Source: an optimization exercise on an open RTL-to-GDS flow (aim: small area and a short achievable clock period). Production flows keep margins and buffers that such runs may drop. RTL that was checked went through simulation tests only; none was proved equivalent to the original. Not every run is shown, and edits may drop behaviour that the tests do not exercise. For runs 2 to 4, only the layout was checked, not whether the RTL still works.

## design.v

```verilog
module abcd_output
(
	input clk,
	input rstn,
	input rx_pin_in,
	output ch_a_output, ch_b_output, ch_c_output, ch_d_output
);
	reg h2l_f1, h2l_f2;
	always @(posedge clk or negedge rstn)
		if (!rstn) begin
			h2l_f1 <= 1'b1;
			h2l_f2 <= 1'b1;
		end else begin
			h2l_f1 <= rx_pin_in;
			h2l_f2 <= h2l_f1;
		end
	wire h2l = h2l_f2 & ~h2l_f1;
	reg [3:0] st;							 
	reg [12:0] cnt;
	wire counting = (st != 4'd0) && (st <= 4'd12);
	wire bps = (cnt == 13'd2604);
	wire cnt_wrap = (cnt == 13'd5207);
	always @(posedge clk or negedge rstn)
		if (!rstn)
			cnt <= 13'd0;
		else if (counting && !cnt_wrap)
			cnt <= cnt + 1'b1;
		else
			cnt <= 13'd0;
	always @(posedge clk or negedge rstn)
		if (!rstn)
			st <= 4'd0;
		else case (st)
			4'd0, 4'd15: st <= h2l ? 4'd1 : 4'd0;
			4'd12, 4'd13, 4'd14: st <= st + 1'b1;
			default: if (bps) st <= st + 1'b1;
		endcase
	reg [7:0] rdata;
	wire sample = bps && (st >= 4'd2) && (st <= 4'd9);
	always @(posedge clk)
		if (sample)
			rdata <= {rx_pin_in, rdata[7:1]};
	wire byte_ev = (st == 4'd15);			 
	reg [1:0] cst;							 
	reg [2:0] func;							 
	reg [7:0] data_hi;
	wire [2:0] func_code =
		(rdata[7:3] == 5'b01000 && rdata[2:0] != 3'd7) ? rdata[2:0] :
		(rdata == 8'd83) ? 3'd7 : 3'd0;
	always @(posedge clk or negedge rstn)
		if (!rstn)
			cst <= 2'd0;
		else if (byte_ev)
			cst <= (cst == 2'd1) ? 2'd2 : (cst == 2'd0) ? 2'd1 : 2'd0;
	always @(posedge clk) begin
		if (byte_ev && cst == 2'd0) func <= func_code;
		if (byte_ev && cst == 2'd1) data_hi <= rdata;
	end
	wire [15:0] value = {data_hi, rdata};
	wire commit = byte_ev && (cst == 2'd2);
	localparam [31:0] DIVIDEND = 32'd50000000;
	wire dwin = (st == 4'd10) && (cnt[12:5] == 8'h80);
	wire dbit = DIVIDEND[~cnt[4:0]];
	reg [15:0] rem;
	reg [15:0] quo;
	wire [16:0] r2 = {rem, dbit};
	wire [17:0] diff = {1'b0, r2} - {2'b0, value};
	wire ge = ~diff[17];
	always @(posedge clk) begin
		rem <= dwin ? (ge ? diff[15:0] : r2[15:0]) : 16'd0;
		if (dwin) quo <= {quo[14:0], ge};
	end
	reg [15:0] delay_a, delay_b, delay_c, delay_d, duty, frame_len, tick_len;
	wire nz = (value != 16'd0);
	always @(posedge clk or negedge rstn)
		if (!rstn) begin
			delay_a <= 16'd0;
			delay_b <= 16'd10;
			delay_c <= 16'd20;
			delay_d <= 16'd30;
			duty <= 16'd5;
			frame_len <= 16'd19264;			 
			tick_len <= 16'd50000;			 
		end else if (commit) begin
			case (func)
				3'd1: delay_a <= value;
				3'd2: delay_b <= value;
				3'd3: delay_c <= value;
				3'd4: delay_d <= value;
				3'd5: duty <= value;
				3'd6: if (nz) frame_len <= quo;
				3'd7: if (nz) tick_len <= quo;
				default: ;
			endcase
		end
	reg [15:0] fcnt, tcnt, tnum;
	reg oa, ob, oc, od;
	wire frame = (fcnt >= frame_len);
	wire tick = (tcnt >= tick_len);
	wire [16:0] m = {1'b0, tnum} + 17'd1;
	wire dd0 = (duty == 16'd0);
	function chan;
		input [16:0] m;
		input [15:0] dly;
		input [15:0] duty;
		input dd0;
		reg [16:0] x;
		begin
			x = m - {1'b0, dly};
			chan = (x < {1'b0, duty}) | (dd0 & (dly == 16'd0));
		end
	endfunction
	always @(posedge clk or negedge rstn)
		if (!rstn) begin
			fcnt <= 16'd0;
			tcnt <= 16'd0;
			tnum <= 16'd0;
			oa <= 1'b0; ob <= 1'b0; oc <= 1'b0; od <= 1'b0;
		end else if (frame) begin
			fcnt <= 16'd0;
			tcnt <= 16'd0;
			tnum <= 16'd0;
			oa <= (delay_a == 16'd0);
			ob <= (delay_b == 16'd0);
			oc <= (delay_c == 16'd0);
			od <= (delay_d == 16'd0);
		end else if (tick) begin
			tcnt <= 16'd0;
			tnum <= m[15:0];
			oa <= chan(m, delay_a, duty, dd0);
			ob <= chan(m, delay_b, duty, dd0);
			oc <= chan(m, delay_c, duty, dd0);
			od <= chan(m, delay_d, duty, dd0);
		end else begin
			fcnt <= fcnt + 1'b1;
			tcnt <= tcnt + 1'b1;
		end
	assign ch_a_output = oa;
	assign ch_b_output = ob;
	assign ch_c_output = oc;
	assign ch_d_output = od;
endmodule
```

## run.sh

```bash
#!/bin/bash
# synth_recipe.tcl (not shown) runs the flow's synth.tcl, then flattens the netlist and writes it again
# the make line also repeats each setting of config.mk as NAME=value (left out here)
make -C /OpenROAD-flow-scripts/flow DESIGN_CONFIG=/design/flow/config.mk WORK_HOME=/design/flow/orfs CLKGATE_MAP_FILE= SYNTH_SCRIPT=/design/flow/synth_recipe.tcl finish
```

## config.mk

```make
export PLATFORM = sky130hd
export DESIGN_NAME = abcd_output
export DESIGN_NICKNAME = abcd_output
export VERILOG_FILES = /design/flow/design.v
export SDC_FILE = /design/flow/constraint.sdc
export NUM_CORES = 4
export LEC_CHECK = 0
export CAP_MARGIN = 20
export CORE_MARGIN = 2
export CORE_UTILIZATION = 40
export SLEW_MARGIN = 20
```

## constraint.sdc

```tcl
create_clock -name core_clock -period 110.0 [get_ports {clk}]
set_input_delay 22.0000 -clock core_clock [delete_from_list [all_inputs] [get_ports {clk}]]
set_output_delay 22.0000 -clock core_clock [all_outputs]
set_load 0.01 [all_outputs]
```

Fig. 1: run 1, routing view
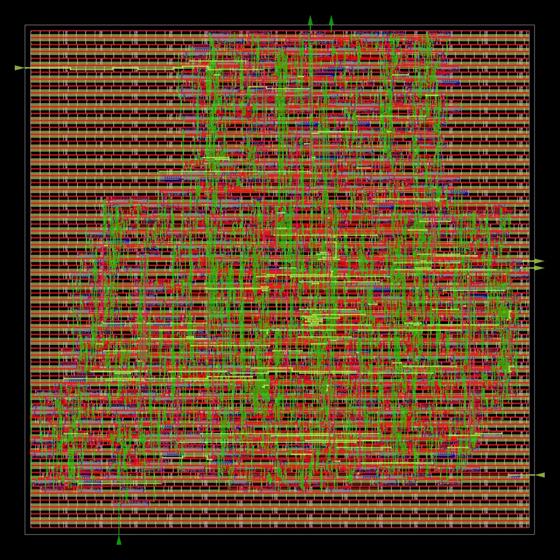
total routed wirelength: 37100 um
DR WL/cell: 16.8 um
vias: 11.8k
WL met2: 16500 um

Fig. 2: run 1, zoomed window
Window x 88 to 113, y 88 to 113 um. Cells in gray, sequential cells in the stronger gray; small squares are vias.
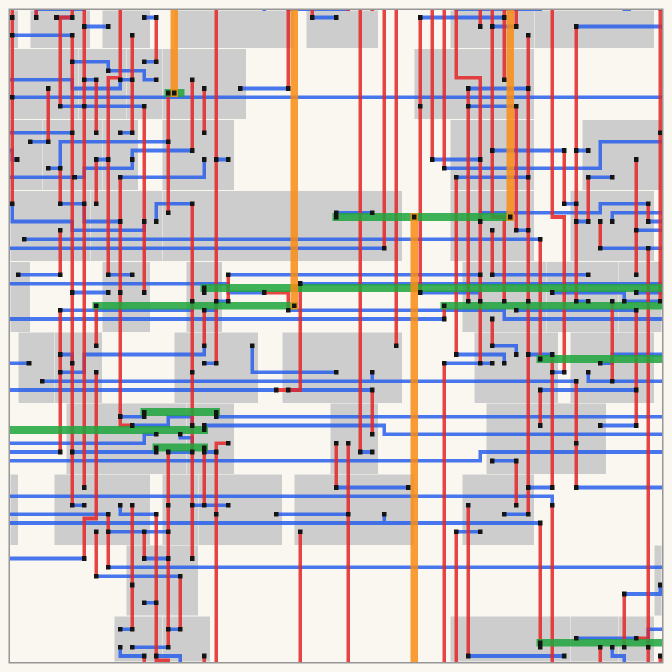
blue -> M1
orange -> M4
green -> M3
red -> M2
cells with their middle in the window = 49
sequential cells in the window = 0
most frequent = ha_1 (10), nor2_1 (4), a21oi_1 (4)

==> flow_summary.toml, run 1 <==
[route]
dr.pass1.iters = 5
vias_per_cell = 5.34

[sta]
max_freq_mhz = 42.6
fin_skew_ps = 41.5
post-route-period-util_pct = 21.3
finalHoldViolCount = 0
max_slew_margin_pct = 29.1
worst_slack_ps = 86540

[clocking]
cts_tree = "yes"
postCtsHoldBufs = 0
cts-root-buf = "clkbuf_16"
ctsHtreeMaxLevel = 1
cts.reportedPaths.clkPinSlew_ps = 60
max-clock-path-buffers = 3
cts_resized = 0

[setup_path]
critPathMaxFanout = 2
setup.worst_path.start_class = "flip-flop"
slowest_delay_ps = 540
end_kind = "primary output"
critPathKind = "flip-flop to primary output"
cp.required_ps = 88000
cp.arrival_ps = 1460
critPathTopFamily = "buffers and inverters"
cp_slowest_cell = "clkdlybuf4s50_1"

[final_layout]
fillers = 3689
fin_cells = 2210
num_antenna_cells = 0
final_cell_mix = "182 x ha_1, 164 x nand2_1, 162 x dfrtp_1, 154 x inv_1, 141 x nor2_1"
nNetsFinal = 1860

[placement]
dp_cells = 2157
routabilityCongestion = 0.837
dp_hpwl_um = 28200

[die]
die-area_um2 = 40300
io_pins = 7
fp.coreArea_um2 = 38500
num_rows = 72

[synth]
synth_adder_area_share_pct = 15.3
yosysTopAreaCellShare_pct = 26.2
yosysSeqAreaShare_pct = 38.9
synth-compound-area-share_pct = 14.7
synth-xor-area-share_pct = 7.12
async_flop_share_pct = 78.4
synth.area.mux_share_pct = 2.62
synth_top_family_by_area = "simple AND/OR/NAND/NOR gates"
synth_top_cell_by_area = "dfrtp_1"
yosys_register_bits = 236
netlist_area_um2 = 15500
synth_nets = 1854
yosysWarnings = 1

[global_routing]
first_global_vias = 11706
overflow = 0
track_usage_pct = 18.6
grt_max_degree = 75
grt_pass1_wl_um = 60700
antenna_found_initial = 0

[run_status]
run_status = "finished clean"

[power]
Fig. 3: run 1, clock nets
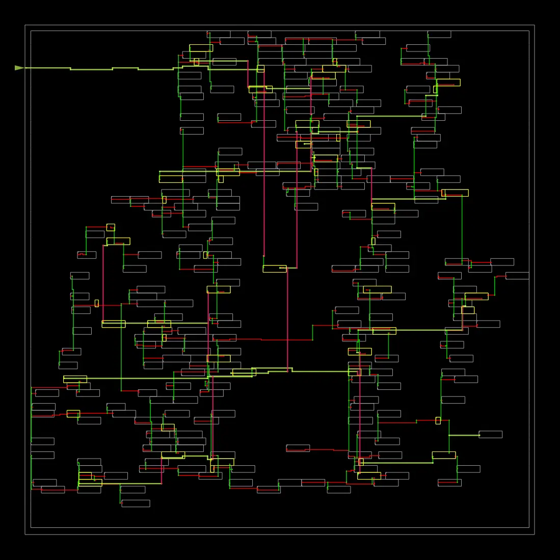
worst skew pair latency: 580 ps
Layout clock buffers: 41
clk sinks: 236
CTS buffer count: 28

run 1: area by class of cell:
type / instances / area, um^2 / area share, %
Clock buffer: 41 / 800 / 4.70
Clock inverter: 11 / 93.8 / 0.551
Inverter: 154 / 578 / 3.40
Multi-Input combinational cell: 1233 / 8720 / 51.3
Sequential cell: 236 / 6030 / 35.4
Tap cell: 518 / 648 / 3.81
Timing Repair Buffer: 17 / 146 / 0.860
run 1: synth_stat cells (10+ instances only):
library cell,n
mux2i_1,12
nand2_1,164
a21o_1,27
nor2b_1,17
edfxtp_1,35
and3_1,14
nor2_1,141
o21ai_0,137
clkbuf_1,34
dfrtp_1,162
nand4_1,18
xnor2_1,62
dfstp_2,23
a211oi_1,15
nor3_1,32
o211ai_1,10
xor2_1,64
inv_1,154
mux2_2,24
nor4_1,27
ha_1,182
a21oi_1,65
nand3_1,49
nand2b_1,11
dfxtp_1,16
or3_1,10
o21a_1,22
run 1: routing by layer:
| metal | GRT usage [%] | up-vias | share of wire (%) |
|---|---|---|---|
| met2 | 30.1 | 232 | 45 |
| met5 | 0 | - | 0 |
| met1 | 26.0 | 5637 | 48 |
| met4 | 5.29 | 0 | 2.3 |
| met3 | 2.78 | 63 | 4.9 |
| li1 | - | 5865 | - |
run 1: flip-flops by register name, summed over array words and instances, names as in the netlist, 3 cells and up:
register / count
duty: 16
delay_c: 16
func: 3
delay_a: 16
rdata: 8
frame_len: 16
tick_len: 16
quo: 16
delay_b: 16
data_hi: 8
fcnt: 16
cnt: 13
rem: 16
st: 4
tnum: 16
tcnt: 16
delay_d: 16
run 1: kinds of logic (layout without fill, tap and decap cells):
group                    after synthesis  after routing
AO/OA/AOI/OAI                        354            354
XOR/XNOR                             126            126
adder cells (fa/ha/maj)              187            187
buffers and inverters                195            223
flip-flops                           236            236
multiplexers                          37             37
AND/OR/NAND/NOR                      529            529
run 1: path summary, 6_finish.rpt:
kind	startpoint	endpoint	slack (ps)	depth (start not counted)
max	ob	ch_b_output	86540	1
min in group asynchronous	rstn	delay_a[1]	21380	1
min	h2l_f1	h2l_f2	360	0
max in group asynchronous	rstn	fcnt[10]	87280	2
max reg2reg	tnum[0]	oc	104700	18
min reg2reg	h2l_f1	h2l_f2	360	0
Fig. 4: run 1, floorplan with the power grid
Pins as bars on the die edge.
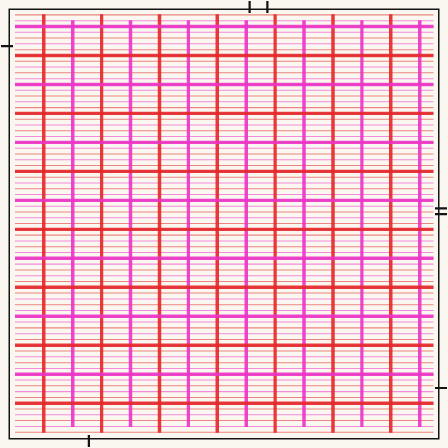

## Run 2: files that changed since run 1, shown whole
==> design.v <==
module abcd_output
(
	input clk,
	input rstn,
	input rx_pin_in,
	output ch_a_output, ch_b_output, ch_c_output, ch_d_output
);
	reg h2l_f1, h2l_f2;
	always @(posedge clk or negedge rstn)
		if (!rstn) begin
			h2l_f1 <= 1'b1;
			h2l_f2 <= 1'b1;
		end else begin
			h2l_f1 <= rx_pin_in;
			h2l_f2 <= h2l_f1;
		end
	wire h2l = h2l_f2 & ~h2l_f1;
	reg [3:0] st;							 
	reg [12:0] cnt;
	wire counting = (st != 4'd0) && (st <= 4'd12);
	wire bps = (cnt == 13'd2604);
	wire cnt_wrap = (cnt == 13'd5207);
	always @(posedge clk or negedge rstn)
		if (!rstn)
			cnt <= 13'd0;
		else if (counting && !cnt_wrap)
			cnt <= cnt + 1'b1;
		else
			cnt <= 13'd0;
	always @(posedge clk or negedge rstn)
		if (!rstn)
			st <= 4'd0;
		else case (st)
			4'd0, 4'd15: st <= h2l ? 4'd1 : 4'd0;
			4'd12, 4'd13, 4'd14: st <= st + 1'b1;
			default: if (bps) st <= st + 1'b1;
		endcase
	reg [7:0] rdata;
	wire sample = bps && (st >= 4'd2) && (st <= 4'd9);
	always @(posedge clk)
		if (sample)
			rdata <= {rx_pin_in, rdata[7:1]};
	wire byte_ev = (st == 4'd15);			 
	reg [1:0] cst;							 
	reg [2:0] func;							 
	reg [7:0] data_hi;
	wire [2:0] func_code =
		(rdata[7:3] == 5'b01000 && rdata[2:0] != 3'd7) ? rdata[2:0] :
		(rdata == 8'd83) ? 3'd7 : 3'd0;
	always @(posedge clk or negedge rstn)
		if (!rstn)
			cst <= 2'd0;
		else if (byte_ev)
			cst <= (cst == 2'd1) ? 2'd2 : (cst == 2'd0) ? 2'd1 : 2'd0;
	always @(posedge clk) begin
		if (byte_ev && cst == 2'd0) func <= func_code;
		if (byte_ev && cst == 2'd1) data_hi <= rdata;
	end
	wire [15:0] value = {data_hi, rdata};
	wire commit = byte_ev && (cst == 2'd2);
	localparam [31:0] DIVIDEND = 32'd50000000;
	wire [4:0] cl = cnt[4:0];
	wire [4:0] bidx = 5'd25 - (cl - 5'd22);
	wire dbit = DIVIDEND[bidx] & st[0] & st[3];
	wire rclr = (cl == 5'd21);
	reg [15:0] rem;
	reg [15:0] quo;
	wire [16:0] r2 = {rem, dbit};
	wire ge;
	wire [16:0] diff;
	sub17 u_div (.a(r2), .b(value), .ge(ge), .d(diff));
	always @(posedge clk) begin
		rem <= rclr ? 16'd0 : (ge ? diff[15:0] : r2[15:0]);
		quo <= {quo[14:0], ge};
	end
	reg [15:0] delay_a, delay_b, delay_c, delay_d, duty, frame_len, tick_len;
	wire nz = (value != 16'd0);
	always @(posedge clk or negedge rstn)
		if (!rstn) begin
			delay_a <= 16'd0;
			delay_b <= 16'd10;
			delay_c <= 16'd20;
			delay_d <= 16'd30;
			duty <= 16'd5;
			frame_len <= 16'd19264;			 
			tick_len <= 16'd50000;			 
		end else if (commit) begin
			case (func)
				3'd1: delay_a <= value;
				3'd2: delay_b <= value;
				3'd3: delay_c <= value;
				3'd4: delay_d <= value;
				3'd5: duty <= value;
				3'd6: if (nz) frame_len <= quo;
				3'd7: if (nz) tick_len <= quo;
				default: ;
			endcase
		end
	reg [15:0] fcnt, tcnt, tnum;
	reg oa, ob, oc, od;
	wire frame, tick;
	cmp_ge #(16) u_fr (.a(fcnt), .b(frame_len), .ge(frame));
	cmp_ge #(16) u_tk (.a(tcnt), .b(tick_len), .ge(tick));
	wire [15:0] fcnt_inc, tcnt_inc, tnum_inc;
	wire fcnt_co, tcnt_co, m16;
	incr #(16) u_fi (.a(fcnt), .s(fcnt_inc), .co(fcnt_co));
	incr #(16) u_ti (.a(tcnt), .s(tcnt_inc), .co(tcnt_co));
	incr #(16) u_ni (.a(tnum), .s(tnum_inc), .co(m16));	 
	wire [15:0] w;
	wire w16, wpos;
	sub17 u_w (.a({m16, tnum_inc}), .b(duty), .d({w16, w}), .ge(wpos));
	wire duty0 = ~|duty;
	wire force1 = frame | duty0;
	wire kill = force1 | ~wpos;
	wire [15:0] nb1 = ~(({16{m16}} | tnum_inc) & {16{~force1}});
	wire [15:0] nb2 = ~(({16{w16}} | w) & {16{~kill}});
	wire g1a, g1b, g1c, g1d, g2a, g2b, g2c, g2d;
	cmp_chain #(16) u_1a (.a(delay_a), .nb(nb1), .ci(1'b0), .co(g1a));
	cmp_chain #(16) u_1b (.a(delay_b), .nb(nb1), .ci(1'b0), .co(g1b));
	cmp_chain #(16) u_1c (.a(delay_c), .nb(nb1), .ci(1'b0), .co(g1c));
	cmp_chain #(16) u_1d (.a(delay_d), .nb(nb1), .ci(1'b0), .co(g1d));
	cmp_chain #(16) u_2a (.a(delay_a), .nb(nb2), .ci(kill), .co(g2a));
	cmp_chain #(16) u_2b (.a(delay_b), .nb(nb2), .ci(kill), .co(g2b));
	cmp_chain #(16) u_2c (.a(delay_c), .nb(nb2), .ci(kill), .co(g2c));
	cmp_chain #(16) u_2d (.a(delay_d), .nb(nb2), .ci(kill), .co(g2d));
	wire upd = frame | tick;
	always @(posedge clk or negedge rstn)
		if (!rstn) begin
			fcnt <= 16'd0;
			tcnt <= 16'd0;
			tnum <= 16'd0;
			oa <= 1'b0; ob <= 1'b0; oc <= 1'b0; od <= 1'b0;
		end else begin
			fcnt <= frame ? 16'd0 : tick ? fcnt : fcnt_inc;
			tcnt <= upd ? 16'd0 : tcnt_inc;
			tnum <= frame ? 16'd0 : tick ? tnum_inc : tnum;
			if (upd) begin
				oa <= ~g1a & g2a;
				ob <= ~g1b & g2b;
				oc <= ~g1c & g2c;
				od <= ~g1d & g2d;
			end
		end
	assign ch_a_output = oa;
	assign ch_b_output = ob;
	assign ch_c_output = oc;
	assign ch_d_output = od;
endmodule
module cmp_chain #(parameter N = 16)
(
	input [N-1:0] a,
	input [N-1:0] nb,
	input ci,
	output co
);
	wire [N:0] c;
	assign c[0] = ci;
	genvar i;
	generate for (i = 0; i < N; i = i + 1) begin : g
		assign c[i+1] = (a[i] & nb[i]) | (c[i] & (a[i] | nb[i]));
	end endgenerate
	assign co = c[N];
endmodule
module cmp_ge #(parameter N = 16)
(
	input [N-1:0] a,
	input [N-1:0] b,
	output ge
);
	cmp_chain #(N) u (.a(a), .nb(~b), .ci(1'b1), .co(ge));
endmodule
module incr #(parameter N = 16)
(
	input [N-1:0] a,
	output [N-1:0] s,
	output co
);
	wire [N:0] c;
	assign c[0] = 1'b1;
	genvar i;
	generate for (i = 0; i < N; i = i + 1) begin : g
		assign s[i] = a[i] ^ c[i];
		assign c[i+1] = a[i] & c[i];
	end endgenerate
	assign co = c[N];
endmodule
module sub_ge #(parameter N = 17)
(
	input [N-1:0] a,
	input [N-1:0] b,
	output [N-1:0] d,
	output ge
);
	wire [N:0] c;
	assign c[0] = 1'b1;
	genvar i;
	generate for (i = 0; i < N; i = i + 1) begin : g
		assign d[i] = a[i] ^ ~b[i] ^ c[i];
		assign c[i+1] = (a[i] & ~b[i]) | (c[i] & (a[i] | ~b[i]));
	end endgenerate
	assign ge = c[N];
endmodule
module sub17
(
	input [16:0] a,
	input [15:0] b,
	output [16:0] d,
	output ge
);
	sub_ge #(17) u (.a(a), .b({1'b0, b}), .d(d), .ge(ge));
endmodule
==> config.mk <==
export PLATFORM = sky130hd
export DESIGN_NAME = abcd_output
export DESIGN_NICKNAME = abcd_output
export VERILOG_FILES = /design/flow/design.v
export SDC_FILE = /design/flow/constraint.sdc
export NUM_CORES = 4
export LEC_CHECK = 0
export ABC_AREA = 1
export CAP_MARGIN = 20
export CORE_MARGIN = 2
export CORE_UTILIZATION = 60
export SLEW_MARGIN = 20
Fig. 5: run 2, floorplan with the power grid
Pins as bars on the die edge.
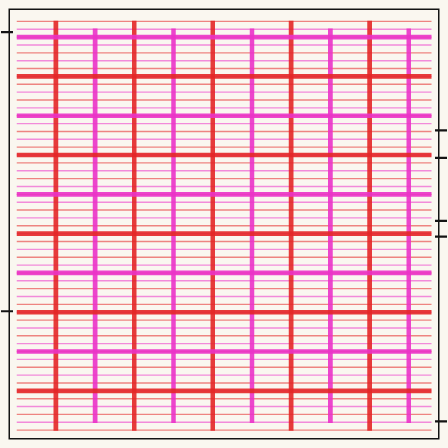
red -> VSS
magenta -> VDD
met5 straps = 10
met1 rails = 53
met4 straps = 10
signal pins = 7

Fig. 6: run 2, routed metal, one color a layer
Bar = 50 um. Two of the layers only.
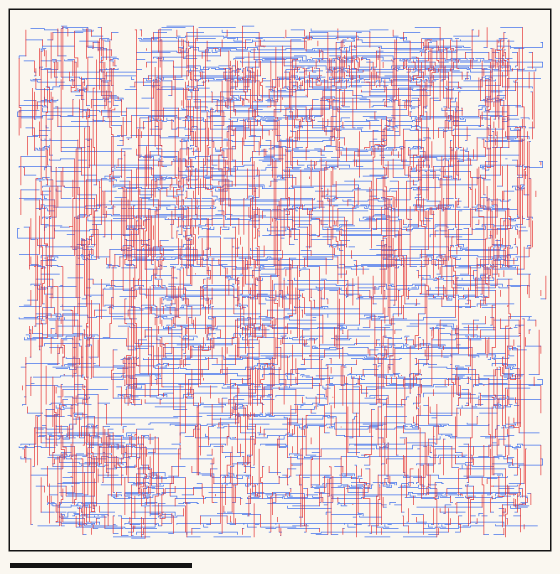
blue -> M1  # wire length 12900 um
red -> M2  # wire length 12700 um
total routed wirelength: 27200 um
Total GRT Usage: 26.3%
vias: 9663

==> flow_summary.toml, run 2 <==
[global_routing]
antenna_found_initial = 0
grt_pass1_wl_um = 47100
overflow = 0
first_global_vias = 9633

[final_layout]
nNetsFinal = 1594
num_antenna_cells = 0
fin_cells = 1794
final_cell_mix = "436 x nand2_1, 226 x inv_1, 162 x dfrtp_1, 156 x o21ai_0, 70 x nor2_1"

[route]
vias_per_cell = 5.39
wire_per_inst_um = 15.2

[placement]
dp_hpwl_um = 19000
routabilityCongestion = 0.866

[synth]
yosysTopAreaCellShare_pct = 32.5
yosys_register_bits = 236
synth_commonest_cells = "437 x nand2_1, 227 x inv_1, 162 x dfrtp_1"
synth_top_cell_by_area = "dfrtp_1"
netlist_area_um2 = 12500
yosysSeqAreaShare_pct = 47.1
yosysWarnings = 1
yosysMostFrequentCell = "nand2_1"

[setup_path]
setup.worst_path.start_class = "flip-flop"
end_kind = "primary output"
cp.arrival_ps = 1390
cp_slowest_cell = "clkdlybuf4s50_1"
regToRegStartpoint = "tnum[0]"
critPathKind = "flip-flop to primary output"
slowest_delay_ps = 530
critPathTopFamily = "buffers and inverters"
critPathMaxFanout = 2
cp.required_ps = 88000
critPathLaunch = "od"
worst-r2r-setup-slack_ps = 99800
cp_num_cells = 1
rr_worst_depth = 45

[sta]
post-route-period-util_pct = 21.3
max_freq_mhz = 42.7
fin_skew_ps = 13.6
finalHoldViolCount = 0
max_slew_margin_pct = 38.6

[clocking]
cts_tree = "yes"
clock_sinks = 236
ctsHtreeMaxLevel = 1
cts_resized = 0
max-clock-path-buffers = 3
clock_latency_ps = 520
cts-buffers-inserted = 25

[die]
die-area_um2 = 21900
num_rows = 52
io_pins = 7
fp.coreArea_um2 = 20300

[worst_hold_path]
holdPathStages = 0

[run_status]
run_status = "finished clean"
==> run 2: changes by cell type after synthesis, sizes merged, moves of 27 or more <==
cell | previous run | this run
nand2 | 164 | 438
ha | 182 | 55
inv | 154 | 230
nor2 | 141 | 74
xor2 | 64 | 1
xnor2 | 62 | 2
o21ai | 142 | 177
a21oi | 66 | 37
a21o | 27 | 0
==> run 2: layout make-up <==
class | instances | area, um^2 | share of cell area, %
multi-input combinational | 1000 | 5630 | 41.2
timing repair buffer | 12 | 116 | 0.851
clock buffer | 37 | 711 | 5.20
inverter | 231 | 870 | 6.36
clock inverter | 8 | 138 | 1.01
tap | 270 | 338 | 2.47
sequential | 236 | 5870 | 42.9
==> run 2: worst register-to-register path: cells and delay by family (launching register included) <==
family,cells,cell delay (ps)
and+or+nand+nor,13,940
buffers and inverters,4,380
AOI/OAI and AO/OA,8,830
adders and majority gates,20,7550
DFF,1,440
==> run 2: worst paths after layout <==
kind / endpoint
worst max-delay path: ch_d_output
min in group asynchronous: tcnt[6]
worst max register to register: oc
worst min register to register: quo[6]
worst min-delay path: quo[6]
max in group asynchronous: delay_a[2]
==> run 2: kinds of logic after synthesis <==
kind of cell             share of synthesized area, %
AO/OA/AOI/OAI                                    12.7
buffers and inverters                            8.03
adder cells (fa/ha/maj)                          11.5
XOR/XNOR                                        0.211
AND/OR/NAND/NOR                                  20.4
flip-flops                                       47.1
==> run 2: per-layer routing <==
metal	vias to the layer above	wire, um	GRT usage (%)
met5	-	0	0
met1	4595	12900	37.8
met3	36	1150	3.56
met4	0	495	6.19
li1	4857	-	-
met2	175	12700	43.1
==> run 2: stage by stage <==
stage / util [%] / hold slack (ps) / setup WS (ps)
finish: 67.4 / 351 / 86610
global route: 67.4 / 356 / 86550
CTS: 67.2 / 348 / 86580
detailed placement: 63.0 / 336 / 86190
global placement: 62.9 / 333 / 86220
floorplan: - / 331 / 87620
## Run 3: what changed since run 2
--- a/config.mk
+++ b/config.mk
@@ -9,4 +9,6 @@
 export CAP_MARGIN = 20
 export CORE_MARGIN = 2
 export CORE_UTILIZATION = 60
+export CTS_BUF_LIST = sky130_fd_sc_hd__clkbuf_4
+export CTS_CLUSTER_SIZE = 30
 export SLEW_MARGIN = 20
Fig. 7: run 3, cells colored by class
Bar = 50 um.
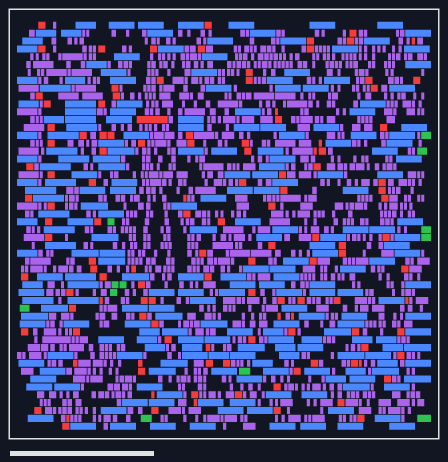
purple -> remaining logic cells  # cells 1231
blue -> registers  # cells 236
red -> clock drivers and dummy loads  # cells 121
green -> remaining buffers and delay cells  # cells 12

==> flow_summary.toml, run 3 <==
[route]
drc_errors = 0
vias_per_cell = 5.28
dr.pass1.iters = 5

[clocking]
clock_latency_ps = 660
cts-buffers-inserted = 66
cts-root-buf = "clkbuf_4"
max-clock-path-buffers = 3
cts_tree = "yes"
cts_setup_buffers = 0
clock_sinks = 236
cts_resized = 0
cts.reportedPaths.clkPinSlew_ps = 70
postCtsHoldBufs = 0

[setup_path]
critPathTopFamily = "buffers and inverters"
cp.arrival_ps = 1530
critPathKind = "flip-flop to primary output"
slowest_delay_ps = 530
critPathMaxFanout = 2
setup.worst_path.start_class = "flip-flop"
cp_slowest_cell = "clkdlybuf4s50_1"
end_kind = "primary output"

[die]
io_pins = 7
num_rows = 52
die-area_um2 = 21900
fp.coreArea_um2 = 20300

[final_layout]
nNetsFinal = 1635
fin_cells = 1871
final_cell_mix = "436 x nand2_1, 226 x inv_1, 162 x dfrtp_1, 156 x o21ai_0, 102 x clkbuf_4"
final_util_pct = 67.5

[placement]
dp_cells = 1749
routabilityCongestion = 0.866
pre_cts_ws_ps = 86190

[synth]
async_flop_share_pct = 78.4
synth_nets = 1590
synthDistinctLibCells = 50
yosysSeqAreaShare_pct = 47.1
yosysTopAreaCellShare_pct = 32.5
yosysMostFrequentCell = "nand2_1"
yosysWarnings = 1
synth_commonest_cells = "437 x nand2_1, 227 x inv_1, 162 x dfrtp_1"
yosys_register_bits = 236
netlist_area_um2 = 12500

[sta]
post-route-period-util_pct = 21.4
max_slew_margin_pct = 39.5
holdWs_ps = 349
finalHoldViolCount = 0
worst_slack_ps = 86470
fin_skew_ps = 36.7
max_freq_mhz = 42.5

[global_routing]
first_global_vias = 9948
grt_pass1_wl_um = 47600
antenna_found_initial = 1
overflow = 0
grt_max_degree = 106

[run_status]
run_status = "finished clean"
Fig. 8: run 3, routed metal, one color a layer
Bar = 50 um. Two of the layers only.
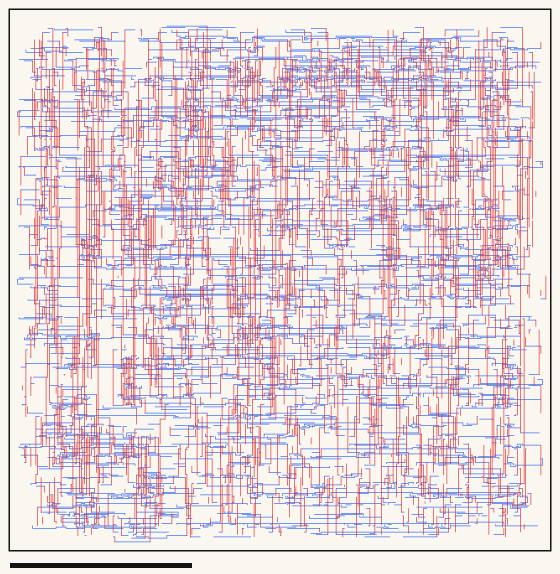
blue -> M1  # wire length 12900 um
red -> M2  # wire length 12700 um
DR WL/cell: 14.6 um
total routed wirelength: 27400 um
vias: 9870
Total GRT Usage: 26.9%

==> run 3: worst paths after layout <==
kind | from | end | slack (ps) | depth (start not counted)
setup / recovery | od | ch_d_output | 86470 | 1
hold / removal | quo[7] | quo[8] | 350 | 0
setup reg to reg | tnum[0] | oc | 99820 | 45
hold reg to reg | quo[7] | quo[8] | 350 | 0
max in group asynchronous | rstn | delay_c[3] | 87310 | 2
min in group asynchronous | rstn | tcnt[6] | 21410 | 1
==> run 3: kinds of logic (layout without fill, tap and decap cells) <==
logic type	after synthesis	after routing	share of synthesized area [%]
compound gates	280	280	12.7
xor+xnor	3	3	0.211
fa+ha+maj	98	98	11.5
buf+inv	266	364	8.03
flops	236	236	47.1
other cells	0	1	0
simple gates	619	619	20.4
==> run 3: area by class of cell <==
type,instances,area (um^2)
Clock buffer,102,766
Fill cell,1806,6600
Antenna cell,1,2.50
Timing Repair Buffer,12,116
Clock inverter,19,106
Sequential cell,236,5870
Multi-Input combinational cell,1000,5630
Inverter,231,870
Tap cell,270,338
==> run 3: layer usage <==
| layer | vias up | part of all wire (%) | track usage [%] |
|---|---|---|---|
| li1 | 4983 | - | - |
| met1 | 4657 | 47 | 38.0 |
| met2 | 183 | 47 | 42.9 |
| met3 | 47 | 4.3 | 4.33 |
| met4 | 0 | 2.0 | 9.00 |
| met5 | - | 0 | 0 |
Fig. 9: run 3, routing view
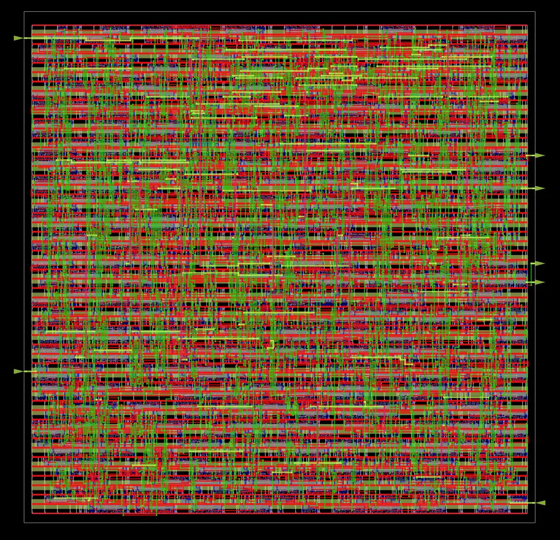

## Run 4: what changed since run 3
--- a/config.mk
+++ b/config.mk
@@ -9,6 +9,6 @@
 export CAP_MARGIN = 20
 export CORE_MARGIN = 2
 export CORE_UTILIZATION = 60
-export CTS_BUF_LIST = sky130_fd_sc_hd__clkbuf_4
-export CTS_CLUSTER_SIZE = 30
+export CTS_BUF_LIST = sky130_fd_sc_hd__clkbuf_8
+export CTS_CLUSTER_SIZE = 40
 export SLEW_MARGIN = 20
Fig. 10: run 4, routing view
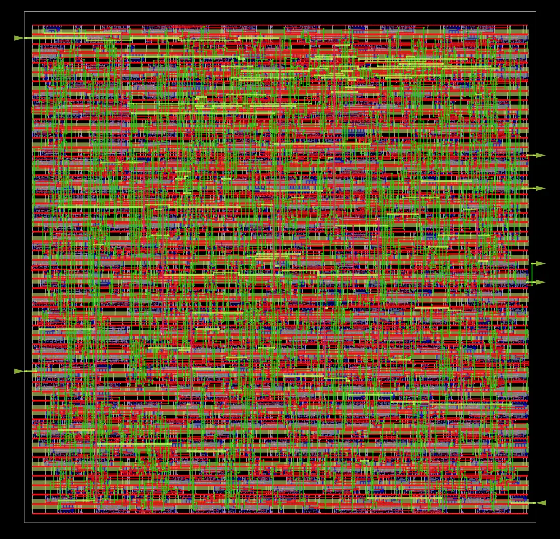
DR WL/cell: 14.9 um
highest metal used: met4
total routed wirelength: 27300 um
vias: 9732
WL met2: 12700 um

==> flow_summary.toml, run 4 <==
[setup_path]
r2r-end = "oc"
critPathTopFamily = "buffers and inverters"
critPathMaxFanout = 2
setup.worst_path.start_class = "flip-flop"
regToRegStartpoint = "tnum[0]"
slowest_delay_ps = 530

[placement]
dp_hpwl_um = 19000

[global_routing]
grt_pass1_wl_um = 47200
antenna_found_initial = 0
grt_max_degree = 106
first_global_vias = 9686
track_usage_pct = 26.5

[clocking]
cts_resized = 0
postCtsHoldBufs = 0
ctsHtreeMaxLevel = 2
cts_setup_buffers = 0
clock_sinks = 236

[synth]
synthDistinctLibCells = 50
yosysWarnings = 1
yosysMostFrequentCell = "nand2_1"
yosys_register_bits = 236
netlist_area_um2 = 12500
yosysSeqAreaShare_pct = 47.1
async_flop_share_pct = 78.4
synth_nets = 1590
synth_top_cell_by_area = "dfrtp_1"
synth_commonest_cells = "437 x nand2_1, 227 x inv_1, 162 x dfrtp_1"

[sta]
holdWs_ps = 351
max_freq_mhz = 42.7
post-route-period-util_pct = 21.3

[worst_hold_path]
holdPathStages = 0
min_to = "quo[6]"
min-delay-start = "quo[5]"

[die]
fp.coreArea_um2 = 20300
io_pins = 7

[run_status]
run_status = "finished clean"

[final_layout]
nNetsFinal = 1612
final_cell_mix = "436 x nand2_1, 234 x inv_1, 162 x dfrtp_1, 156 x o21ai_0, 70 x nor2_1"

[route]
drc_errors = 0
vias_per_cell = 5.33
Fig. 11: run 4, cells colored by class
Bar = 50 um.
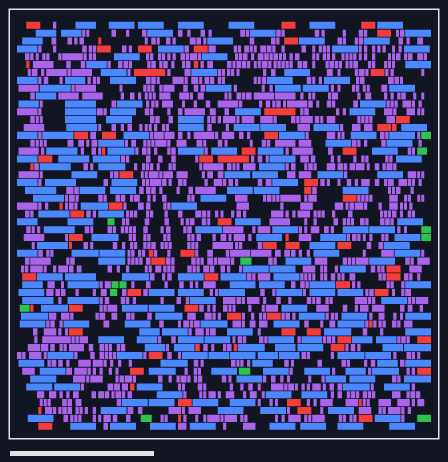
purple -> remaining logic cells  # cells 1231
blue -> registers  # cells 236
green -> remaining buffers and delay cells  # cells 13
red -> clock drivers and dummy loads  # cells 77

[run 4: cell counts after synthesis]
Identical to the previous run, type by type.
[run 4: cell families (layout without fill, tap and decap cells)]
kind of cell / after synthesis / after routing / share of synthesized area (%)
AND/OR/NAND/NOR: 619 / 619 / 20.4
AO/OA/AOI/OAI: 280 / 280 / 12.7
buffers and inverters: 266 / 321 / 8.03
flip-flops: 236 / 236 / 47.1
adder cells (fa/ha/maj): 98 / 98 / 11.5
XOR/XNOR: 3 / 3 / 0.211
[run 4: worst max-delay path by stage]
stage / from / end / depth (start not counted)
floorplan: oa / ch_a_output / 0
global placement: rstn / delay_a[4] / 2
detailed placement: rstn / delay_a[3] / 2
CTS: od / ch_d_output / 1
global route: od / ch_d_output / 1
finish: od / ch_d_output / 1
[run 4: metrics by stage]
step	worst slack [ps]	area, um^2	instances	utilization, %
floorplan	87620	12500	1502	-
global placement	86220	12800	1748	62.9
detailed placement	86190	12800	1749	63.0
CTS	86540	13700	1826	67.6
global route	86520	13800	1827	67.8
finish	86570	13800	1827	67.8
[run 4: final cells by class]
| type | count | area, um^2 | area share, % |
|---|---|---|---|
| clock buffers | 55 | 757 | 5.50 |
| clock inverters | 22 | 171 | 1.25 |
| inverters | 231 | 870 | 6.32 |
| multi-input cells | 1000 | 5630 | 40.9 |
| flip-flops and latches | 236 | 5870 | 42.6 |
| well taps | 270 | 338 | 2.45 |
| repair buffers | 13 | 128 | 0.927 |
[run 4: metal layers]
| layer | vias up | track usage (%) | part of all wire [%] |
|---|---|---|---|
| met3 | 40 | 4.36 | 4.2 |
| met2 | 172 | 42.8 | 46 |
| met5 | - | 0 | 0 |
| li1 | 4902 | - | - |
| met4 | 0 | 6.67 | 1.7 |
| met1 | 4618 | 37.9 | 48 |
Fig. 12: run 4, clock nets
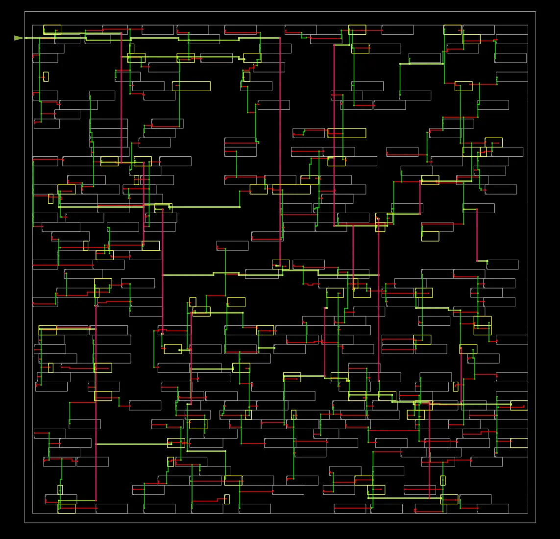

## Run 5: files that changed since run 4, shown whole
==> design.v <==
module abcd_output
(
	input clk,
	input rstn,
	input rx_pin_in,
	output ch_a_output, ch_b_output, ch_c_output, ch_d_output
);
	reg h2l_f1, h2l_f2;
	always @(posedge clk or negedge rstn)
		if (!rstn) begin
			h2l_f1 <= 1'b1;
			h2l_f2 <= 1'b1;
		end else begin
			h2l_f1 <= rx_pin_in;
			h2l_f2 <= h2l_f1;
		end
	wire h2l = h2l_f2 & ~h2l_f1;
	reg [3:0] st;							 
	reg [12:0] cnt;
	wire counting = (st != 4'd0) && (st <= 4'd12);
	wire bps = (cnt == 13'd2604);
	wire cnt_wrap = (cnt == 13'd5207);
	always @(posedge clk or negedge rstn)
		if (!rstn)
			cnt <= 13'd0;
		else if (counting && !cnt_wrap)
			cnt <= cnt + 1'b1;
		else
			cnt <= 13'd0;
	always @(posedge clk or negedge rstn)
		if (!rstn)
			st <= 4'd0;
		else case (st)
			4'd0, 4'd15: st <= h2l ? 4'd1 : 4'd0;
			4'd12, 4'd13, 4'd14: st <= st + 1'b1;
			default: if (bps) st <= st + 1'b1;
		endcase
	reg [15:0] sr;
	wire sample = bps && (st >= 4'd2) && (st <= 4'd9);
	always @(posedge clk)
		if (sample)
			sr <= {rx_pin_in, sr[15:1]};
	wire [7:0] rdata = sr[15:8];
	wire byte_ev = (st == 4'd15);			 
	reg [1:0] cst;							 
	reg [2:0] func;							 
	wire [2:0] func_code =
		(rdata[7:3] == 5'b01000 && rdata[2:0] != 3'd7) ? rdata[2:0] :
		(rdata == 8'd83) ? 3'd7 : 3'd0;
	always @(posedge clk or negedge rstn)
		if (!rstn)
			cst <= 2'd0;
		else if (byte_ev)
			cst <= (cst == 2'd1) ? 2'd2 : (cst == 2'd0) ? 2'd1 : 2'd0;
	always @(posedge clk)
		if (byte_ev && cst == 2'd0)
			func <= func_code;
	wire [15:0] value = {sr[7:0], sr[15:8]};
	wire commit = byte_ev && (cst == 2'd2);
	localparam [31:0] DIVIDEND = 32'd50000000;
	wire [4:0] cl = cnt[4:0];
	wire [4:0] bidx = 5'd25 - (cl - 5'd22);
	wire dbit = DIVIDEND[bidx] & st[0] & st[3];
	wire rclr = (cl == 5'd21);
	reg [15:0] rem;
	reg [15:0] quo;
	wire [16:0] r2 = {rem, dbit};
	wire ge;
	wire [16:0] diff;
	sub_ge #(17) u_div (.a(r2), .b({1'b0, value}), .ge(ge), .d(diff));
	always @(posedge clk) begin
		rem <= rclr ? 16'd0 : (ge ? diff[15:0] : r2[15:0]);
		quo <= {quo[14:0], ge};
	end
	reg [9:0] delay_a, delay_b, delay_c, delay_d, duty;
	reg [15:0] frame_len, tick_len;
	wire nz = (value != 16'd0);
	wire [9:0] vsat = value[9:0] | {10{|value[15:10]}};
	always @(posedge clk or negedge rstn)
		if (!rstn) begin
			delay_a <= 10'd0;
			delay_b <= 10'd10;
			delay_c <= 10'd20;
			delay_d <= 10'd30;
			duty <= 10'd5;
			frame_len <= 16'd19264;			 
			tick_len <= 16'd50000;			 
		end else if (commit) begin
			case (func)
				3'd1: delay_a <= vsat;
				3'd2: delay_b <= vsat;
				3'd3: delay_c <= vsat;
				3'd4: delay_d <= vsat;
				3'd5: duty <= vsat;
				3'd6: if (nz) frame_len <= quo;
				3'd7: if (nz) tick_len <= quo;
				default: ;
			endcase
		end
	reg [15:0] fcnt, tcnt;
	reg [9:0] tnum;
	reg oa, ob, oc, od;
	wire frame, tick;
	cmp_ge #(16) u_fr (.a(fcnt), .b(frame_len), .ge(frame));
	cmp_ge #(16) u_tk (.a(tcnt), .b(tick_len), .ge(tick));
	wire [15:0] fcnt_inc, tcnt_inc;
	wire [9:0] m;
	incr #(16) u_fi (.a(fcnt), .ci(~tick), .s(fcnt_inc));
	incr #(16) u_ti (.a(tcnt), .ci(1'b1), .s(tcnt_inc));
	incr #(10) u_ni (.a(tnum), .ci(tick), .s(m));		 
	wire [9:0] w;
	wire wpos;
	sub_ge #(10) u_w (.a(m), .b(duty), .d(w), .ge(wpos));
	wire duty0 = ~|duty;
	wire force1 = frame | duty0;
	wire kill = force1 | ~wpos;
	wire [9:0] nb1 = ~(m & {10{~force1}});
	wire [9:0] nb2 = ~(w & {10{~kill}});
	wire g1a, g1b, g1c, g1d, g2a, g2b, g2c, g2d;
	cmp_chain #(10) u_1a (.a(delay_a), .nb(nb1), .ci(1'b0), .co(g1a));
	cmp_chain #(10) u_1b (.a(delay_b), .nb(nb1), .ci(1'b0), .co(g1b));
	cmp_chain #(10) u_1c (.a(delay_c), .nb(nb1), .ci(1'b0), .co(g1c));
	cmp_chain #(10) u_1d (.a(delay_d), .nb(nb1), .ci(1'b0), .co(g1d));
	cmp_chain #(10) u_2a (.a(delay_a), .nb(nb2), .ci(kill), .co(g2a));
	cmp_chain #(10) u_2b (.a(delay_b), .nb(nb2), .ci(kill), .co(g2b));
	cmp_chain #(10) u_2c (.a(delay_c), .nb(nb2), .ci(kill), .co(g2c));
	cmp_chain #(10) u_2d (.a(delay_d), .nb(nb2), .ci(kill), .co(g2d));
	wire upd = frame | tick;
	always @(posedge clk or negedge rstn)
		if (!rstn) begin
			fcnt <= 16'd0;
			tcnt <= 16'd0;
			tnum <= 10'd0;
			oa <= 1'b0; ob <= 1'b0; oc <= 1'b0; od <= 1'b0;
		end else begin
			fcnt <= frame ? 16'd0 : fcnt_inc;
			tcnt <= upd ? 16'd0 : tcnt_inc;
			tnum <= frame ? 10'd0 : m;
			if (upd) begin
				oa <= ~g1a & g2a;
				ob <= ~g1b & g2b;
				oc <= ~g1c & g2c;
				od <= ~g1d & g2d;
			end
		end
	assign ch_a_output = oa;
	assign ch_b_output = ob;
	assign ch_c_output = oc;
	assign ch_d_output = od;
endmodule
module cmp_chain #(parameter N = 16)
(
	input [N-1:0] a,
	input [N-1:0] nb,
	input ci,
	output co
);
	wire [N:0] c;
	assign c[0] = ci;
	genvar i;
	generate for (i = 0; i < N; i = i + 1) begin : g
		assign c[i+1] = (a[i] & nb[i]) | (c[i] & (a[i] | nb[i]));
	end endgenerate
	assign co = c[N];
endmodule
module cmp_ge #(parameter N = 16)
(
	input [N-1:0] a,
	input [N-1:0] b,
	output ge
);
	cmp_chain #(N) u (.a(a), .nb(~b), .ci(1'b1), .co(ge));
endmodule
module incr #(parameter N = 16)
(
	input [N-1:0] a,
	input ci,
	output [N-1:0] s
);
	wire [N:0] c;
	assign c[0] = ci;
	genvar i;
	generate for (i = 0; i < N; i = i + 1) begin : g
		assign s[i] = a[i] ^ c[i];
		assign c[i+1] = a[i] & c[i];
	end endgenerate
endmodule
module sub_ge #(parameter N = 17)
(
	input [N-1:0] a,
	input [N-1:0] b,
	output [N-1:0] d,
	output ge
);
	wire [N:0] c;
	assign c[0] = 1'b1;
	genvar i;
	generate for (i = 0; i < N; i = i + 1) begin : g
		assign d[i] = a[i] ^ ~b[i] ^ c[i];
		assign c[i+1] = (a[i] & ~b[i]) | (c[i] & (a[i] | ~b[i]));
	end endgenerate
	assign ge = c[N];
endmodule
==> config.mk <==
export PLATFORM = sky130hd
export DESIGN_NAME = abcd_output
export DESIGN_NICKNAME = abcd_output
export VERILOG_FILES = /design/flow/design.v
export SDC_FILE = /design/flow/constraint.sdc
export NUM_CORES = 4
export LEC_CHECK = 0
export ABC_AREA = 1
export CAP_MARGIN = 20
export CORE_MARGIN = 2
export CORE_UTILIZATION = 60
export CTS_CLUSTER_DIAMETER = 150
export CTS_CLUSTER_SIZE = 60
export SLEW_MARGIN = 20
Fig. 13: run 5, clock nets
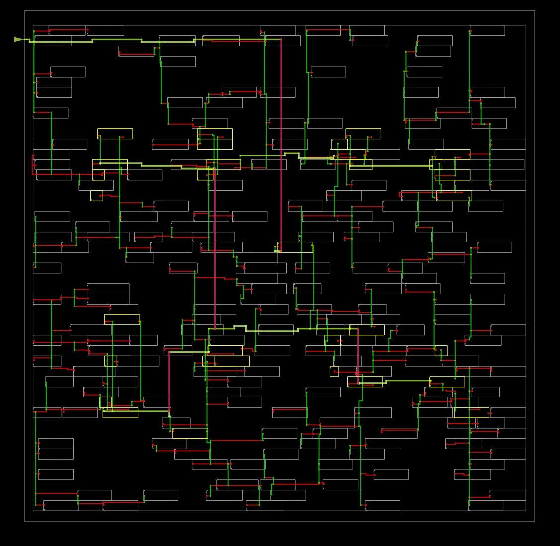
clock skew: 12.3 ps
clk sinks: 200

==> flow_summary.toml, run 5 <==
[final_layout]
final_cell_mix = "275 x nand2_1, 212 x inv_1, 126 x dfrtp_1, 97 x o21ai_0, 92 x nor2_1"
nNetsFinal = 1264
fin_cells = 1422
final_util_pct = 67.0
final_common_cell = "nand2_1"
layout-drive-gt1-share_pct = 8.15
syn_to_final_growth_pct = 9.02
num_antenna_cells = 0

[clocking]
cts.reportedPaths.clkPinSlew_ps = 70
cts_tree = "yes"
cts-buffers-inserted = 17
cts_setup_buffers = 0
clock_latency_ps = 440
ctsHtreeMaxLevel = 4
max-clock-path-buffers = 2
postCtsHoldBufs = 0
cts-root-buf = "clkbuf_16"
cts_resized = 0

[setup_path]
worst-r2r-setup-slack_ps = 102140
slowest_delay_ps = 530
path_cells = "clkdlybuf4s50_1"
cp_slowest_cell = "clkdlybuf4s50_1"
critPathMaxFanout = 2
critPathKind = "flip-flop to primary output"
cp.required_ps = 88000
rr_worst_depth = 28
cp.arrival_ps = 1310
r2r-end = "rem[8]"
end_kind = "primary output"
setup.worst_path.start_class = "flip-flop"
critPathTopFamily = "buffers and inverters"
regToRegStartpoint = "cnt[0]"
critPathBufInv = 1

[synth]
yosysMostFrequentCell = "nand2_1"
synth_nets = 1259
synth_ff_type = "dfrtp_1"
netlist_area_um2 = 10200
synth_edf_count = 19
synthDistinctLibCells = 45
yosysWarnings = 1
yosysSeqAreaShare_pct = 48.7
synth_top_cell_by_area = "dfrtp_1"
yosysTopAreaCellShare_pct = 30.9
avgSynthCellArea_um2 = 8.61
async_flop_share_pct = 74.5
synthCells = 1184
synth_commonest_cells = "275 x nand2_1, 212 x inv_1, 126 x dfrtp_1"
synthTopCellsByArea = "dfrtp_1 31%, nand2_1 10%, inv_1 7.8%"
yosys_register_bits = 200

[die]
io_pins = 7
die-area_um2 = 18000
fp.coreArea_um2 = 16600
die_h_um = 134
start_util_pct = 61.5
num_rows = 47
die_w_um = 134

[placement]
routabilityCongestion = 0.777
io_buffers = 6
dp_cells = 1389
dp_hpwl_um = 14000

[sta]
finalHoldViolCount = 0
max_slew_margin_pct = 33.0
holdWs_ps = 343
final-max-slew-violation-count = 0
setup_violations = 0
worstMarginPinSlew_ps = 1000
tns_ps = 0
timing.final.crit_period_ps = 23310
max_freq_mhz = 42.9
post-route-period-util_pct = 21.2
rsz0062_at_grt = "no"

[route]
detail_route.iter0.violations = 503
ant_nets = 0
vias = 7366
totalWireLength_um = 19800
wire_per_inst_um = 13.9
dr.pass1.iters = 6
vias_per_cell = 5.18
drc_errors = 0

[run_status]
run_status = "finished clean"

[global_routing]
track_usage_pct = 24.2
grt_pass1_wl_um = 34800
overflow = 0
antenna_found_initial = 0
grt_max_degree = 87
first_global_vias = 7188

[job]
max-cap-violations = 0

[worst_hold_path]
holdPathStages = 0
holdCritPathClass = "flip-flop to flip-flop"
min_to = "quo[7]"
min-delay-start = "quo[6]"
Fig. 14: run 5, floorplan with the power grid
Pins as bars on the die edge.
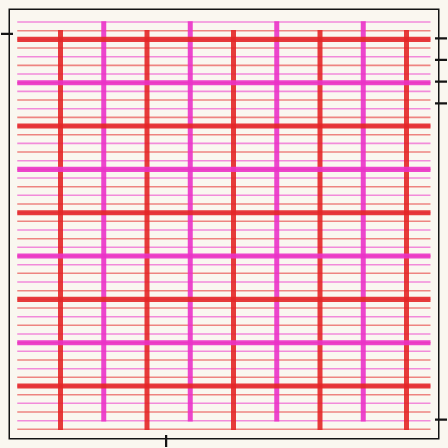
magenta -> VDD
red -> VSS
rows = 47
met4 straps = 9
signal pins = 7

## run 5: per-layer routing
layer  global-route usage [%]  routed length (um)
met5                        0                   0
met4                     4.80                 150
met3                     4.91                 737
met2                     37.9                9060
met1                     35.4                9880
## run 5: worst register-to-register path: cells and delay by family (launching register included)
kind | cells | cell delay [ps]
fa+ha+maj | 17 | 6060
buf+inv | 5 | 720
flops | 1 | 420
compound gates | 3 | 350
simple gates | 3 | 210
## run 5: cell families after synthesis
group           Yosys count  synth area share (%)
fa+ha+maj                72                  10.6
buf+inv                 257                  9.49
compound gates          213                  12.5
xor+xnor                  4                 0.344
mux                       1                0.0982
flops                   200                  48.7
simple gates            437                  18.2
## run 5: cell type report
type                            instances  area [um^2]
Clock buffer                           20          500
Clock inverter                         12          118
Fill cell                            1419         5470
Inverter                              231          867
Multi-Input combinational cell        727         4270
Sequential cell                       200         4970
Tap cell                              220          275
Timing Repair Buffer                   12          110
## run 5: worst max path at each step
| stage | from | endpoint | slack (ps) | depth (start not counted) |
|---|---|---|---|---|
| final | od | ch_d_output | 86690 | 1 |
| after global routing | ob | ch_b_output | 86630 | 1 |
| after CTS | od | ch_d_output | 86670 | 1 |
| after detailed placement | rstn | tcnt[12] | 86460 | 2 |
| after global placement | rstn | tcnt[12] | 86470 | 2 |
| after floorplan | oa | ch_a_output | 87620 | 0 |
## run 5: through the flow
stage	instance area [um^2]	worst slack [ps]
6_report	11100	86690
4_1_cts	11100	86670
3_3_place_gp	10500	86470
2_1_floorplan	10200	87620
5_1_grt	11100	86630
3_5_place_dp	10500	86460
## Run 6: what changed since run 5
--- a/config.mk
+++ b/config.mk
@@ -9,6 +9,4 @@
 export CAP_MARGIN = 20
 export CORE_MARGIN = 2
 export CORE_UTILIZATION = 60
-export CTS_CLUSTER_DIAMETER = 150
-export CTS_CLUSTER_SIZE = 60
 export SLEW_MARGIN = 20
Fig. 15: run 6, routing view
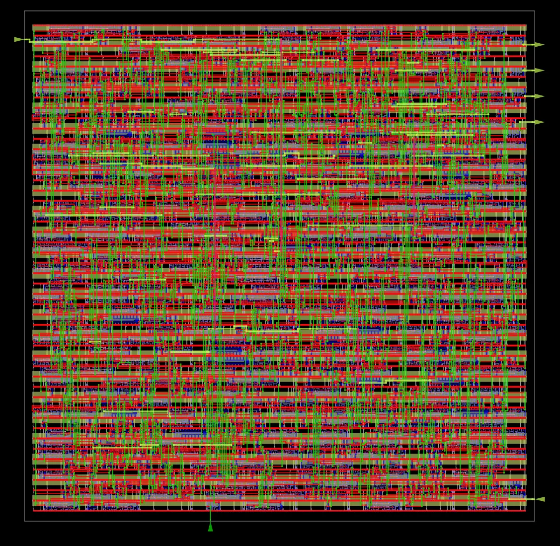
Metal-1 WL: 9880 um
Total GRT Usage: 24.2%

==> flow_summary.toml, run 6 <==
[setup_path]
setup.worst_path.start_class = "flip-flop"
cp.arrival_ps = 1310
end_kind = "primary output"
cp.required_ps = 88000
critPathBufInv = 1
critPathKind = "flip-flop to primary output"

[sta]
worst_slack_ps = 86690
finalHoldViolCount = 0
final-max-slew-violation-count = 0
tns_ps = 0
timing.final.crit_period_ps = 23310
worstMarginPinSlew_ps = 1000

[clocking]
max-clock-path-buffers = 2
clock_latency_ps = 440
cts_resized = 0
ctsHtreeMaxLevel = 4
cts_setup_buffers = 0
cts.reportedPaths.clkPinSlew_ps = 70

[die]
die_h_um = 134
die_w_um = 134
die-area_um2 = 18000
num_rows = 47

[synth]
netlist_area_um2 = 10200
avgSynthCellArea_um2 = 8.61
synthCells = 1184
synth_edf_count = 19
synth_nets = 1259

[global_routing]
antenna_found_initial = 0
grt_pass1_wl_um = 34800

[placement]
dp_hpwl_um = 14000
io_buffers = 6

[final_layout]
num_antenna_cells = 0
syn_to_final_growth_pct = 9.02
fillers = 1419
final_cell_mix = "275 x nand2_1, 212 x inv_1, 126 x dfrtp_1, 97 x o21ai_0, 92 x nor2_1"
multi_input_area_um2 = 4270

[run_status]
run_status = "finished clean"

[route]
drc_errors = 0

[job]
max-cap-violations = 0
Fig. 16: run 6, cells colored by class
Bar = 50 um.
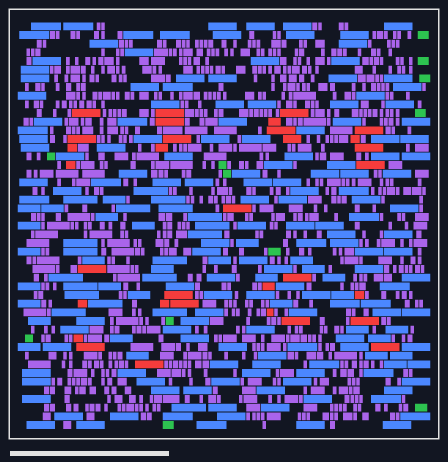
blue -> registers  # cells 200
red -> clock drivers and dummy loads  # cells 32
green -> remaining buffers and delay cells  # cells 12
purple -> remaining logic cells  # cells 958
utilization after layout: 67.0%
Core Area: 16600 um^2
design area: 11100 um^2
sequential cell area share: 44.7%

-- run 6: cell counts after synthesis --
No cell type changed its count.
-- run 6: final timing paths --
path	endpoint	start	slack [ps]
max reg2reg	rem[8]	cnt[0]	102140
min	quo[7]	quo[6]	340
min reg2reg	quo[7]	quo[6]	340
max	ch_d_output	od	86690
max in group asynchronous	tick_len[2]	rstn	87010
min in group asynchronous	frame_len[10]	rstn	21630
-- run 6: final cells by class --
| type | count | area share, % |
|---|---|---|
| Clock buffer | 20 | 4.50 |
| Clock inverter | 12 | 1.06 |
| Inverter | 231 | 7.80 |
| Multi-Input combinational cell | 727 | 38.5 |
| Sequential cell | 200 | 44.7 |
| Tap cell | 220 | 2.48 |
| Timing Repair Buffer | 12 | 0.991 |
-- run 6: stage by stage --
step	utilization [%]	std cells	area, um^2
4_1_cts	66.9	1421	11100
3_3_place_gp	63.2	1389	10500
3_5_place_dp	63.2	1389	10500
2_1_floorplan	-	1184	10200
6_report	67.0	1422	11100
5_1_grt	67.0	1422	11100
-- run 6: logic make-up (layout without fill, tap and decap cells) --
family                   count (synthesis)  in the layout  share of synthesized area, %
multiplexers                             1              1                        0.0982
buffers and inverters                  257            275                          9.49
XOR/XNOR                                 4              4                         0.344
AND/OR/NAND/NOR                        437            437                          18.2
flip-flops                             200            200                          48.7
AO/OA/AOI/OAI                          213            213                          12.5
adder cells (fa/ha/maj)                 72             72                          10.6
-- run 6: routing by layer --
| layer | part of all wire, % | vias to the layer above | routed length [um] | global-route usage (%) |
|---|---|---|---|---|
| li1 | - | 3806 | - | - |
| met4 | 0.76 | 0 | 150 | 4.80 |
| met3 | 3.7 | 10 | 737 | 4.91 |
| met5 | 0 | - | 0 | 0 |
| met1 | 50 | 3446 | 9880 | 35.4 |
| met2 | 46 | 104 | 9060 | 37.9 |
Fig. 17: run 6, routed metal, one color a layer
Bar = 50 um. Two of the layers only.
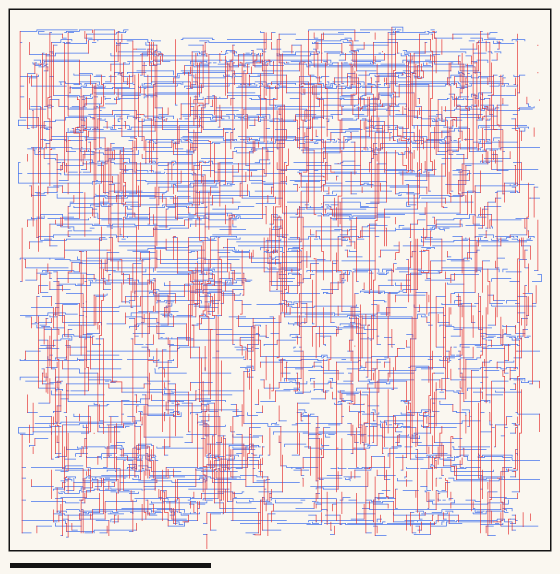

## Run 7: what changed since run 6
--- a/config.mk
+++ b/config.mk
@@ -8,5 +8,5 @@
 export ABC_AREA = 1
 export CAP_MARGIN = 20
 export CORE_MARGIN = 2
-export CORE_UTILIZATION = 60
+export CORE_UTILIZATION = 80
 export SLEW_MARGIN = 20
Fig. 18: run 7, routed metal, one color a layer
Bar = 20 um. Two of the layers only.
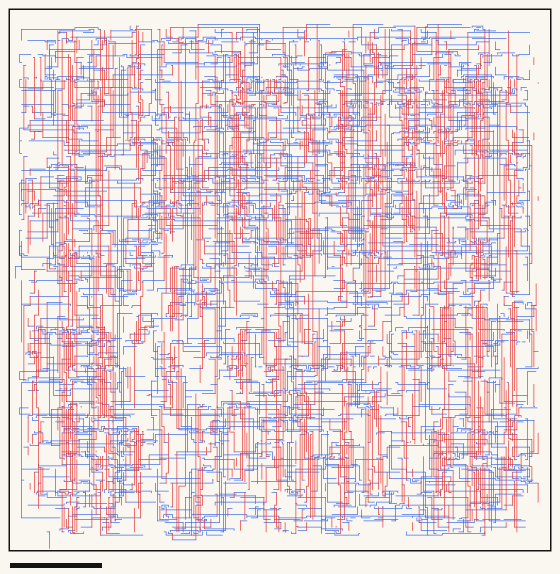
red -> M2  # wire length 11000 um
blue -> M1  # wire length 8750 um
total routed wirelength: 21500 um
Total GRT Usage: 33.4%

Fig. 19: run 7, clock nets
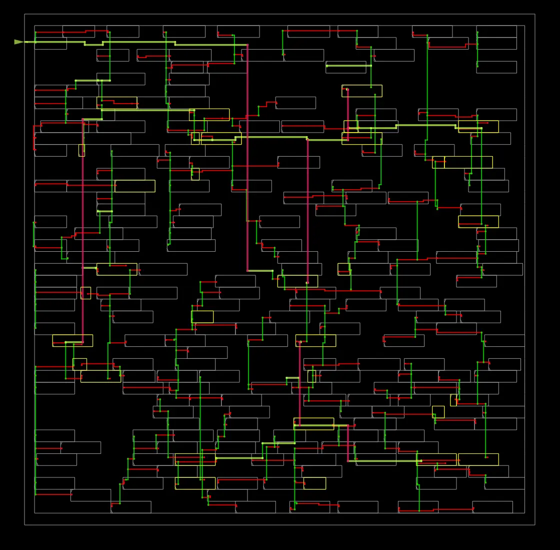
clock skew: 6.73 ps

==> flow_summary.toml, run 7 <==
[route]
detail_route.iter0.violations = 755
wire_per_inst_um = 15.7
vias = 7874
dr.pass1.iters = 5
ant_nets = 0
drc_errors = 0
vias_per_cell = 5.74

[sta]
worst_slack_ps = 86690
final-max-slew-violation-count = 0
timing.final.crit_period_ps = 23310
max_slew_margin_pct = 27.1
finalHoldViolCount = 0
rsz0062_at_grt = "no"
max_freq_mhz = 42.9
tns_ps = 0
worstMarginPinSlew_ps = 1090
setup_violations = 0
post-route-period-util_pct = 21.2

[synth]
yosys_register_bits = 200
synth_nets = 1259
yosysMostFrequentCell = "nand2_1"
async_flop_share_pct = 74.5
synthDistinctLibCells = 45
synth_edf_count = 19
synthTopCellsByArea = "dfrtp_1 31%, nand2_1 10%, inv_1 7.8%"
synth_ff_type = "dfrtp_1"
synth_top_cell_by_area = "dfrtp_1"
avgSynthCellArea_um2 = 8.61
yosysWarnings = 1
synth_commonest_cells = "275 x nand2_1, 212 x inv_1, 126 x dfrtp_1"
yosysTopAreaCellShare_pct = 30.9
netlist_area_um2 = 10200
yosysSeqAreaShare_pct = 48.7
synthCells = 1184

[clocking]
cts-buffers-inserted = 17
cts_resized = 0
cts_setup_buffers = 0
postCtsHoldBufs = 0
cts_tree = "yes"
cts-root-buf = "clkbuf_16"
clock_sinks = 200
max-clock-path-buffers = 2
cts.reportedPaths.clkPinSlew_ps = 70
ctsHtreeMaxLevel = 4
clock_latency_ps = 440

[final_layout]
final_cell_mix = "275 x nand2_1, 212 x inv_1, 126 x dfrtp_1, 97 x o21ai_0, 91 x nor2_1"
num_antenna_cells = 0
syn_to_final_growth_pct = 7.99
final_area_um2 = 11000
final_util_pct = 87.9
layout-drive-gt1-share_pct = 7.92
nNetsFinal = 1262
final_common_cell = "nand2_1"

[die]
io_pins = 7
die-area_um2 = 13700
start_util_pct = 81.4
die_w_um = 117
die_h_um = 117
num_rows = 41
fp.coreArea_um2 = 12500

[placement]
dp_hpwl_um = 13900
routabilityCongestion = 0.848
io_buffers = 6
dpl_cell_area_um2 = 10400
pre_cts_ws_ps = 86430

[setup_path]
end_kind = "primary output"
slowest_delay_ps = 530
critPathTopFamily = "buffers and inverters"
critPathMaxFanout = 2
path_cells = "clkdlybuf4s50_1"
cp_slowest_cell = "clkdlybuf4s50_1"
cp.arrival_ps = 1310
critPathKind = "flip-flop to primary output"
cp.required_ps = 88000
critPathBufInv = 1
setup.worst_path.start_class = "flip-flop"

[worst_hold_path]
holdCritPathClass = "flip-flop to flip-flop"

[global_routing]
overflow = 0
first_global_vias = 7677
grt_pass1_wl_um = 35300
grt_max_degree = 87
antenna_found_initial = 0

[run_status]
run_status = "finished clean"

[job]
max-cap-violations = 0
-- run 7: final cells by class --
class	instances	area [um^2]
inverters	231	867
fillers	655	1510
repair buffers	10	98.8
clock inverters	10	91.3
well taps	172	215
clock buffers	22	485
multi-input cells	727	4280
flip-flops and latches	200	4970
-- run 7: final timing paths --
check                           startpoint     endpoint  slack [ps]  cells after the start
worst max-delay path                    oc  ch_c_output       86690                      1
worst min-delay path                quo[0]       quo[1]         350                      0
worst max register to register      cnt[0]       rem[7]      101880                     28
worst min register to register      quo[0]       quo[1]         350                      0
max in group asynchronous             rstn   delay_a[5]       87320                      2
min in group asynchronous             rstn       cnt[9]       21530                      1
-- run 7: per-stage QoR --
step,hold WS (ps),cells
finish,349,1372
global route,358,1372
CTS,349,1371
detailed placement,339,1339
global placement,332,1339
floorplan,331,1184
-- run 7: routing by layer --
metal | part of all wire [%] | GRT usage, % | routed length (um) | vias up
met1 | 41 | 41.1 | 8750 | 3726
met2 | 51 | 58.2 | 11000 | 298
met3 | 5.6 | 7.67 | 1200 | 60
met5 | 0 | 0 | 0 | -
met4 | 2.4 | 12.5 | 524 | 0
li1 | - | - | - | 3790
-- run 7: kinds of logic (layout without fill, tap and decap cells) --
group                      after synthesis  in the layout  synth area share, %
muxes                                    1              1               0.0982
DFF                                    200            200                 48.7
adders and majority gates               72             72                 10.6
and+or+nand+nor                        437            437                 18.2
buffers and inverters                  257            273                 9.49
xor gates and xnor gates                 4              4                0.344
AOI/OAI and AO/OA                      213            213                 12.5
## Run 8: what changed since run 7
==> flow/run.sh (new file) <==
#!/bin/bash
# Own layout flow: the standard ORFS flow with
#  - a stronger area-oriented ABC script for the synthesis's logic mapping
#    (registers are mapped before ABC, so they are the standard synthesis's),
#  - the CTS and port-buffer options given in flow/opts.sh.
# Each step's full output goes to a log file in this folder and in orfs/logs.
set -euo pipefail
W=$PWD
rm -rf "$W/scripts_mod"
cp -r "$FLOW_HOME/scripts" "$W/scripts_mod"
cp "$W/flow/abc_area.script" "$W/scripts_mod/abc_area.script"
source "$W/flow/opts.sh"
bash "$W/standard.sh" SCRIPTS_DIR="$W/scripts_mod" "${EXTRA_ARGS[@]}" finish > "$W/standard_flow.log" 2>&1
==> flow/abc_area.script (new file) <==
strash
dc2
&get -n
&dch -f
&nf -a -p
&put
==> flow/opts.sh (new file) <==
EXTRA_ARGS=()
==> standard.sh (new file) <==
#!/bin/bash
# synth_recipe.tcl (not shown) runs the flow's synth.tcl, then flattens the netlist and writes it again
# the make line also repeats each setting of config.mk as NAME=value (left out here)
make -C /OpenROAD-flow-scripts/flow DESIGN_CONFIG=/design/flow/config.mk WORK_HOME=/design/flow/orfs CLKGATE_MAP_FILE= SYNTH_SCRIPT=/design/flow/synth_recipe.tcl "${@:-finish}"
--- a/config.mk
+++ b/config.mk
@@ -8,5 +8,5 @@
 export ABC_AREA = 1
 export CAP_MARGIN = 20
 export CORE_MARGIN = 2
-export CORE_UTILIZATION = 80
+export CORE_UTILIZATION = 60
 export SLEW_MARGIN = 20
removed: run.sh
==> flow_summary.toml, run 8 <==
[die]
fp.coreArea_um2 = 15700
die_w_um = 130
start_util_pct = 60.5
num_rows = 46
die-area_um2 = 16900
io_pins = 7

[setup_path]
critPathBufInv = 1
cp.required_ps = 88000
slowest_delay_ps = 530
critPathLaunch = "oa"
r2r-end = "oc"
regToRegStartpoint = "tcnt[0]"
end_kind = "primary output"
critPathKind = "flip-flop to primary output"
cp_num_cells = 1
cp.arrival_ps = 1310
rr_worst_depth = 34
critPathMaxFanout = 2
critPathTopFamily = "buffers and inverters"
worst-r2r-setup-slack_ps = 100920
crit_end = "ch_a_output"
cp_slowest_cell = "clkdlybuf4s50_1"
path_cells = "clkdlybuf4s50_1"

[global_routing]
grt_max_degree = 85
first_global_vias = 6530
track_usage_pct = 23.0
antenna_found_initial = 0
overflow = 0

[placement]
io_buffers = 6
routabilityCongestion = 0.868
dp_hpwl_um = 12600
pre_cts_ws_ps = 86390
dpl_cell_area_um2 = 9890

[route]
dr.pass1.iters = 5
ant_nets = 0
drc_errors = 0
vias = 6663
detail_route.iter0.violations = 477
totalWireLength_um = 17600

[clocking]
cts-root-buf = "clkbuf_16"
clock_sinks = 200
cts.reportedPaths.clkPinSlew_ps = 70
ctsHtreeMaxLevel = 4
postCtsHoldBufs = 0
max-clock-path-buffers = 2
cts_resized = 0
cts_setup_buffers = 0
cts_tree = "yes"

[synth]
yosysTopAreaCellShare_pct = 33.2
synth.area.mux_share_pct = 1.66
synth-xor-area-share_pct = 0.461
yosysSeqAreaShare_pct = 52.3
synthTopCellsByArea = "dfrtp_1 33%, dfxtp_1 6.7%, dfstp_2 6.4%"
synth_edf_count = 19
synth_top_family_by_area = "compound AO/OA/AOI/OAI gates"
yosysWarnings = 1
yosys_register_bits = 200
synthCells = 915
synth_nets = 990
synth-compound-area-share_pct = 15.2
avgSynthCellArea_um2 = 10.4
synth_ff_type = "dfrtp_1"
synthDistinctLibCells = 54
async_flop_share_pct = 74.5
synth_top_cell_by_area = "dfrtp_1"
synth-simple-area-share_pct = 14.8
synth_adder_area_share_pct = 12.3
netlist_area_um2 = 9510

[final_layout]
final_area_um2 = 10600
syn_to_final_growth_pct = 11.0
layout-drive-gt1-share_pct = 6.69
final_cell_mix = "126 x dfrtp_1, 104 x nor2_1, 82 x clkinv_1, 79 x a21oi_1, 78 x nand2_1"
fillers = 1250
final_common_cell = "dfrtp_1"
nNetsFinal = 1019

[sta]
max_slew_margin_pct = 33.2
finalHoldViolCount = 0
timing.final.crit_period_ps = 23310
holdWs_ps = 362
rsz0062_at_grt = "no"
setup_violations = 0
worstMarginPinSlew_ps = 998
post-route-period-util_pct = 21.2
fin_skew_ps = 12.8
final-max-slew-violation-count = 0
tns_ps = 0
worst_slack_ps = 86690
max_freq_mhz = 42.9

[job]
max-cap-violations = 0

[worst_hold_path]
holdCritPathClass = "flip-flop to flip-flop"
min-delay-start = "quo[7]"

[run_status]
run_status = "finished clean"
run 8: cell count changes in the layout (fill, tap and decap cells not counted), moves of 12 or more:
cell / before / now
nor2b_1: 0 / 24
a21oi_1: 40 / 79
nor2_1: 91 / 104
nand2_1: 275 / 78
o22ai_1: 16 / 29
inv_2: 14 / 0
mux2_1: 0 / 14
o21ai_0: 97 / 43
o221ai_1: 27 / 6
and2_0: 0 / 29
inv_1: 212 / 0
a22oi_1: 4 / 16
clkinv_1: 5 / 82
run 8: per-stage QoR:
stage / util, % / std cells
2_1_floorplan: - / 915
3_3_place_gp: 62.9 / 1141
3_5_place_dp: 62.9 / 1141
4_1_cts: 67.0 / 1173
5_1_grt: 67.1 / 1173
6_report: 67.1 / 1173
run 8: final cells by class:
cell class	instances	area (um^2)	share of cell area, %
Clock buffer	20	478	4.53
Clock inverter	12	161	1.53
Inverter	82	308	2.92
Multi-Input combinational cell	633	4270	40.5
Sequential cell	200	4970	47.1
Tap cell	216	270	2.56
Timing Repair Buffer	10	95.1	0.901
run 8: worst min-delay path by stage:
stage,endpoint,slack [ps],cells after the start
after global placement,quo[4],350,0
after floorplan,quo[1],340,0
after global routing,h2l_f2,370,0
final,quo[8],360,0
after CTS,quo[8],370,0
after detailed placement,quo[8],360,0
run 8: cell families (layout without fill, tap and decap cells):
kind of cell / Yosys count / in the layout
multiplexers: 14 / 14
AND/OR/NAND/NOR: 300 / 300
XOR/XNOR: 5 / 5
flip-flops: 200 / 200
buffers and inverters: 82 / 124
AO/OA/AOI/OAI: 233 / 233
adder cells (fa/ha/maj): 81 / 81
run 8: metal layers:
layer | global-route usage [%] | wire (um)
met1 | 31.5 | 8280
met2 | 37.7 | 8520
met3 | 4.39 | 629
met4 | 6.96 | 204
met5 | 0 | 0
Fig. 20: run 8, floorplan with the power grid
Pins as bars on the die edge.
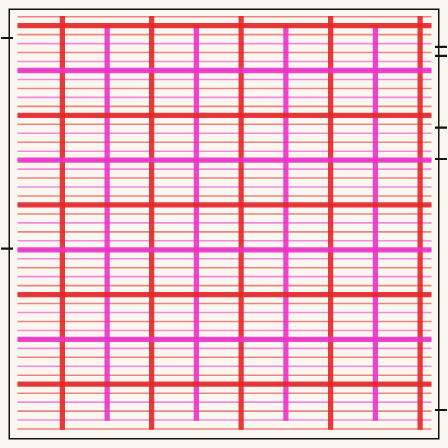
Die Span Y: 130 um

Fig. 21: run 8, clock nets
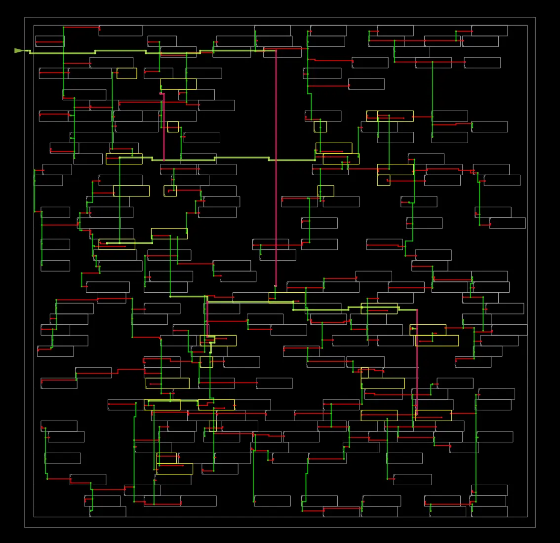
CTS buffer count: 17
worst skew pair latency: 430 ps

Fig. 22: run 8, cells colored by class
Bar = 50 um.
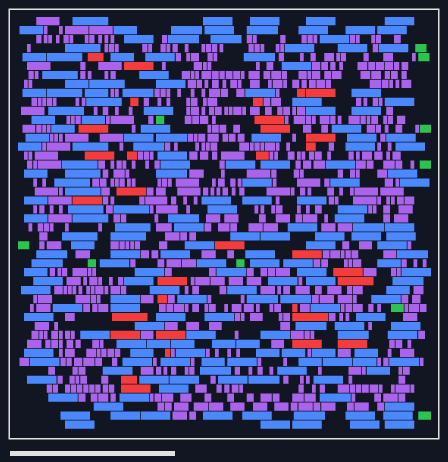

## Run 9: what changed since run 8
==> flow/opts.sh (replaced) <==
EXTRA_ARGS=(
  "CTS_ARGS=-sink_clustering_enable -repair_clock_nets -buf_list sky130_fd_sc_hd__clkbuf_8 -root_buf sky130_fd_sc_hd__clkbuf_16 -sink_clustering_size 20 -sink_clustering_max_diameter 60 -dont_use_dummy_load"
  "BUFFER_PORTS_ARGS=-buffer_cell sky130_fd_sc_hd__buf_2"
)
Fig. 23: run 9, cells colored by class
Bar = 50 um.
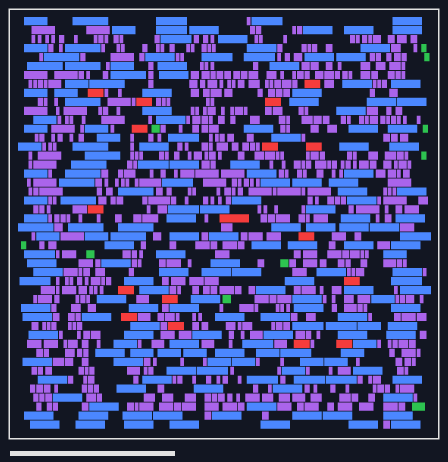
Rows: 46
Core Area: 15700 um^2
sequential cell area share: 49.1%
utilization after layout: 64.5%

Fig. 24: run 9, routing view
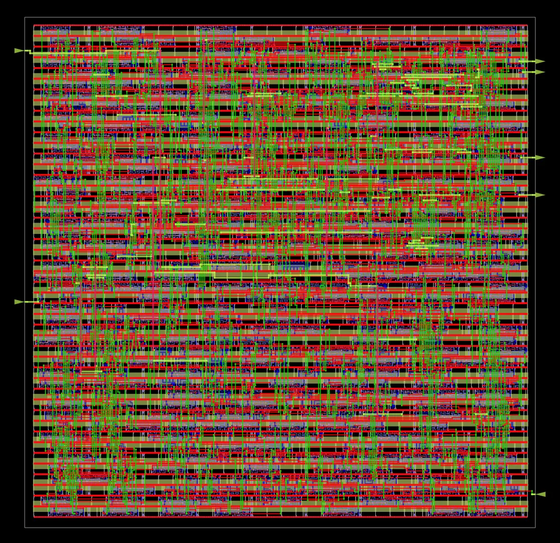
Total GRT Usage: 23.2%
Metal-1 WL: 8240 um

==> flow_summary.toml, run 9 <==
[clocking]
clock_sinks = 200
cts.reportedPaths.clkPinSlew_ps = 80
cts-buffers-inserted = 17
cts-root-buf = "clkbuf_16"
postCtsHoldBufs = 0
max-clock-path-buffers = 2
cts_setup_buffers = 0
cts_resized = 0
ctsHtreeMaxLevel = 4
clock_latency_ps = 380
cts_tree = "yes"

[final_layout]
syn_to_final_growth_pct = 6.51
num_antenna_cells = 0
final_cell_mix = "126 x dfrtp_1, 104 x nor2_1, 82 x clkinv_1, 79 x a21oi_1, 78 x nand2_1"
final_common_cell = "dfrtp_1"
layout-drive-gt1-share_pct = 5.73
nNetsFinal = 1019
final_area_um2 = 10100

[sta]
worst_slack_ps = 87040
final-max-slew-violation-count = 0
timing.final.crit_period_ps = 22960
worstMarginPinSlew_ps = 1030
fin_skew_ps = 33.4
tns_ps = 0
setup_violations = 0
rsz0062_at_grt = "no"
post-route-period-util_pct = 20.9
max_freq_mhz = 43.6
max_slew_margin_pct = 31.5

[setup_path]
critPathKind = "input pin to async pin"
setup.worst_path.start_class = "input pin"
rr_worst_depth = 34
critPathBufInv = 2
end_kind = "async pin"
cp_slowest_cell = "buf_4"
critPathTopFamily = "buffers and inverters"
critPathMaxFanout = 95
cp_num_cells = 2
path_cells = "buf_6 > buf_4"
cp.arrival_ps = 23370

[die]
die_w_um = 130
start_util_pct = 60.5
die-area_um2 = 16900
io_pins = 7

[route]
vias_per_cell = 5.78
dr.pass1.iters = 5
vias = 6691
route.top_layer_used = "met4"
detail_route.iter0.violations = 311
wire_per_inst_um = 15.5
routed-wl-met3_um = 612
totalWireLength_um = 18000
wl_met2_um = 8810
drc_errors = 0
ant_nets = 0

[synth]
yosysSeqAreaShare_pct = 52.3
synth_top_cell_by_area = "dfrtp_1"
synth_ff_type = "dfrtp_1"
synth_edf_count = 19
yosysTopAreaCellShare_pct = 33.2
yosys_register_bits = 200
synthCells = 915
yosysMostFrequentCell = "dfrtp_1"
netlist_area_um2 = 9510
synthTopCellsByArea = "dfrtp_1 33%, dfxtp_1 6.7%, dfstp_2 6.4%"
synthDistinctLibCells = 54
async_flop_share_pct = 74.5
synth_nets = 990
avgSynthCellArea_um2 = 10.4
synth_commonest_cells = "126 x dfrtp_1, 105 x nor2_1, 82 x clkinv_1"
yosysWarnings = 1

[global_routing]
grt_pass1_wl_um = 30900
antenna_found_initial = 0
grt_max_degree = 96
first_global_vias = 6586

[placement]
io_buffers = 6
dp_hpwl_um = 12900
pre_cts_ws_ps = 86570
dpl_cell_area_um2 = 9870
routabilityCongestion = 0.864

[job]
max-cap-violations = 0

[run_status]
run_status = "finished clean"

[worst_hold_path]
holdCritPathClass = "flip-flop to flip-flop"
holdPathStages = 0
## run 9: cell counts after synthesis
Identical to the previous run, type by type.
## run 9: kinds of logic (layout without fill, tap and decap cells)
family	after synthesis	count (layout)	share of synthesized area, %
compound gates	233	233	15.2
xor+xnor	5	5	0.461
fa+ha+maj	81	81	12.3
buf+inv	82	109	3.24
flops	200	200	52.3
mux	14	14	1.66
simple gates	300	300	14.8
## run 9: final timing paths
check                             start          end  slack [ps]
worst max-delay path               rstn   delay_b[5]       87040
worst max register to register  tcnt[0]           oc      100930
min in group asynchronous          rstn     tcnt[11]       21690
worst min-delay path             quo[6]       quo[7]         360
worst min register to register   quo[6]       quo[7]         360
max in group core_clock              oa  ch_a_output       87100
## run 9: stage by stage
stage                     utilization, %  instances  hold slack, ps
final                               64.5       1158             361
after global routing                64.5       1158             373
after CTS                           64.3       1158             361
after detailed placement            62.8       1141             355
after global placement              62.7       1141             356
after floorplan                        -        915             341
## run 9: final cells by class
| cell class | instances | area [um^2] |
|---|---|---|
| clock buffers | 17 | 245 |
| fillers | 1313 | 5590 |
| inverters | 82 | 308 |
| multi-input cells | 633 | 4270 |
| flip-flops and latches | 200 | 4970 |
| well taps | 216 | 270 |
| repair buffers | 10 | 66.3 |
## run 9: routing by layer
layer  track usage (%)  vias to the layer above
met2              38.6                      129
met5                 0                        -
met4              8.60                        0
met1              31.0                     3272
met3              3.81                       24
li1                  -                     3266
## Run 10: what changed since run 9
--- a/design.v
+++ b/design.v
@@ -16,14 +16,14 @@
 		end
 	wire h2l = h2l_f2 & ~h2l_f1;
 	reg [3:0] st;							 
-	reg [12:0] cnt;
+	reg [12:0] cnt;							 
 	wire counting = (st != 4'd0) && (st <= 4'd12);
-	wire bps = (cnt == 13'd2604);
-	wire cnt_wrap = (cnt == 13'd5207);
+	wire bps = (st == 4'd1) ? (cnt[11] & cnt[9] & cnt[5] & cnt[3] & cnt[2])
+	                         : (cnt[12] & cnt[10] & cnt[6] & cnt[4] & cnt[2] & cnt[1] & cnt[0]);
 	always @(posedge clk or negedge rstn)
 		if (!rstn)
 			cnt <= 13'd0;
-		else if (counting && !cnt_wrap)
+		else if (counting && !bps)
 			cnt <= cnt + 1'b1;
 		else
 			cnt <= 13'd0;
@@ -59,21 +59,22 @@
 	wire commit = byte_ev && (cst == 2'd2);
 	localparam [31:0] DIVIDEND = 32'd50000000;
 	wire [4:0] cl = cnt[4:0];
-	wire [4:0] bidx = 5'd25 - (cl - 5'd22);
-	wire dbit = DIVIDEND[bidx] & st[0] & st[3];
-	wire rclr = (cl == 5'd21);
-	reg [15:0] rem;
-	reg [15:0] quo;
-	wire [16:0] r2 = {rem, dbit};
-	wire ge;
-	wire [16:0] diff;
-	sub_ge #(17) u_div (.a(r2), .b({1'b0, value}), .ge(ge), .d(diff));
+	wire [4:0] bidx = 5'd26 - cl;
+	wire dbit = DIVIDEND[bidx] & st[0] & st[1];
+	wire rclr = (cl == 5'd0) && st[0] && st[1];	 
+	reg [15:0] nrem;
+	reg [15:0] nquo;
+	wire [16:0] nr2 = {nrem, ~dbit};
+	wire [16:0] sum;
+	wire co;
+	add_c #(17) u_div (.a(nr2), .b({1'b0, value}), .s(sum), .co(co));
+	wire ge = ~co;
 	always @(posedge clk) begin
-		rem <= rclr ? 16'd0 : (ge ? diff[15:0] : r2[15:0]);
-		quo <= {quo[14:0], ge};
+		nrem <= rclr ? 16'hffff : (ge ? sum[15:0] : nr2[15:0]);
+		nquo <= {nquo[14:0], co};
 	end
 	reg [9:0] delay_a, delay_b, delay_c, delay_d, duty;
-	reg [15:0] frame_len, tick_len;
+	reg [15:0] nframe, ntick;				 
 	wire nz = (value != 16'd0);
 	wire [9:0] vsat = value[9:0] | {10{|value[15:10]}};
 	always @(posedge clk or negedge rstn)
@@ -83,8 +84,8 @@
 			delay_c <= 10'd20;
 			delay_d <= 10'd30;
 			duty <= 10'd5;
-			frame_len <= 16'd19264;			 
-			tick_len <= 16'd50000;			 
+			nframe <= ~16'd19264;			 
+			ntick <= ~16'd50000;			 
 		end else if (commit) begin
 			case (func)
 				3'd1: delay_a <= vsat;
@@ -92,8 +93,8 @@
 				3'd3: delay_c <= vsat;
 				3'd4: delay_d <= vsat;
 				3'd5: duty <= vsat;
-				3'd6: if (nz) frame_len <= quo;
-				3'd7: if (nz) tick_len <= quo;
+				3'd6: if (nz) nframe <= nquo;
+				3'd7: if (nz) ntick <= nquo;
 				default: ;
 			endcase
 		end
@@ -101,8 +102,8 @@
 	reg [9:0] tnum;
 	reg oa, ob, oc, od;
 	wire frame, tick;
-	cmp_ge #(16) u_fr (.a(fcnt), .b(frame_len), .ge(frame));
-	cmp_ge #(16) u_tk (.a(tcnt), .b(tick_len), .ge(tick));
+	cmp_chain #(16) u_fr (.a(fcnt), .nb(nframe), .ci(1'b1), .co(frame));
+	cmp_chain #(16) u_tk (.a(tcnt), .nb(ntick), .ci(1'b1), .co(tick));
 	wire [15:0] fcnt_inc, tcnt_inc;
 	wire [9:0] m;
 	incr #(16) u_fi (.a(fcnt), .ci(~tick), .s(fcnt_inc));
@@ -163,13 +164,21 @@
 	end endgenerate
 	assign co = c[N];
 endmodule
-module cmp_ge #(parameter N = 16)
+module add_c #(parameter N = 17)
 (
 	input [N-1:0] a,
 	input [N-1:0] b,
-	output ge
-);
-	cmp_chain #(N) u (.a(a), .nb(~b), .ci(1'b1), .co(ge));
+	output [N-1:0] s,
+	output co
+);
+	wire [N:0] c;
+	assign c[0] = 1'b0;
+	genvar i;
+	generate for (i = 0; i < N; i = i + 1) begin : g
+		assign s[i] = a[i] ^ b[i] ^ c[i];
+		assign c[i+1] = (a[i] & b[i]) | (c[i] & (a[i] | b[i]));
+	end endgenerate
+	assign co = c[N];
 endmodule
 module incr #(parameter N = 16)
 (
==> flow/abc_area.script (replaced) <==
strash
balance -l;resub -K 6 -l;rewrite -l;resub -K 6 -N 2 -l;refactor -l;resub -K 8 -l;balance -l;resub -K 8 -N 2 -l;rewrite -l;resub -K 10 -l;rewrite -z -l;resub -K 10 -N 2 -l;balance -l;resub -K 12 -l;refactor -z -l;resub -K 12 -N 2 -l;rewrite -z -l;balance -l
&get -n
&dch -f
&nf -a -p -R 1000
&put
==> flow/opts.sh (replaced) <==
# make variables passed to standard.sh (they override the ones it sets)
EXTRA_ARGS=(
  "ADDER_MAP_FILE="
  "CTS_ARGS=-sink_clustering_enable -repair_clock_nets -buf_list sky130_fd_sc_hd__clkbuf_8 -root_buf sky130_fd_sc_hd__clkbuf_16 -sink_clustering_size 30 -sink_clustering_max_diameter 100 -dont_use_dummy_load"
  "BUFFER_PORTS_ARGS=-buffer_cell sky130_fd_sc_hd__buf_2"
)
==> flow_summary.toml, run 10 <==
[route]
totalWireLength_um = 17700
vias_per_cell = 6.01
detail_route.iter0.violations = 375
wire_per_inst_um = 16.2
vias = 6556
dr.pass1.iters = 5
drc_errors = 0
ant_nets = 0

[synth]
synthDistinctLibCells = 43
yosysWarnings = 1
netlist_area_um2 = 9020
avgSynthCellArea_um2 = 10.3
yosys_register_bits = 200
synth_top_cell_by_area = "dfrtp_1"
yosysSeqAreaShare_pct = 55.2
yosysTopAreaCellShare_pct = 32.2
synth_edf_count = 19
synth_commonest_cells = "116 x dfrtp_1, 115 x a21oi_1, 113 x nor2_1"
synthTopCellsByArea = "dfrtp_1 32%, dfstp_2 9.6%, dfxtp_1 7.1%"
yosysMostFrequentCell = "dfrtp_1"
synth_nets = 882
synthCells = 879
synth_ff_type = "dfrtp_1"
async_flop_share_pct = 74.5

[final_layout]
syn_to_final_growth_pct = 6.69
nNetsFinal = 912
num_antenna_cells = 0
final_cell_mix = "116 x dfrtp_1, 115 x a21oi_1, 112 x nor2_1, 74 x o21ai_0, 67 x nand2_1"
fillers = 1187
final_common_cell = "dfrtp_1"
layout-drive-gt1-share_pct = 7.39

[setup_path]
critPathBufInv = 1
cp.required_ps = 88000
slowest_delay_ps = 390
critPathKind = "flip-flop to primary output"
regToRegStartpoint = "tcnt[1]"
critPathMaxFanout = 2
path_cells = "buf_2"
critPathTopFamily = "flip-flops"
cp_num_cells = 1
cp.arrival_ps = 900
setup.worst_path.start_class = "flip-flop"
cp_slowest_cell = "dfrtp_1"
rr_worst_depth = 40
end_kind = "primary output"
critPathLaunch = "ob"

[die]
die-area_um2 = 16000
fp.coreArea_um2 = 14600
die_w_um = 127
io_pins = 7
die_h_um = 127
start_util_pct = 61.8
num_rows = 44

[placement]
dp_hpwl_um = 12400
io_buffers = 6
routabilityCongestion = 0.858

[clocking]
cts_resized = 0
cts-buffers-inserted = 17
clock_latency_ps = 390
cts_setup_buffers = 0
cts-root-buf = "clkbuf_16"
postCtsHoldBufs = 0
ctsHtreeMaxLevel = 4
cts_tree = "yes"
max-clock-path-buffers = 2
cts.reportedPaths.clkPinSlew_ps = 90
clock_sinks = 200

[sta]
tns_ps = 0
rsz0062_at_grt = "no"
worstMarginPinSlew_ps = 947
finalHoldViolCount = 0
timing.final.crit_period_ps = 22900
max_slew_margin_pct = 36.7
post-route-period-util_pct = 20.8
fin_skew_ps = 29.1
setup_violations = 0
max_freq_mhz = 43.7
final-max-slew-violation-count = 0
holdWs_ps = 344

[run_status]
run_status = "finished clean"

[global_routing]
first_global_vias = 6409
grt_max_degree = 87
overflow = 0
antenna_found_initial = 0
grt_pass1_wl_um = 30700
track_usage_pct = 23.6

[worst_hold_path]
holdPathStages = 0
min-delay-start = "nquo[6]"
holdCritPathClass = "flip-flop to flip-flop"

[job]
max-cap-violations = 0
run 10: cell families (layout without fill, tap and decap cells):
logic type               Yosys count  after routing  share of synthesized area [%]
adder cells (fa/ha/maj)           29             29                           3.22
flip-flops                       200            200                           55.2
AO/OA/AOI/OAI                    267            267                           17.0
AND/OR/NAND/NOR                  289            289                           14.6
buffers and inverters              2             30                         0.0833
XOR/XNOR                          60             60                           5.83
multiplexers                      32             32                           4.00
run 10: final cells by class:
class	instances	area [um^2]	share of cell area [%]
well taps	184	230	2.39
inverters	2	7.51	0.0780
clock buffers	17	245	2.55
multi-input cells	677	4080	42.4
repair buffers	11	81.3	0.845
flip-flops and latches	200	4980	51.8
run 10: final timing paths:
kind	slack [ps]	end
max	87100	ch_b_output
min	340	nquo[7]
max reg2reg	101670	ob
min reg2reg	340	nquo[7]
max in group asynchronous	87210	tnum[3]
min in group asynchronous	21610	oa
run 10: metal layers:
metal  GRT usage (%)  part of all wire, %  vias to the layer above  routed length (um)
met4            6.66                  1.3                        0                 226
met5               0                    0                        -                   0
met3            5.86                  3.8                       18                 666
met1            33.2                   47                     3158                8290
met2            36.9                   48                      109                8480
li1                -                    -                     3271                   -
run 10: through the flow:
stage	cells	worst slack (ps)	utilization (%)	instance area, um^2
finish	1091	87100	65.9	9620
global route	1091	86990	65.9	9620
CTS	1091	86770	65.9	9610
detailed placement	1074	86370	64.2	9360
global placement	1073	86450	64.0	9340
floorplan	879	87620	-	9020
Fig. 25: run 10, clock nets
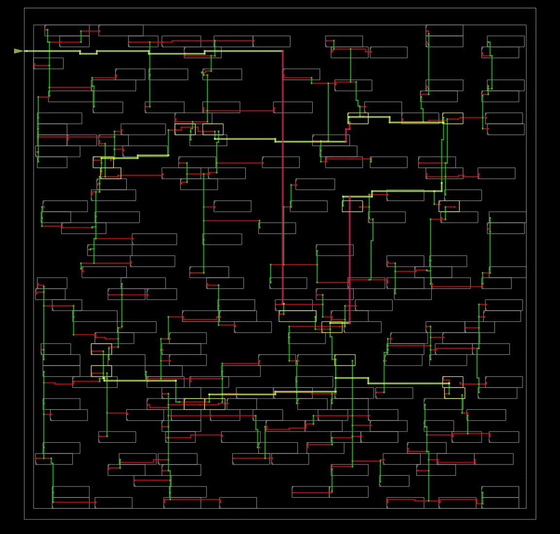
Layout clock buffers: 17

Fig. 26: run 10, cells colored by class
Bar = 50 um.
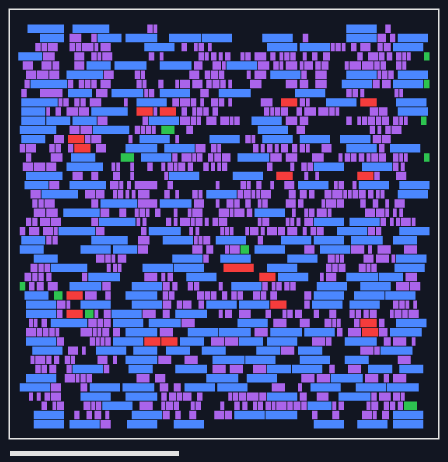
red -> clock-net drivers  # cells 17
green -> remaining buffers and delay cells  # cells 11
blue -> registers  # cells 200
purple -> remaining logic cells  # cells 679

## Run 11: what changed since run 10
==> flow/opts.sh (replaced) <==
EXTRA_ARGS=(
  "ADDER_MAP_FILE="
  "CTS_ARGS=-sink_clustering_enable -repair_clock_nets -buf_list {sky130_fd_sc_hd__clkbuf_4 sky130_fd_sc_hd__clkbuf_8} -root_buf sky130_fd_sc_hd__clkbuf_16 -dont_use_dummy_load"
  "BUFFER_PORTS_ARGS=-buffer_cell sky130_fd_sc_hd__buf_2"
)
Fig. 27: run 11, floorplan with the power grid
Pins as bars on the die edge.
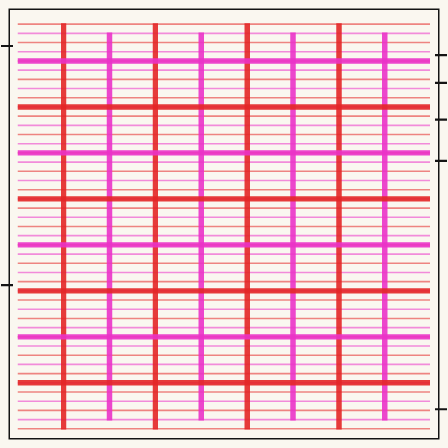
die width: 127 um
Die Span Y: 127 um

Fig. 28: run 11, routed metal, one color a layer
Bar = 50 um. Two of the layers only.
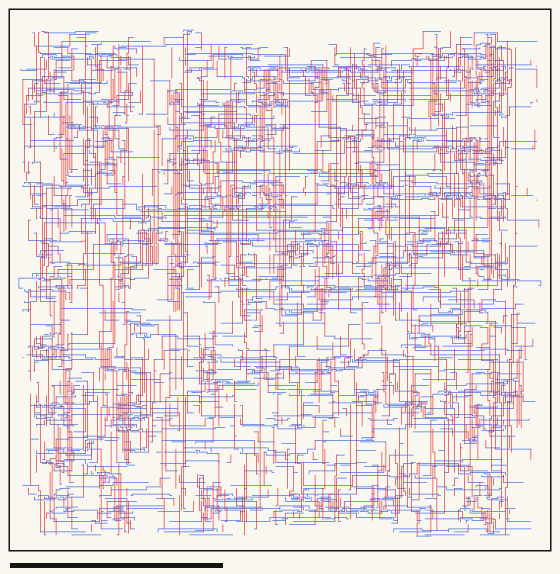
DR WL/cell: 16.2 um
total routed wirelength: 17700 um
vias: 6556
Total GRT Usage: 23.6%

==> flow_summary.toml, run 11 <==
[route]
ant_nets = 0
drc_errors = 0
vias_per_cell = 6.01
detail_route.iter0.violations = 375
dr.pass1.iters = 5

[die]
fp.coreArea_um2 = 14600
num_rows = 44
start_util_pct = 61.8
die-area_um2 = 16000
io_pins = 7

[sta]
timing.final.crit_period_ps = 22900
setup_violations = 0
max_slew_margin_pct = 36.7
final-max-slew-violation-count = 0
max_freq_mhz = 43.7
worstMarginPinSlew_ps = 947
tns_ps = 0
holdWs_ps = 344
finalHoldViolCount = 0
worst_slack_ps = 87100
rsz0062_at_grt = "no"
fin_skew_ps = 29.1
post-route-period-util_pct = 20.8

[synth]
yosys_register_bits = 200
yosysSeqAreaShare_pct = 55.2
netlist_area_um2 = 9020
synth_ff_type = "dfrtp_1"
synthDistinctLibCells = 43
synth_commonest_cells = "116 x dfrtp_1, 115 x a21oi_1, 113 x nor2_1"
synth_nets = 882
avgSynthCellArea_um2 = 10.3
async_flop_share_pct = 74.5
yosysMostFrequentCell = "dfrtp_1"
synthCells = 879
yosysWarnings = 1
synth_edf_count = 19
synth_top_cell_by_area = "dfrtp_1"
synthTopCellsByArea = "dfrtp_1 32%, dfstp_2 9.6%, dfxtp_1 7.1%"
yosysTopAreaCellShare_pct = 32.2

[placement]
routabilityCongestion = 0.858
io_buffers = 6
pre_cts_ws_ps = 86370
dp_hpwl_um = 12400

[job]
max-cap-violations = 0

[clocking]
cts.reportedPaths.clkPinSlew_ps = 90
cts_tree = "yes"
cts_setup_buffers = 0
cts-root-buf = "clkbuf_16"
postCtsHoldBufs = 0
cts-buffers-inserted = 17
clock_sinks = 200
cts_resized = 0
ctsHtreeMaxLevel = 4
clock_latency_ps = 390
max-clock-path-buffers = 2

[global_routing]
antenna_found_initial = 0
first_global_vias = 6409
grt_pass1_wl_um = 30700
overflow = 0
grt_max_degree = 87

[final_layout]
num_antenna_cells = 0
final_common_cell = "dfrtp_1"
layout-drive-gt1-share_pct = 7.39
final_cell_mix = "116 x dfrtp_1, 115 x a21oi_1, 112 x nor2_1, 74 x o21ai_0, 67 x nand2_1"
nNetsFinal = 912
syn_to_final_growth_pct = 6.69

[setup_path]
slowest_delay_ps = 390
setup.worst_path.start_class = "flip-flop"
path_cells = "buf_2"
cp.arrival_ps = 900
cp_slowest_cell = "dfrtp_1"
critPathTopFamily = "flip-flops"
critPathMaxFanout = 2
critPathKind = "flip-flop to primary output"
cp.required_ps = 88000
end_kind = "primary output"
critPathBufInv = 1

[worst_hold_path]
holdCritPathClass = "flip-flop to flip-flop"

[run_status]
run_status = "finished clean"
run 11: cell counts in the layout (fill, tap and decap cells not counted):
Identical to the previous run, type by type.
run 11: final cells by class:
| cell class | instances | area (um^2) |
|---|---|---|
| repair buffers | 11 | 81.3 |
| multi-input cells | 677 | 4080 |
| fillers | 1187 | 4970 |
| clock buffers | 17 | 245 |
| inverters | 2 | 7.51 |
| flip-flops and latches | 200 | 4980 |
| well taps | 184 | 230 |
run 11: metal layers:
| metal | global-route usage (%) | part of all wire, % | wire length [um] | up-vias |
|---|---|---|---|---|
| met5 | 0 | 0 | 0 | - |
| met4 | 6.66 | 1.3 | 226 | 0 |
| met2 | 36.9 | 48 | 8480 | 109 |
| met3 | 5.86 | 3.8 | 666 | 18 |
| met1 | 33.2 | 47 | 8290 | 3158 |
| li1 | - | - | - | 3271 |
run 11: final timing paths:
| check | startpoint | to | slack, ps | cells past startpoint |
|---|---|---|---|---|
| max | ob | ch_b_output | 87100 | 1 |
| min reg2reg | nquo[6] | nquo[7] | 340 | 0 |
| max reg2reg | tcnt[1] | ob | 101670 | 40 |
| min in group asynchronous | rstn | oa | 21610 | 1 |
| min | nquo[6] | nquo[7] | 340 | 0 |
| max in group asynchronous | rstn | tnum[3] | 87210 | 2 |
run 11: stage by stage:
step                area (um^2)  cells  utilization [%]
detailed placement         9360   1074             64.2
finish                     9620   1091             65.9
global route               9620   1091             65.9
CTS                        9610   1091             65.9
global placement           9340   1073             64.0
floorplan                  9020    879                -
run 11: logic make-up after synthesis:
group                    after synthesis  synth area share, %
AO/OA/AOI/OAI                        267                 17.0
XOR/XNOR                              60                 5.83
AND/OR/NAND/NOR                      289                 14.6
adder cells (fa/ha/maj)               29                 3.22
multiplexers                          32                 4.00
flip-flops                           200                 55.2
buffers and inverters                  2               0.0833
## Run 12: what changed since run 11
==> flow/opts.sh (replaced) <==
EXTRA_ARGS=(
  "ADDER_MAP_FILE="
  "CTS_ARGS=-sink_clustering_enable -repair_clock_nets -buf_list sky130_fd_sc_hd__clkbuf_8 -root_buf sky130_fd_sc_hd__clkbuf_16 -sink_clustering_size 25 -sink_clustering_max_diameter 300 -sink_clustering_levels 1 -dont_use_dummy_load"
  "BUFFER_PORTS_ARGS=-buffer_cell sky130_fd_sc_hd__buf_2"
)
Fig. 29: run 12, zoomed window
Window x 51 to 76, y 51 to 76 um. Cells in gray, sequential cells in the stronger gray; small squares are vias.
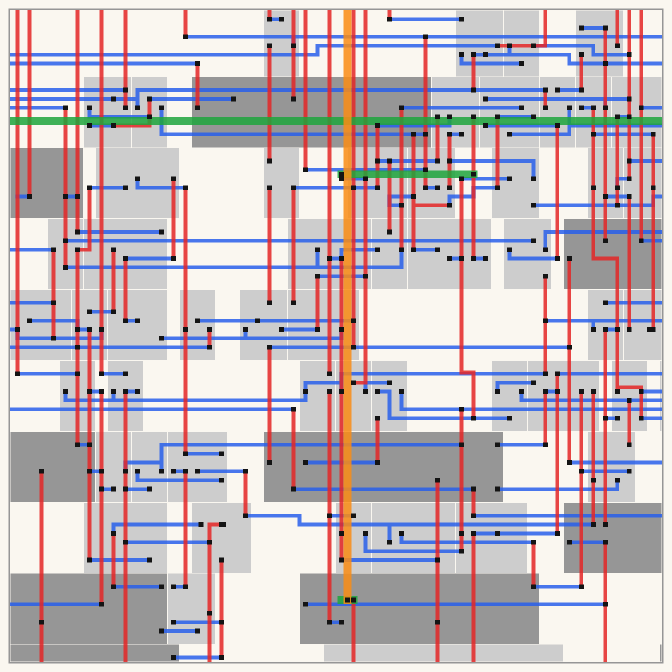

==> flow_summary.toml, run 12 <==
[placement]
dp_hpwl_um = 12400
io_buffers = 6
pre_cts_ws_ps = 86370
routabilityCongestion = 0.858

[global_routing]
grt_pass1_wl_um = 30700
first_global_vias = 6409
track_usage_pct = 23.6
antenna_found_initial = 0
overflow = 0
grt_max_degree = 87

[sta]
tns_ps = 0
rsz0062_at_grt = "no"
setup_violations = 0
fin_skew_ps = 29.1
post-route-period-util_pct = 20.8
timing.final.crit_period_ps = 22900
final-max-slew-violation-count = 0
finalHoldViolCount = 0
max_slew_margin_pct = 36.7
worst_slack_ps = 87100
max_freq_mhz = 43.7
worstMarginPinSlew_ps = 947

[route]
ant_nets = 0
vias = 6556
dr.pass1.iters = 5
drc_errors = 0
vias_per_cell = 6.01
wire_per_inst_um = 16.2
totalWireLength_um = 17700
detail_route.iter0.violations = 375

[clocking]
cts.reportedPaths.clkPinSlew_ps = 90
clock_latency_ps = 390
cts_setup_buffers = 0
cts-buffers-inserted = 17
clock_sinks = 200
postCtsHoldBufs = 0
max-clock-path-buffers = 2
cts-root-buf = "clkbuf_16"
cts_resized = 0
ctsHtreeMaxLevel = 4
cts_tree = "yes"

[setup_path]
end_kind = "primary output"
critPathMaxFanout = 2
cp_slowest_cell = "dfrtp_1"
cp.required_ps = 88000
critPathTopFamily = "flip-flops"
critPathBufInv = 1
critPathKind = "flip-flop to primary output"
setup.worst_path.start_class = "flip-flop"
slowest_delay_ps = 390
path_cells = "buf_2"
cp.arrival_ps = 900

[synth]
yosysSeqAreaShare_pct = 55.2
synth_commonest_cells = "116 x dfrtp_1, 115 x a21oi_1, 113 x nor2_1"
synthDistinctLibCells = 43
netlist_area_um2 = 9020
synthCells = 879
synth_nets = 882
yosys_register_bits = 200
yosysMostFrequentCell = "dfrtp_1"
yosysTopAreaCellShare_pct = 32.2
synth_top_cell_by_area = "dfrtp_1"
synthTopCellsByArea = "dfrtp_1 32%, dfstp_2 9.6%, dfxtp_1 7.1%"
yosysWarnings = 1
synth_edf_count = 19
synth_ff_type = "dfrtp_1"
async_flop_share_pct = 74.5
avgSynthCellArea_um2 = 10.3

[job]
max-cap-violations = 0

[die]
die-area_um2 = 16000
die_w_um = 127
start_util_pct = 61.8
fp.coreArea_um2 = 14600
die_h_um = 127
num_rows = 44
io_pins = 7

[final_layout]
regArea_um2 = 4980
final_cell_mix = "116 x dfrtp_1, 115 x a21oi_1, 112 x nor2_1, 74 x o21ai_0, 67 x nand2_1"
nNetsFinal = 912
fillers = 1187
multi_input_area_um2 = 4080
layout-drive-gt1-share_pct = 7.39
final_common_cell = "dfrtp_1"
final_util_pct = 65.9
num_antenna_cells = 0
syn_to_final_growth_pct = 6.69

[worst_hold_path]
holdCritPathClass = "flip-flop to flip-flop"

[run_status]
run_status = "finished clean"
Fig. 30: run 12, routing view
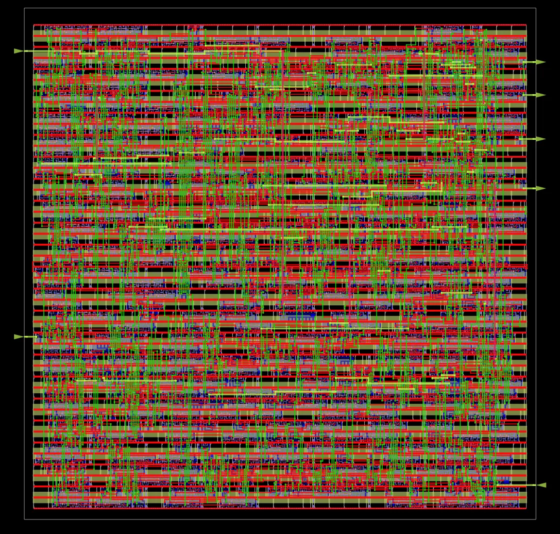
WL met3: 666 um
WL met2: 8480 um

==> run 12: kinds of logic after synthesis <==
group | synth area share [%]
AO/OA/AOI/OAI | 17.0
XOR/XNOR | 5.83
adder cells (fa/ha/maj) | 3.22
buffers and inverters | 0.0833
flip-flops | 55.2
multiplexers | 4.00
AND/OR/NAND/NOR | 14.6
==> run 12: routing by layer <==
metal / wire length (um) / vias to the layer above / part of all wire [%] / GRT usage, %
met1: 8290 / 3158 / 47 / 33.2
met3: 666 / 18 / 3.8 / 5.86
met5: 0 / - / 0 / 0
met2: 8480 / 109 / 48 / 36.9
met4: 226 / 0 / 1.3 / 6.66
li1: - / 3271 / - / -
==> run 12: metrics by stage <==
| step | hold slack (ps) | cells | area [um^2] |
|---|---|---|---|
| 2_1_floorplan | 338 | 879 | 9020 |
| 3_3_place_gp | 351 | 1073 | 9340 |
| 3_5_place_dp | 350 | 1074 | 9360 |
| 4_1_cts | 348 | 1091 | 9610 |
| 5_1_grt | 358 | 1091 | 9620 |
| 6_report | 344 | 1091 | 9620 |
==> run 12: path summary, 6_finish.rpt <==
check	start	end	slack [ps]	depth (start not counted)
max	ob	ch_b_output	87100	1
min	nquo[6]	nquo[7]	340	0
max reg2reg	tcnt[1]	ob	101670	40
min reg2reg	nquo[6]	nquo[7]	340	0
max in group asynchronous	rstn	tnum[3]	87210	2
min in group asynchronous	rstn	oa	21610	1
==> run 12: final cells by class <==
class / instances / share of cell area (%)
clock buffers: 17 / 2.55
inverters: 2 / 0.0780
multi-input cells: 677 / 42.4
flip-flops and latches: 200 / 51.8
well taps: 184 / 2.39
repair buffers: 11 / 0.845
## Run 13: what changed since run 12
==> flow/opts.sh (replaced) <==
EXTRA_ARGS=(
  "ADDER_MAP_FILE="
  "CTS_ARGS=-sink_clustering_enable -repair_clock_nets -buf_list sky130_fd_sc_hd__clkbuf_16 -root_buf sky130_fd_sc_hd__clkbuf_16 -sink_clustering_size 50 -sink_clustering_max_diameter 300 -dont_use_dummy_load"
  "BUFFER_PORTS_ARGS=-buffer_cell sky130_fd_sc_hd__buf_2"
)
Fig. 31: run 13, cells colored by class
Bar = 50 um.
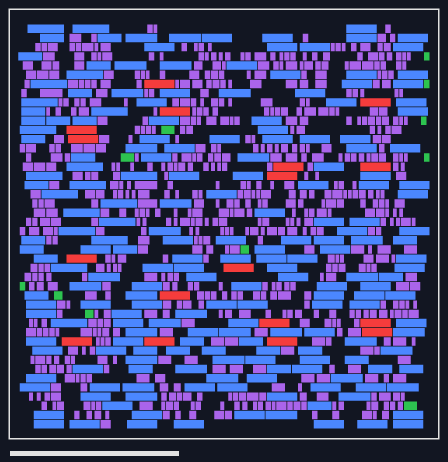
Rows: 44
sequential cell area share: 50.8%

Fig. 32: run 13, routing view
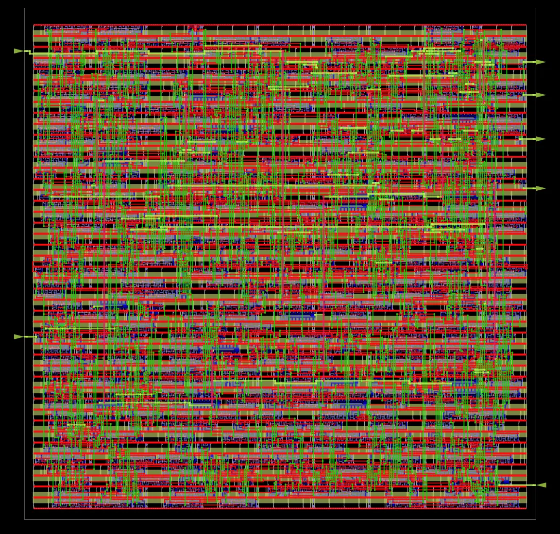
DR WL/cell: 16.5 um
WL met3: 668 um
Total GRT Usage: 24.1%
total routed wirelength: 18000 um
vias: 6605

==> flow_summary.toml, run 13 <==
[run_status]
run_status = "finished clean"

[synth]
avgSynthCellArea_um2 = 10.3
yosysWarnings = 1
synth_nets = 882
synth_commonest_cells = "116 x dfrtp_1, 115 x a21oi_1, 113 x nor2_1"
yosysTopAreaCellShare_pct = 32.2
yosysMostFrequentCell = "dfrtp_1"
synthDistinctLibCells = 43
yosys_register_bits = 200
yosysSeqAreaShare_pct = 55.2
async_flop_share_pct = 74.5
synth_top_cell_by_area = "dfrtp_1"
synth_ff_type = "dfrtp_1"
synthTopCellsByArea = "dfrtp_1 32%, dfstp_2 9.6%, dfxtp_1 7.1%"
synthCells = 879
synth_edf_count = 19

[sta]
finalHoldViolCount = 0
post-route-period-util_pct = 20.9
fin_skew_ps = 18.2
max_slew_margin_pct = 36.5
timing.final.crit_period_ps = 22940
setup_violations = 0
max_freq_mhz = 43.6
final-max-slew-violation-count = 0
rsz0062_at_grt = "no"
tns_ps = 0
worst_slack_ps = 87060
holdWs_ps = 356

[final_layout]
num_antenna_cells = 0
final_cell_mix = "116 x dfrtp_1, 115 x a21oi_1, 112 x nor2_1, 74 x o21ai_0, 67 x nand2_1"
nNetsFinal = 912
syn_to_final_growth_pct = 8.69
final_common_cell = "dfrtp_1"
fillers = 1151

[setup_path]
cp.required_ps = 88000
cp_num_cells = 1
cp_slowest_cell = "dfrtp_1"
critPathBufInv = 1
critPathMaxFanout = 2
cp.arrival_ps = 940
end_kind = "primary output"
path_cells = "buf_2"
critPathTopFamily = "flip-flops"
slowest_delay_ps = 380
setup.worst_path.start_class = "flip-flop"
critPathKind = "flip-flop to primary output"
rr_worst_depth = 40

[clocking]
ctsHtreeMaxLevel = 4
clock_sinks = 200
cts-root-buf = "clkbuf_16"
postCtsHoldBufs = 0
cts_setup_buffers = 0
clock_latency_ps = 430
cts_tree = "yes"
cts_resized = 0
cts-buffers-inserted = 17
cts.reportedPaths.clkPinSlew_ps = 70

[die]
start_util_pct = 61.8
die_h_um = 127
fp.coreArea_um2 = 14600
io_pins = 7
die-area_um2 = 16000
die_w_um = 127

[global_routing]
grt_max_degree = 87
overflow = 0
grt_pass1_wl_um = 31300
antenna_found_initial = 0

[placement]
io_buffers = 6
dp_hpwl_um = 12400
pre_cts_ws_ps = 86370
routabilityCongestion = 0.858

[worst_hold_path]
holdPathStages = 0
holdCritPathClass = "flip-flop to flip-flop"

[job]
max-cap-violations = 0

[route]
ant_nets = 0
detail_route.iter0.violations = 414
dr.pass1.iters = 5
drc_errors = 0
vias_per_cell = 6.05
==> run 13: stage by stage <==
stage | std cells | utilization (%) | instance area [um^2]
3_5_place_dp | 1074 | 64.2 | 9360
5_1_grt | 1091 | 67.2 | 9800
2_1_floorplan | 879 | - | 9020
3_3_place_gp | 1073 | 64.0 | 9340
4_1_cts | 1091 | 67.1 | 9790
6_report | 1091 | 67.2 | 9800
==> run 13: worst paths after layout <==
path / from / end / slack, ps
setup / recovery: ob / ch_b_output / 87060
hold / removal: nquo[6] / nquo[7] / 360
setup reg to reg: tcnt[1] / ob / 101640
hold reg to reg: nquo[6] / nquo[7] / 360
max in group asynchronous: rstn / delay_a[3] / 87260
min in group asynchronous: rstn / fcnt[10] / 21560
==> run 13: cell type report <==
cell class / instances / area (um^2) / share of cell area, %
flip-flops and latches: 200 / 4980 / 50.8
repair buffers: 11 / 81.3 / 0.830
well taps: 184 / 230 / 2.35
inverters: 2 / 7.51 / 0.0766
multi-input cells: 677 / 4080 / 41.6
clock buffers: 17 / 425 / 4.34
==> run 13: routing by layer <==
metal | wire length [um] | up-vias | track usage [%]
li1 | - | 3277 | -
met3 | 668 | 28 | 4.93
met5 | 0 | - | 0
met2 | 8610 | 129 | 37.8
met4 | 344 | 0 | 8.99
met1 | 8340 | 3171 | 33.5
==> run 13: logic make-up after synthesis <==
| group | after synthesis | share of synthesized area [%] |
|---|---|---|
| AO/OA/AOI/OAI | 267 | 17.0 |
| XOR/XNOR | 60 | 5.83 |
| adder cells (fa/ha/maj) | 29 | 3.22 |
| buffers and inverters | 2 | 0.0833 |
| flip-flops | 200 | 55.2 |
| multiplexers | 32 | 4.00 |
| AND/OR/NAND/NOR | 289 | 14.6 |

==> layout pictures side by side <==
Routed metal, one color a layer.
Bar = 50 um. Two of the layers only.
(a)
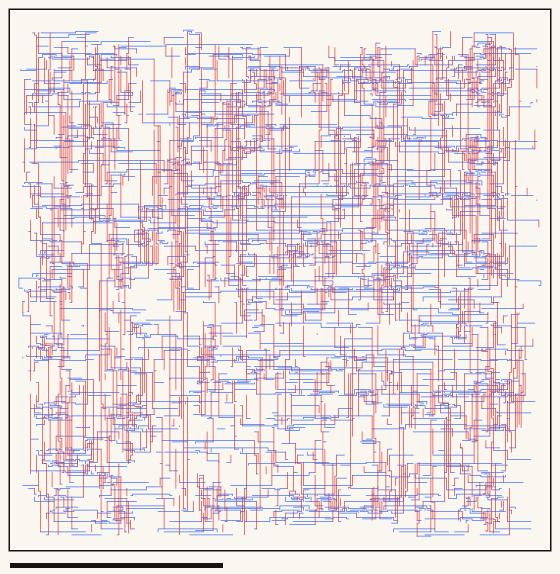
(b)
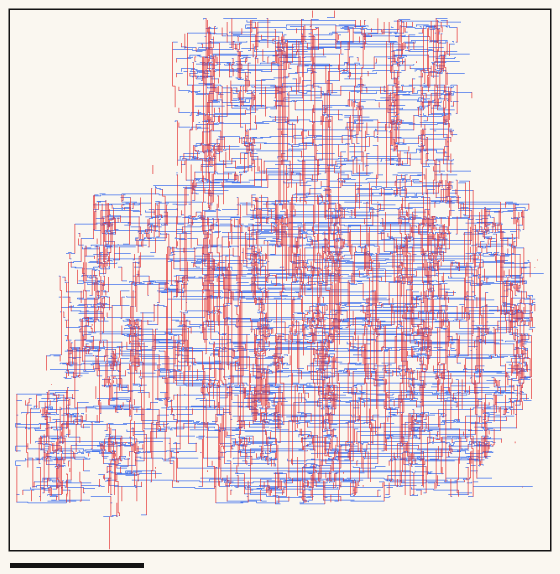
(c)
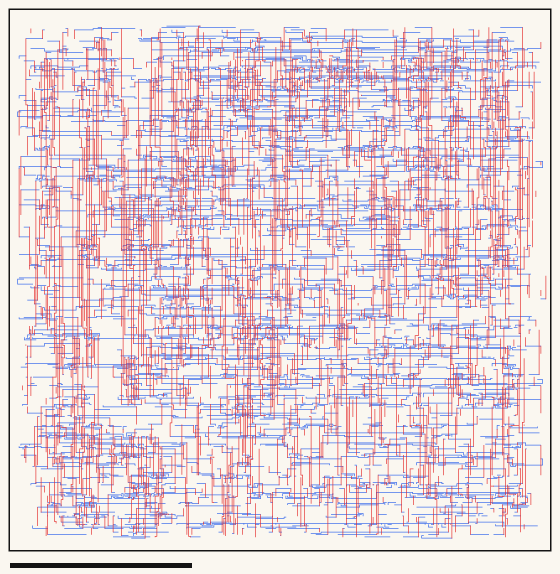
- (c) = run 4
- (b) = run 1
- (a) = run 13
- largest die: (b)
- most wire: (b)

Key to (a):
red -> M2  # wire length 8620 um
blue -> M1  # wire length 8340 um


==> layout pictures side by side <==
Cells colored by class.
picture 1
Bar = 50 um.
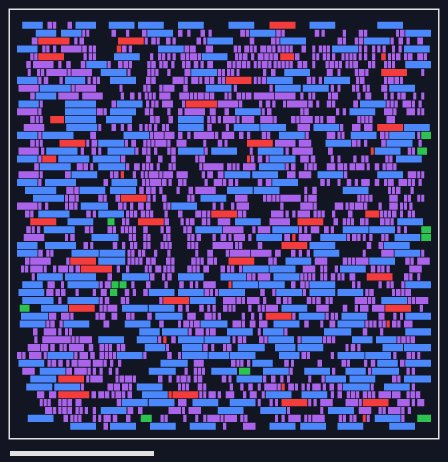
picture 2
Bar = 20 um.
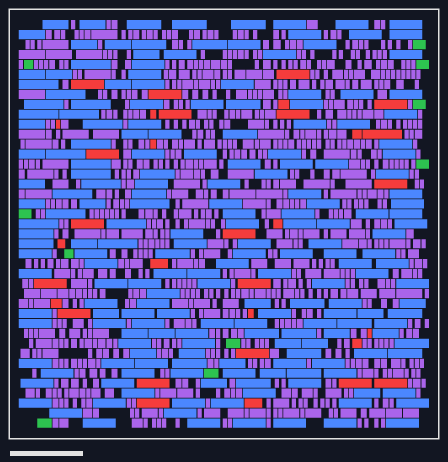
picture 3
Bar = 50 um.
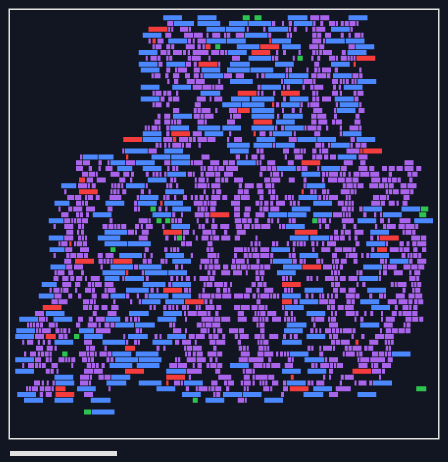
Of these, most cells: picture 3
Of these, fewest cells: picture 2
run 1: picture 3
run 2: picture 1
run 7: picture 2

Key to picture 1:
red -> clock drivers and dummy loads  # cells 45
green -> remaining buffers and delay cells  # cells 12
blue -> registers  # cells 236
purple -> remaining logic cells  # cells 1231

what the ideal ports hide:
The results above use ideal ports. As a check the final layouts listed here were re-extracted and re-timed, cells and wires unchanged. Step 1, drivers: a clkbuf_16 drives clk and a buf_2 each remaining input, both assumed. Step 2 moves the port delays by t, midway between the first and last clock arrival at a register: inputs arrive t later, outputs are due t later. That takes back most of the time a late clock gives input paths. Slacks: ideal / step 1 / step 2; pairs: ideal / step 1.
run | t, ns | slack for setup (ns) | cell pins on the clock port's net
run 1 | 0.605 | 86.539 / 86.490 / 86.690 | 1
run 2 | 0.562 | 86.606 / 86.558 / 86.623 | 1
run 3 | 0.684 | 86.465 / 86.421 / 86.633 | 1
run 4 | 0.583 | 86.571 / 86.525 / 86.618 | 1
run 5 | 0.480 | 86.688 / 86.641 / 86.532 | 1
run 6 | 0.480 | 86.688 / 86.641 / 86.532 | 1
run 7 | 0.480 | 86.689 / 86.644 / 86.846 | 1
run 8 | 0.469 | 86.692 / 86.646 / 86.813 | 1
run 9 | 0.410 | 87.041 / 87.043 / 86.633 | 1
run 10 | 0.421 | 87.097 / 87.050 / 86.798 | 1
run 11 | 0.421 | 87.097 / 87.050 / 86.798 | 1
run 12 | 0.421 | 87.097 / 87.050 / 86.798 | 1
run 13 | 0.469 | 87.062 / 87.014 / 86.802 | 1
After both steps setup and hold are still met in every run listed. For run 9, which loses most, drivers alone change the setup slack by +0.002 ns; drivers and shift together by -0.408 ns. The worst setup slack also covers recovery checks on asynchronous resets.
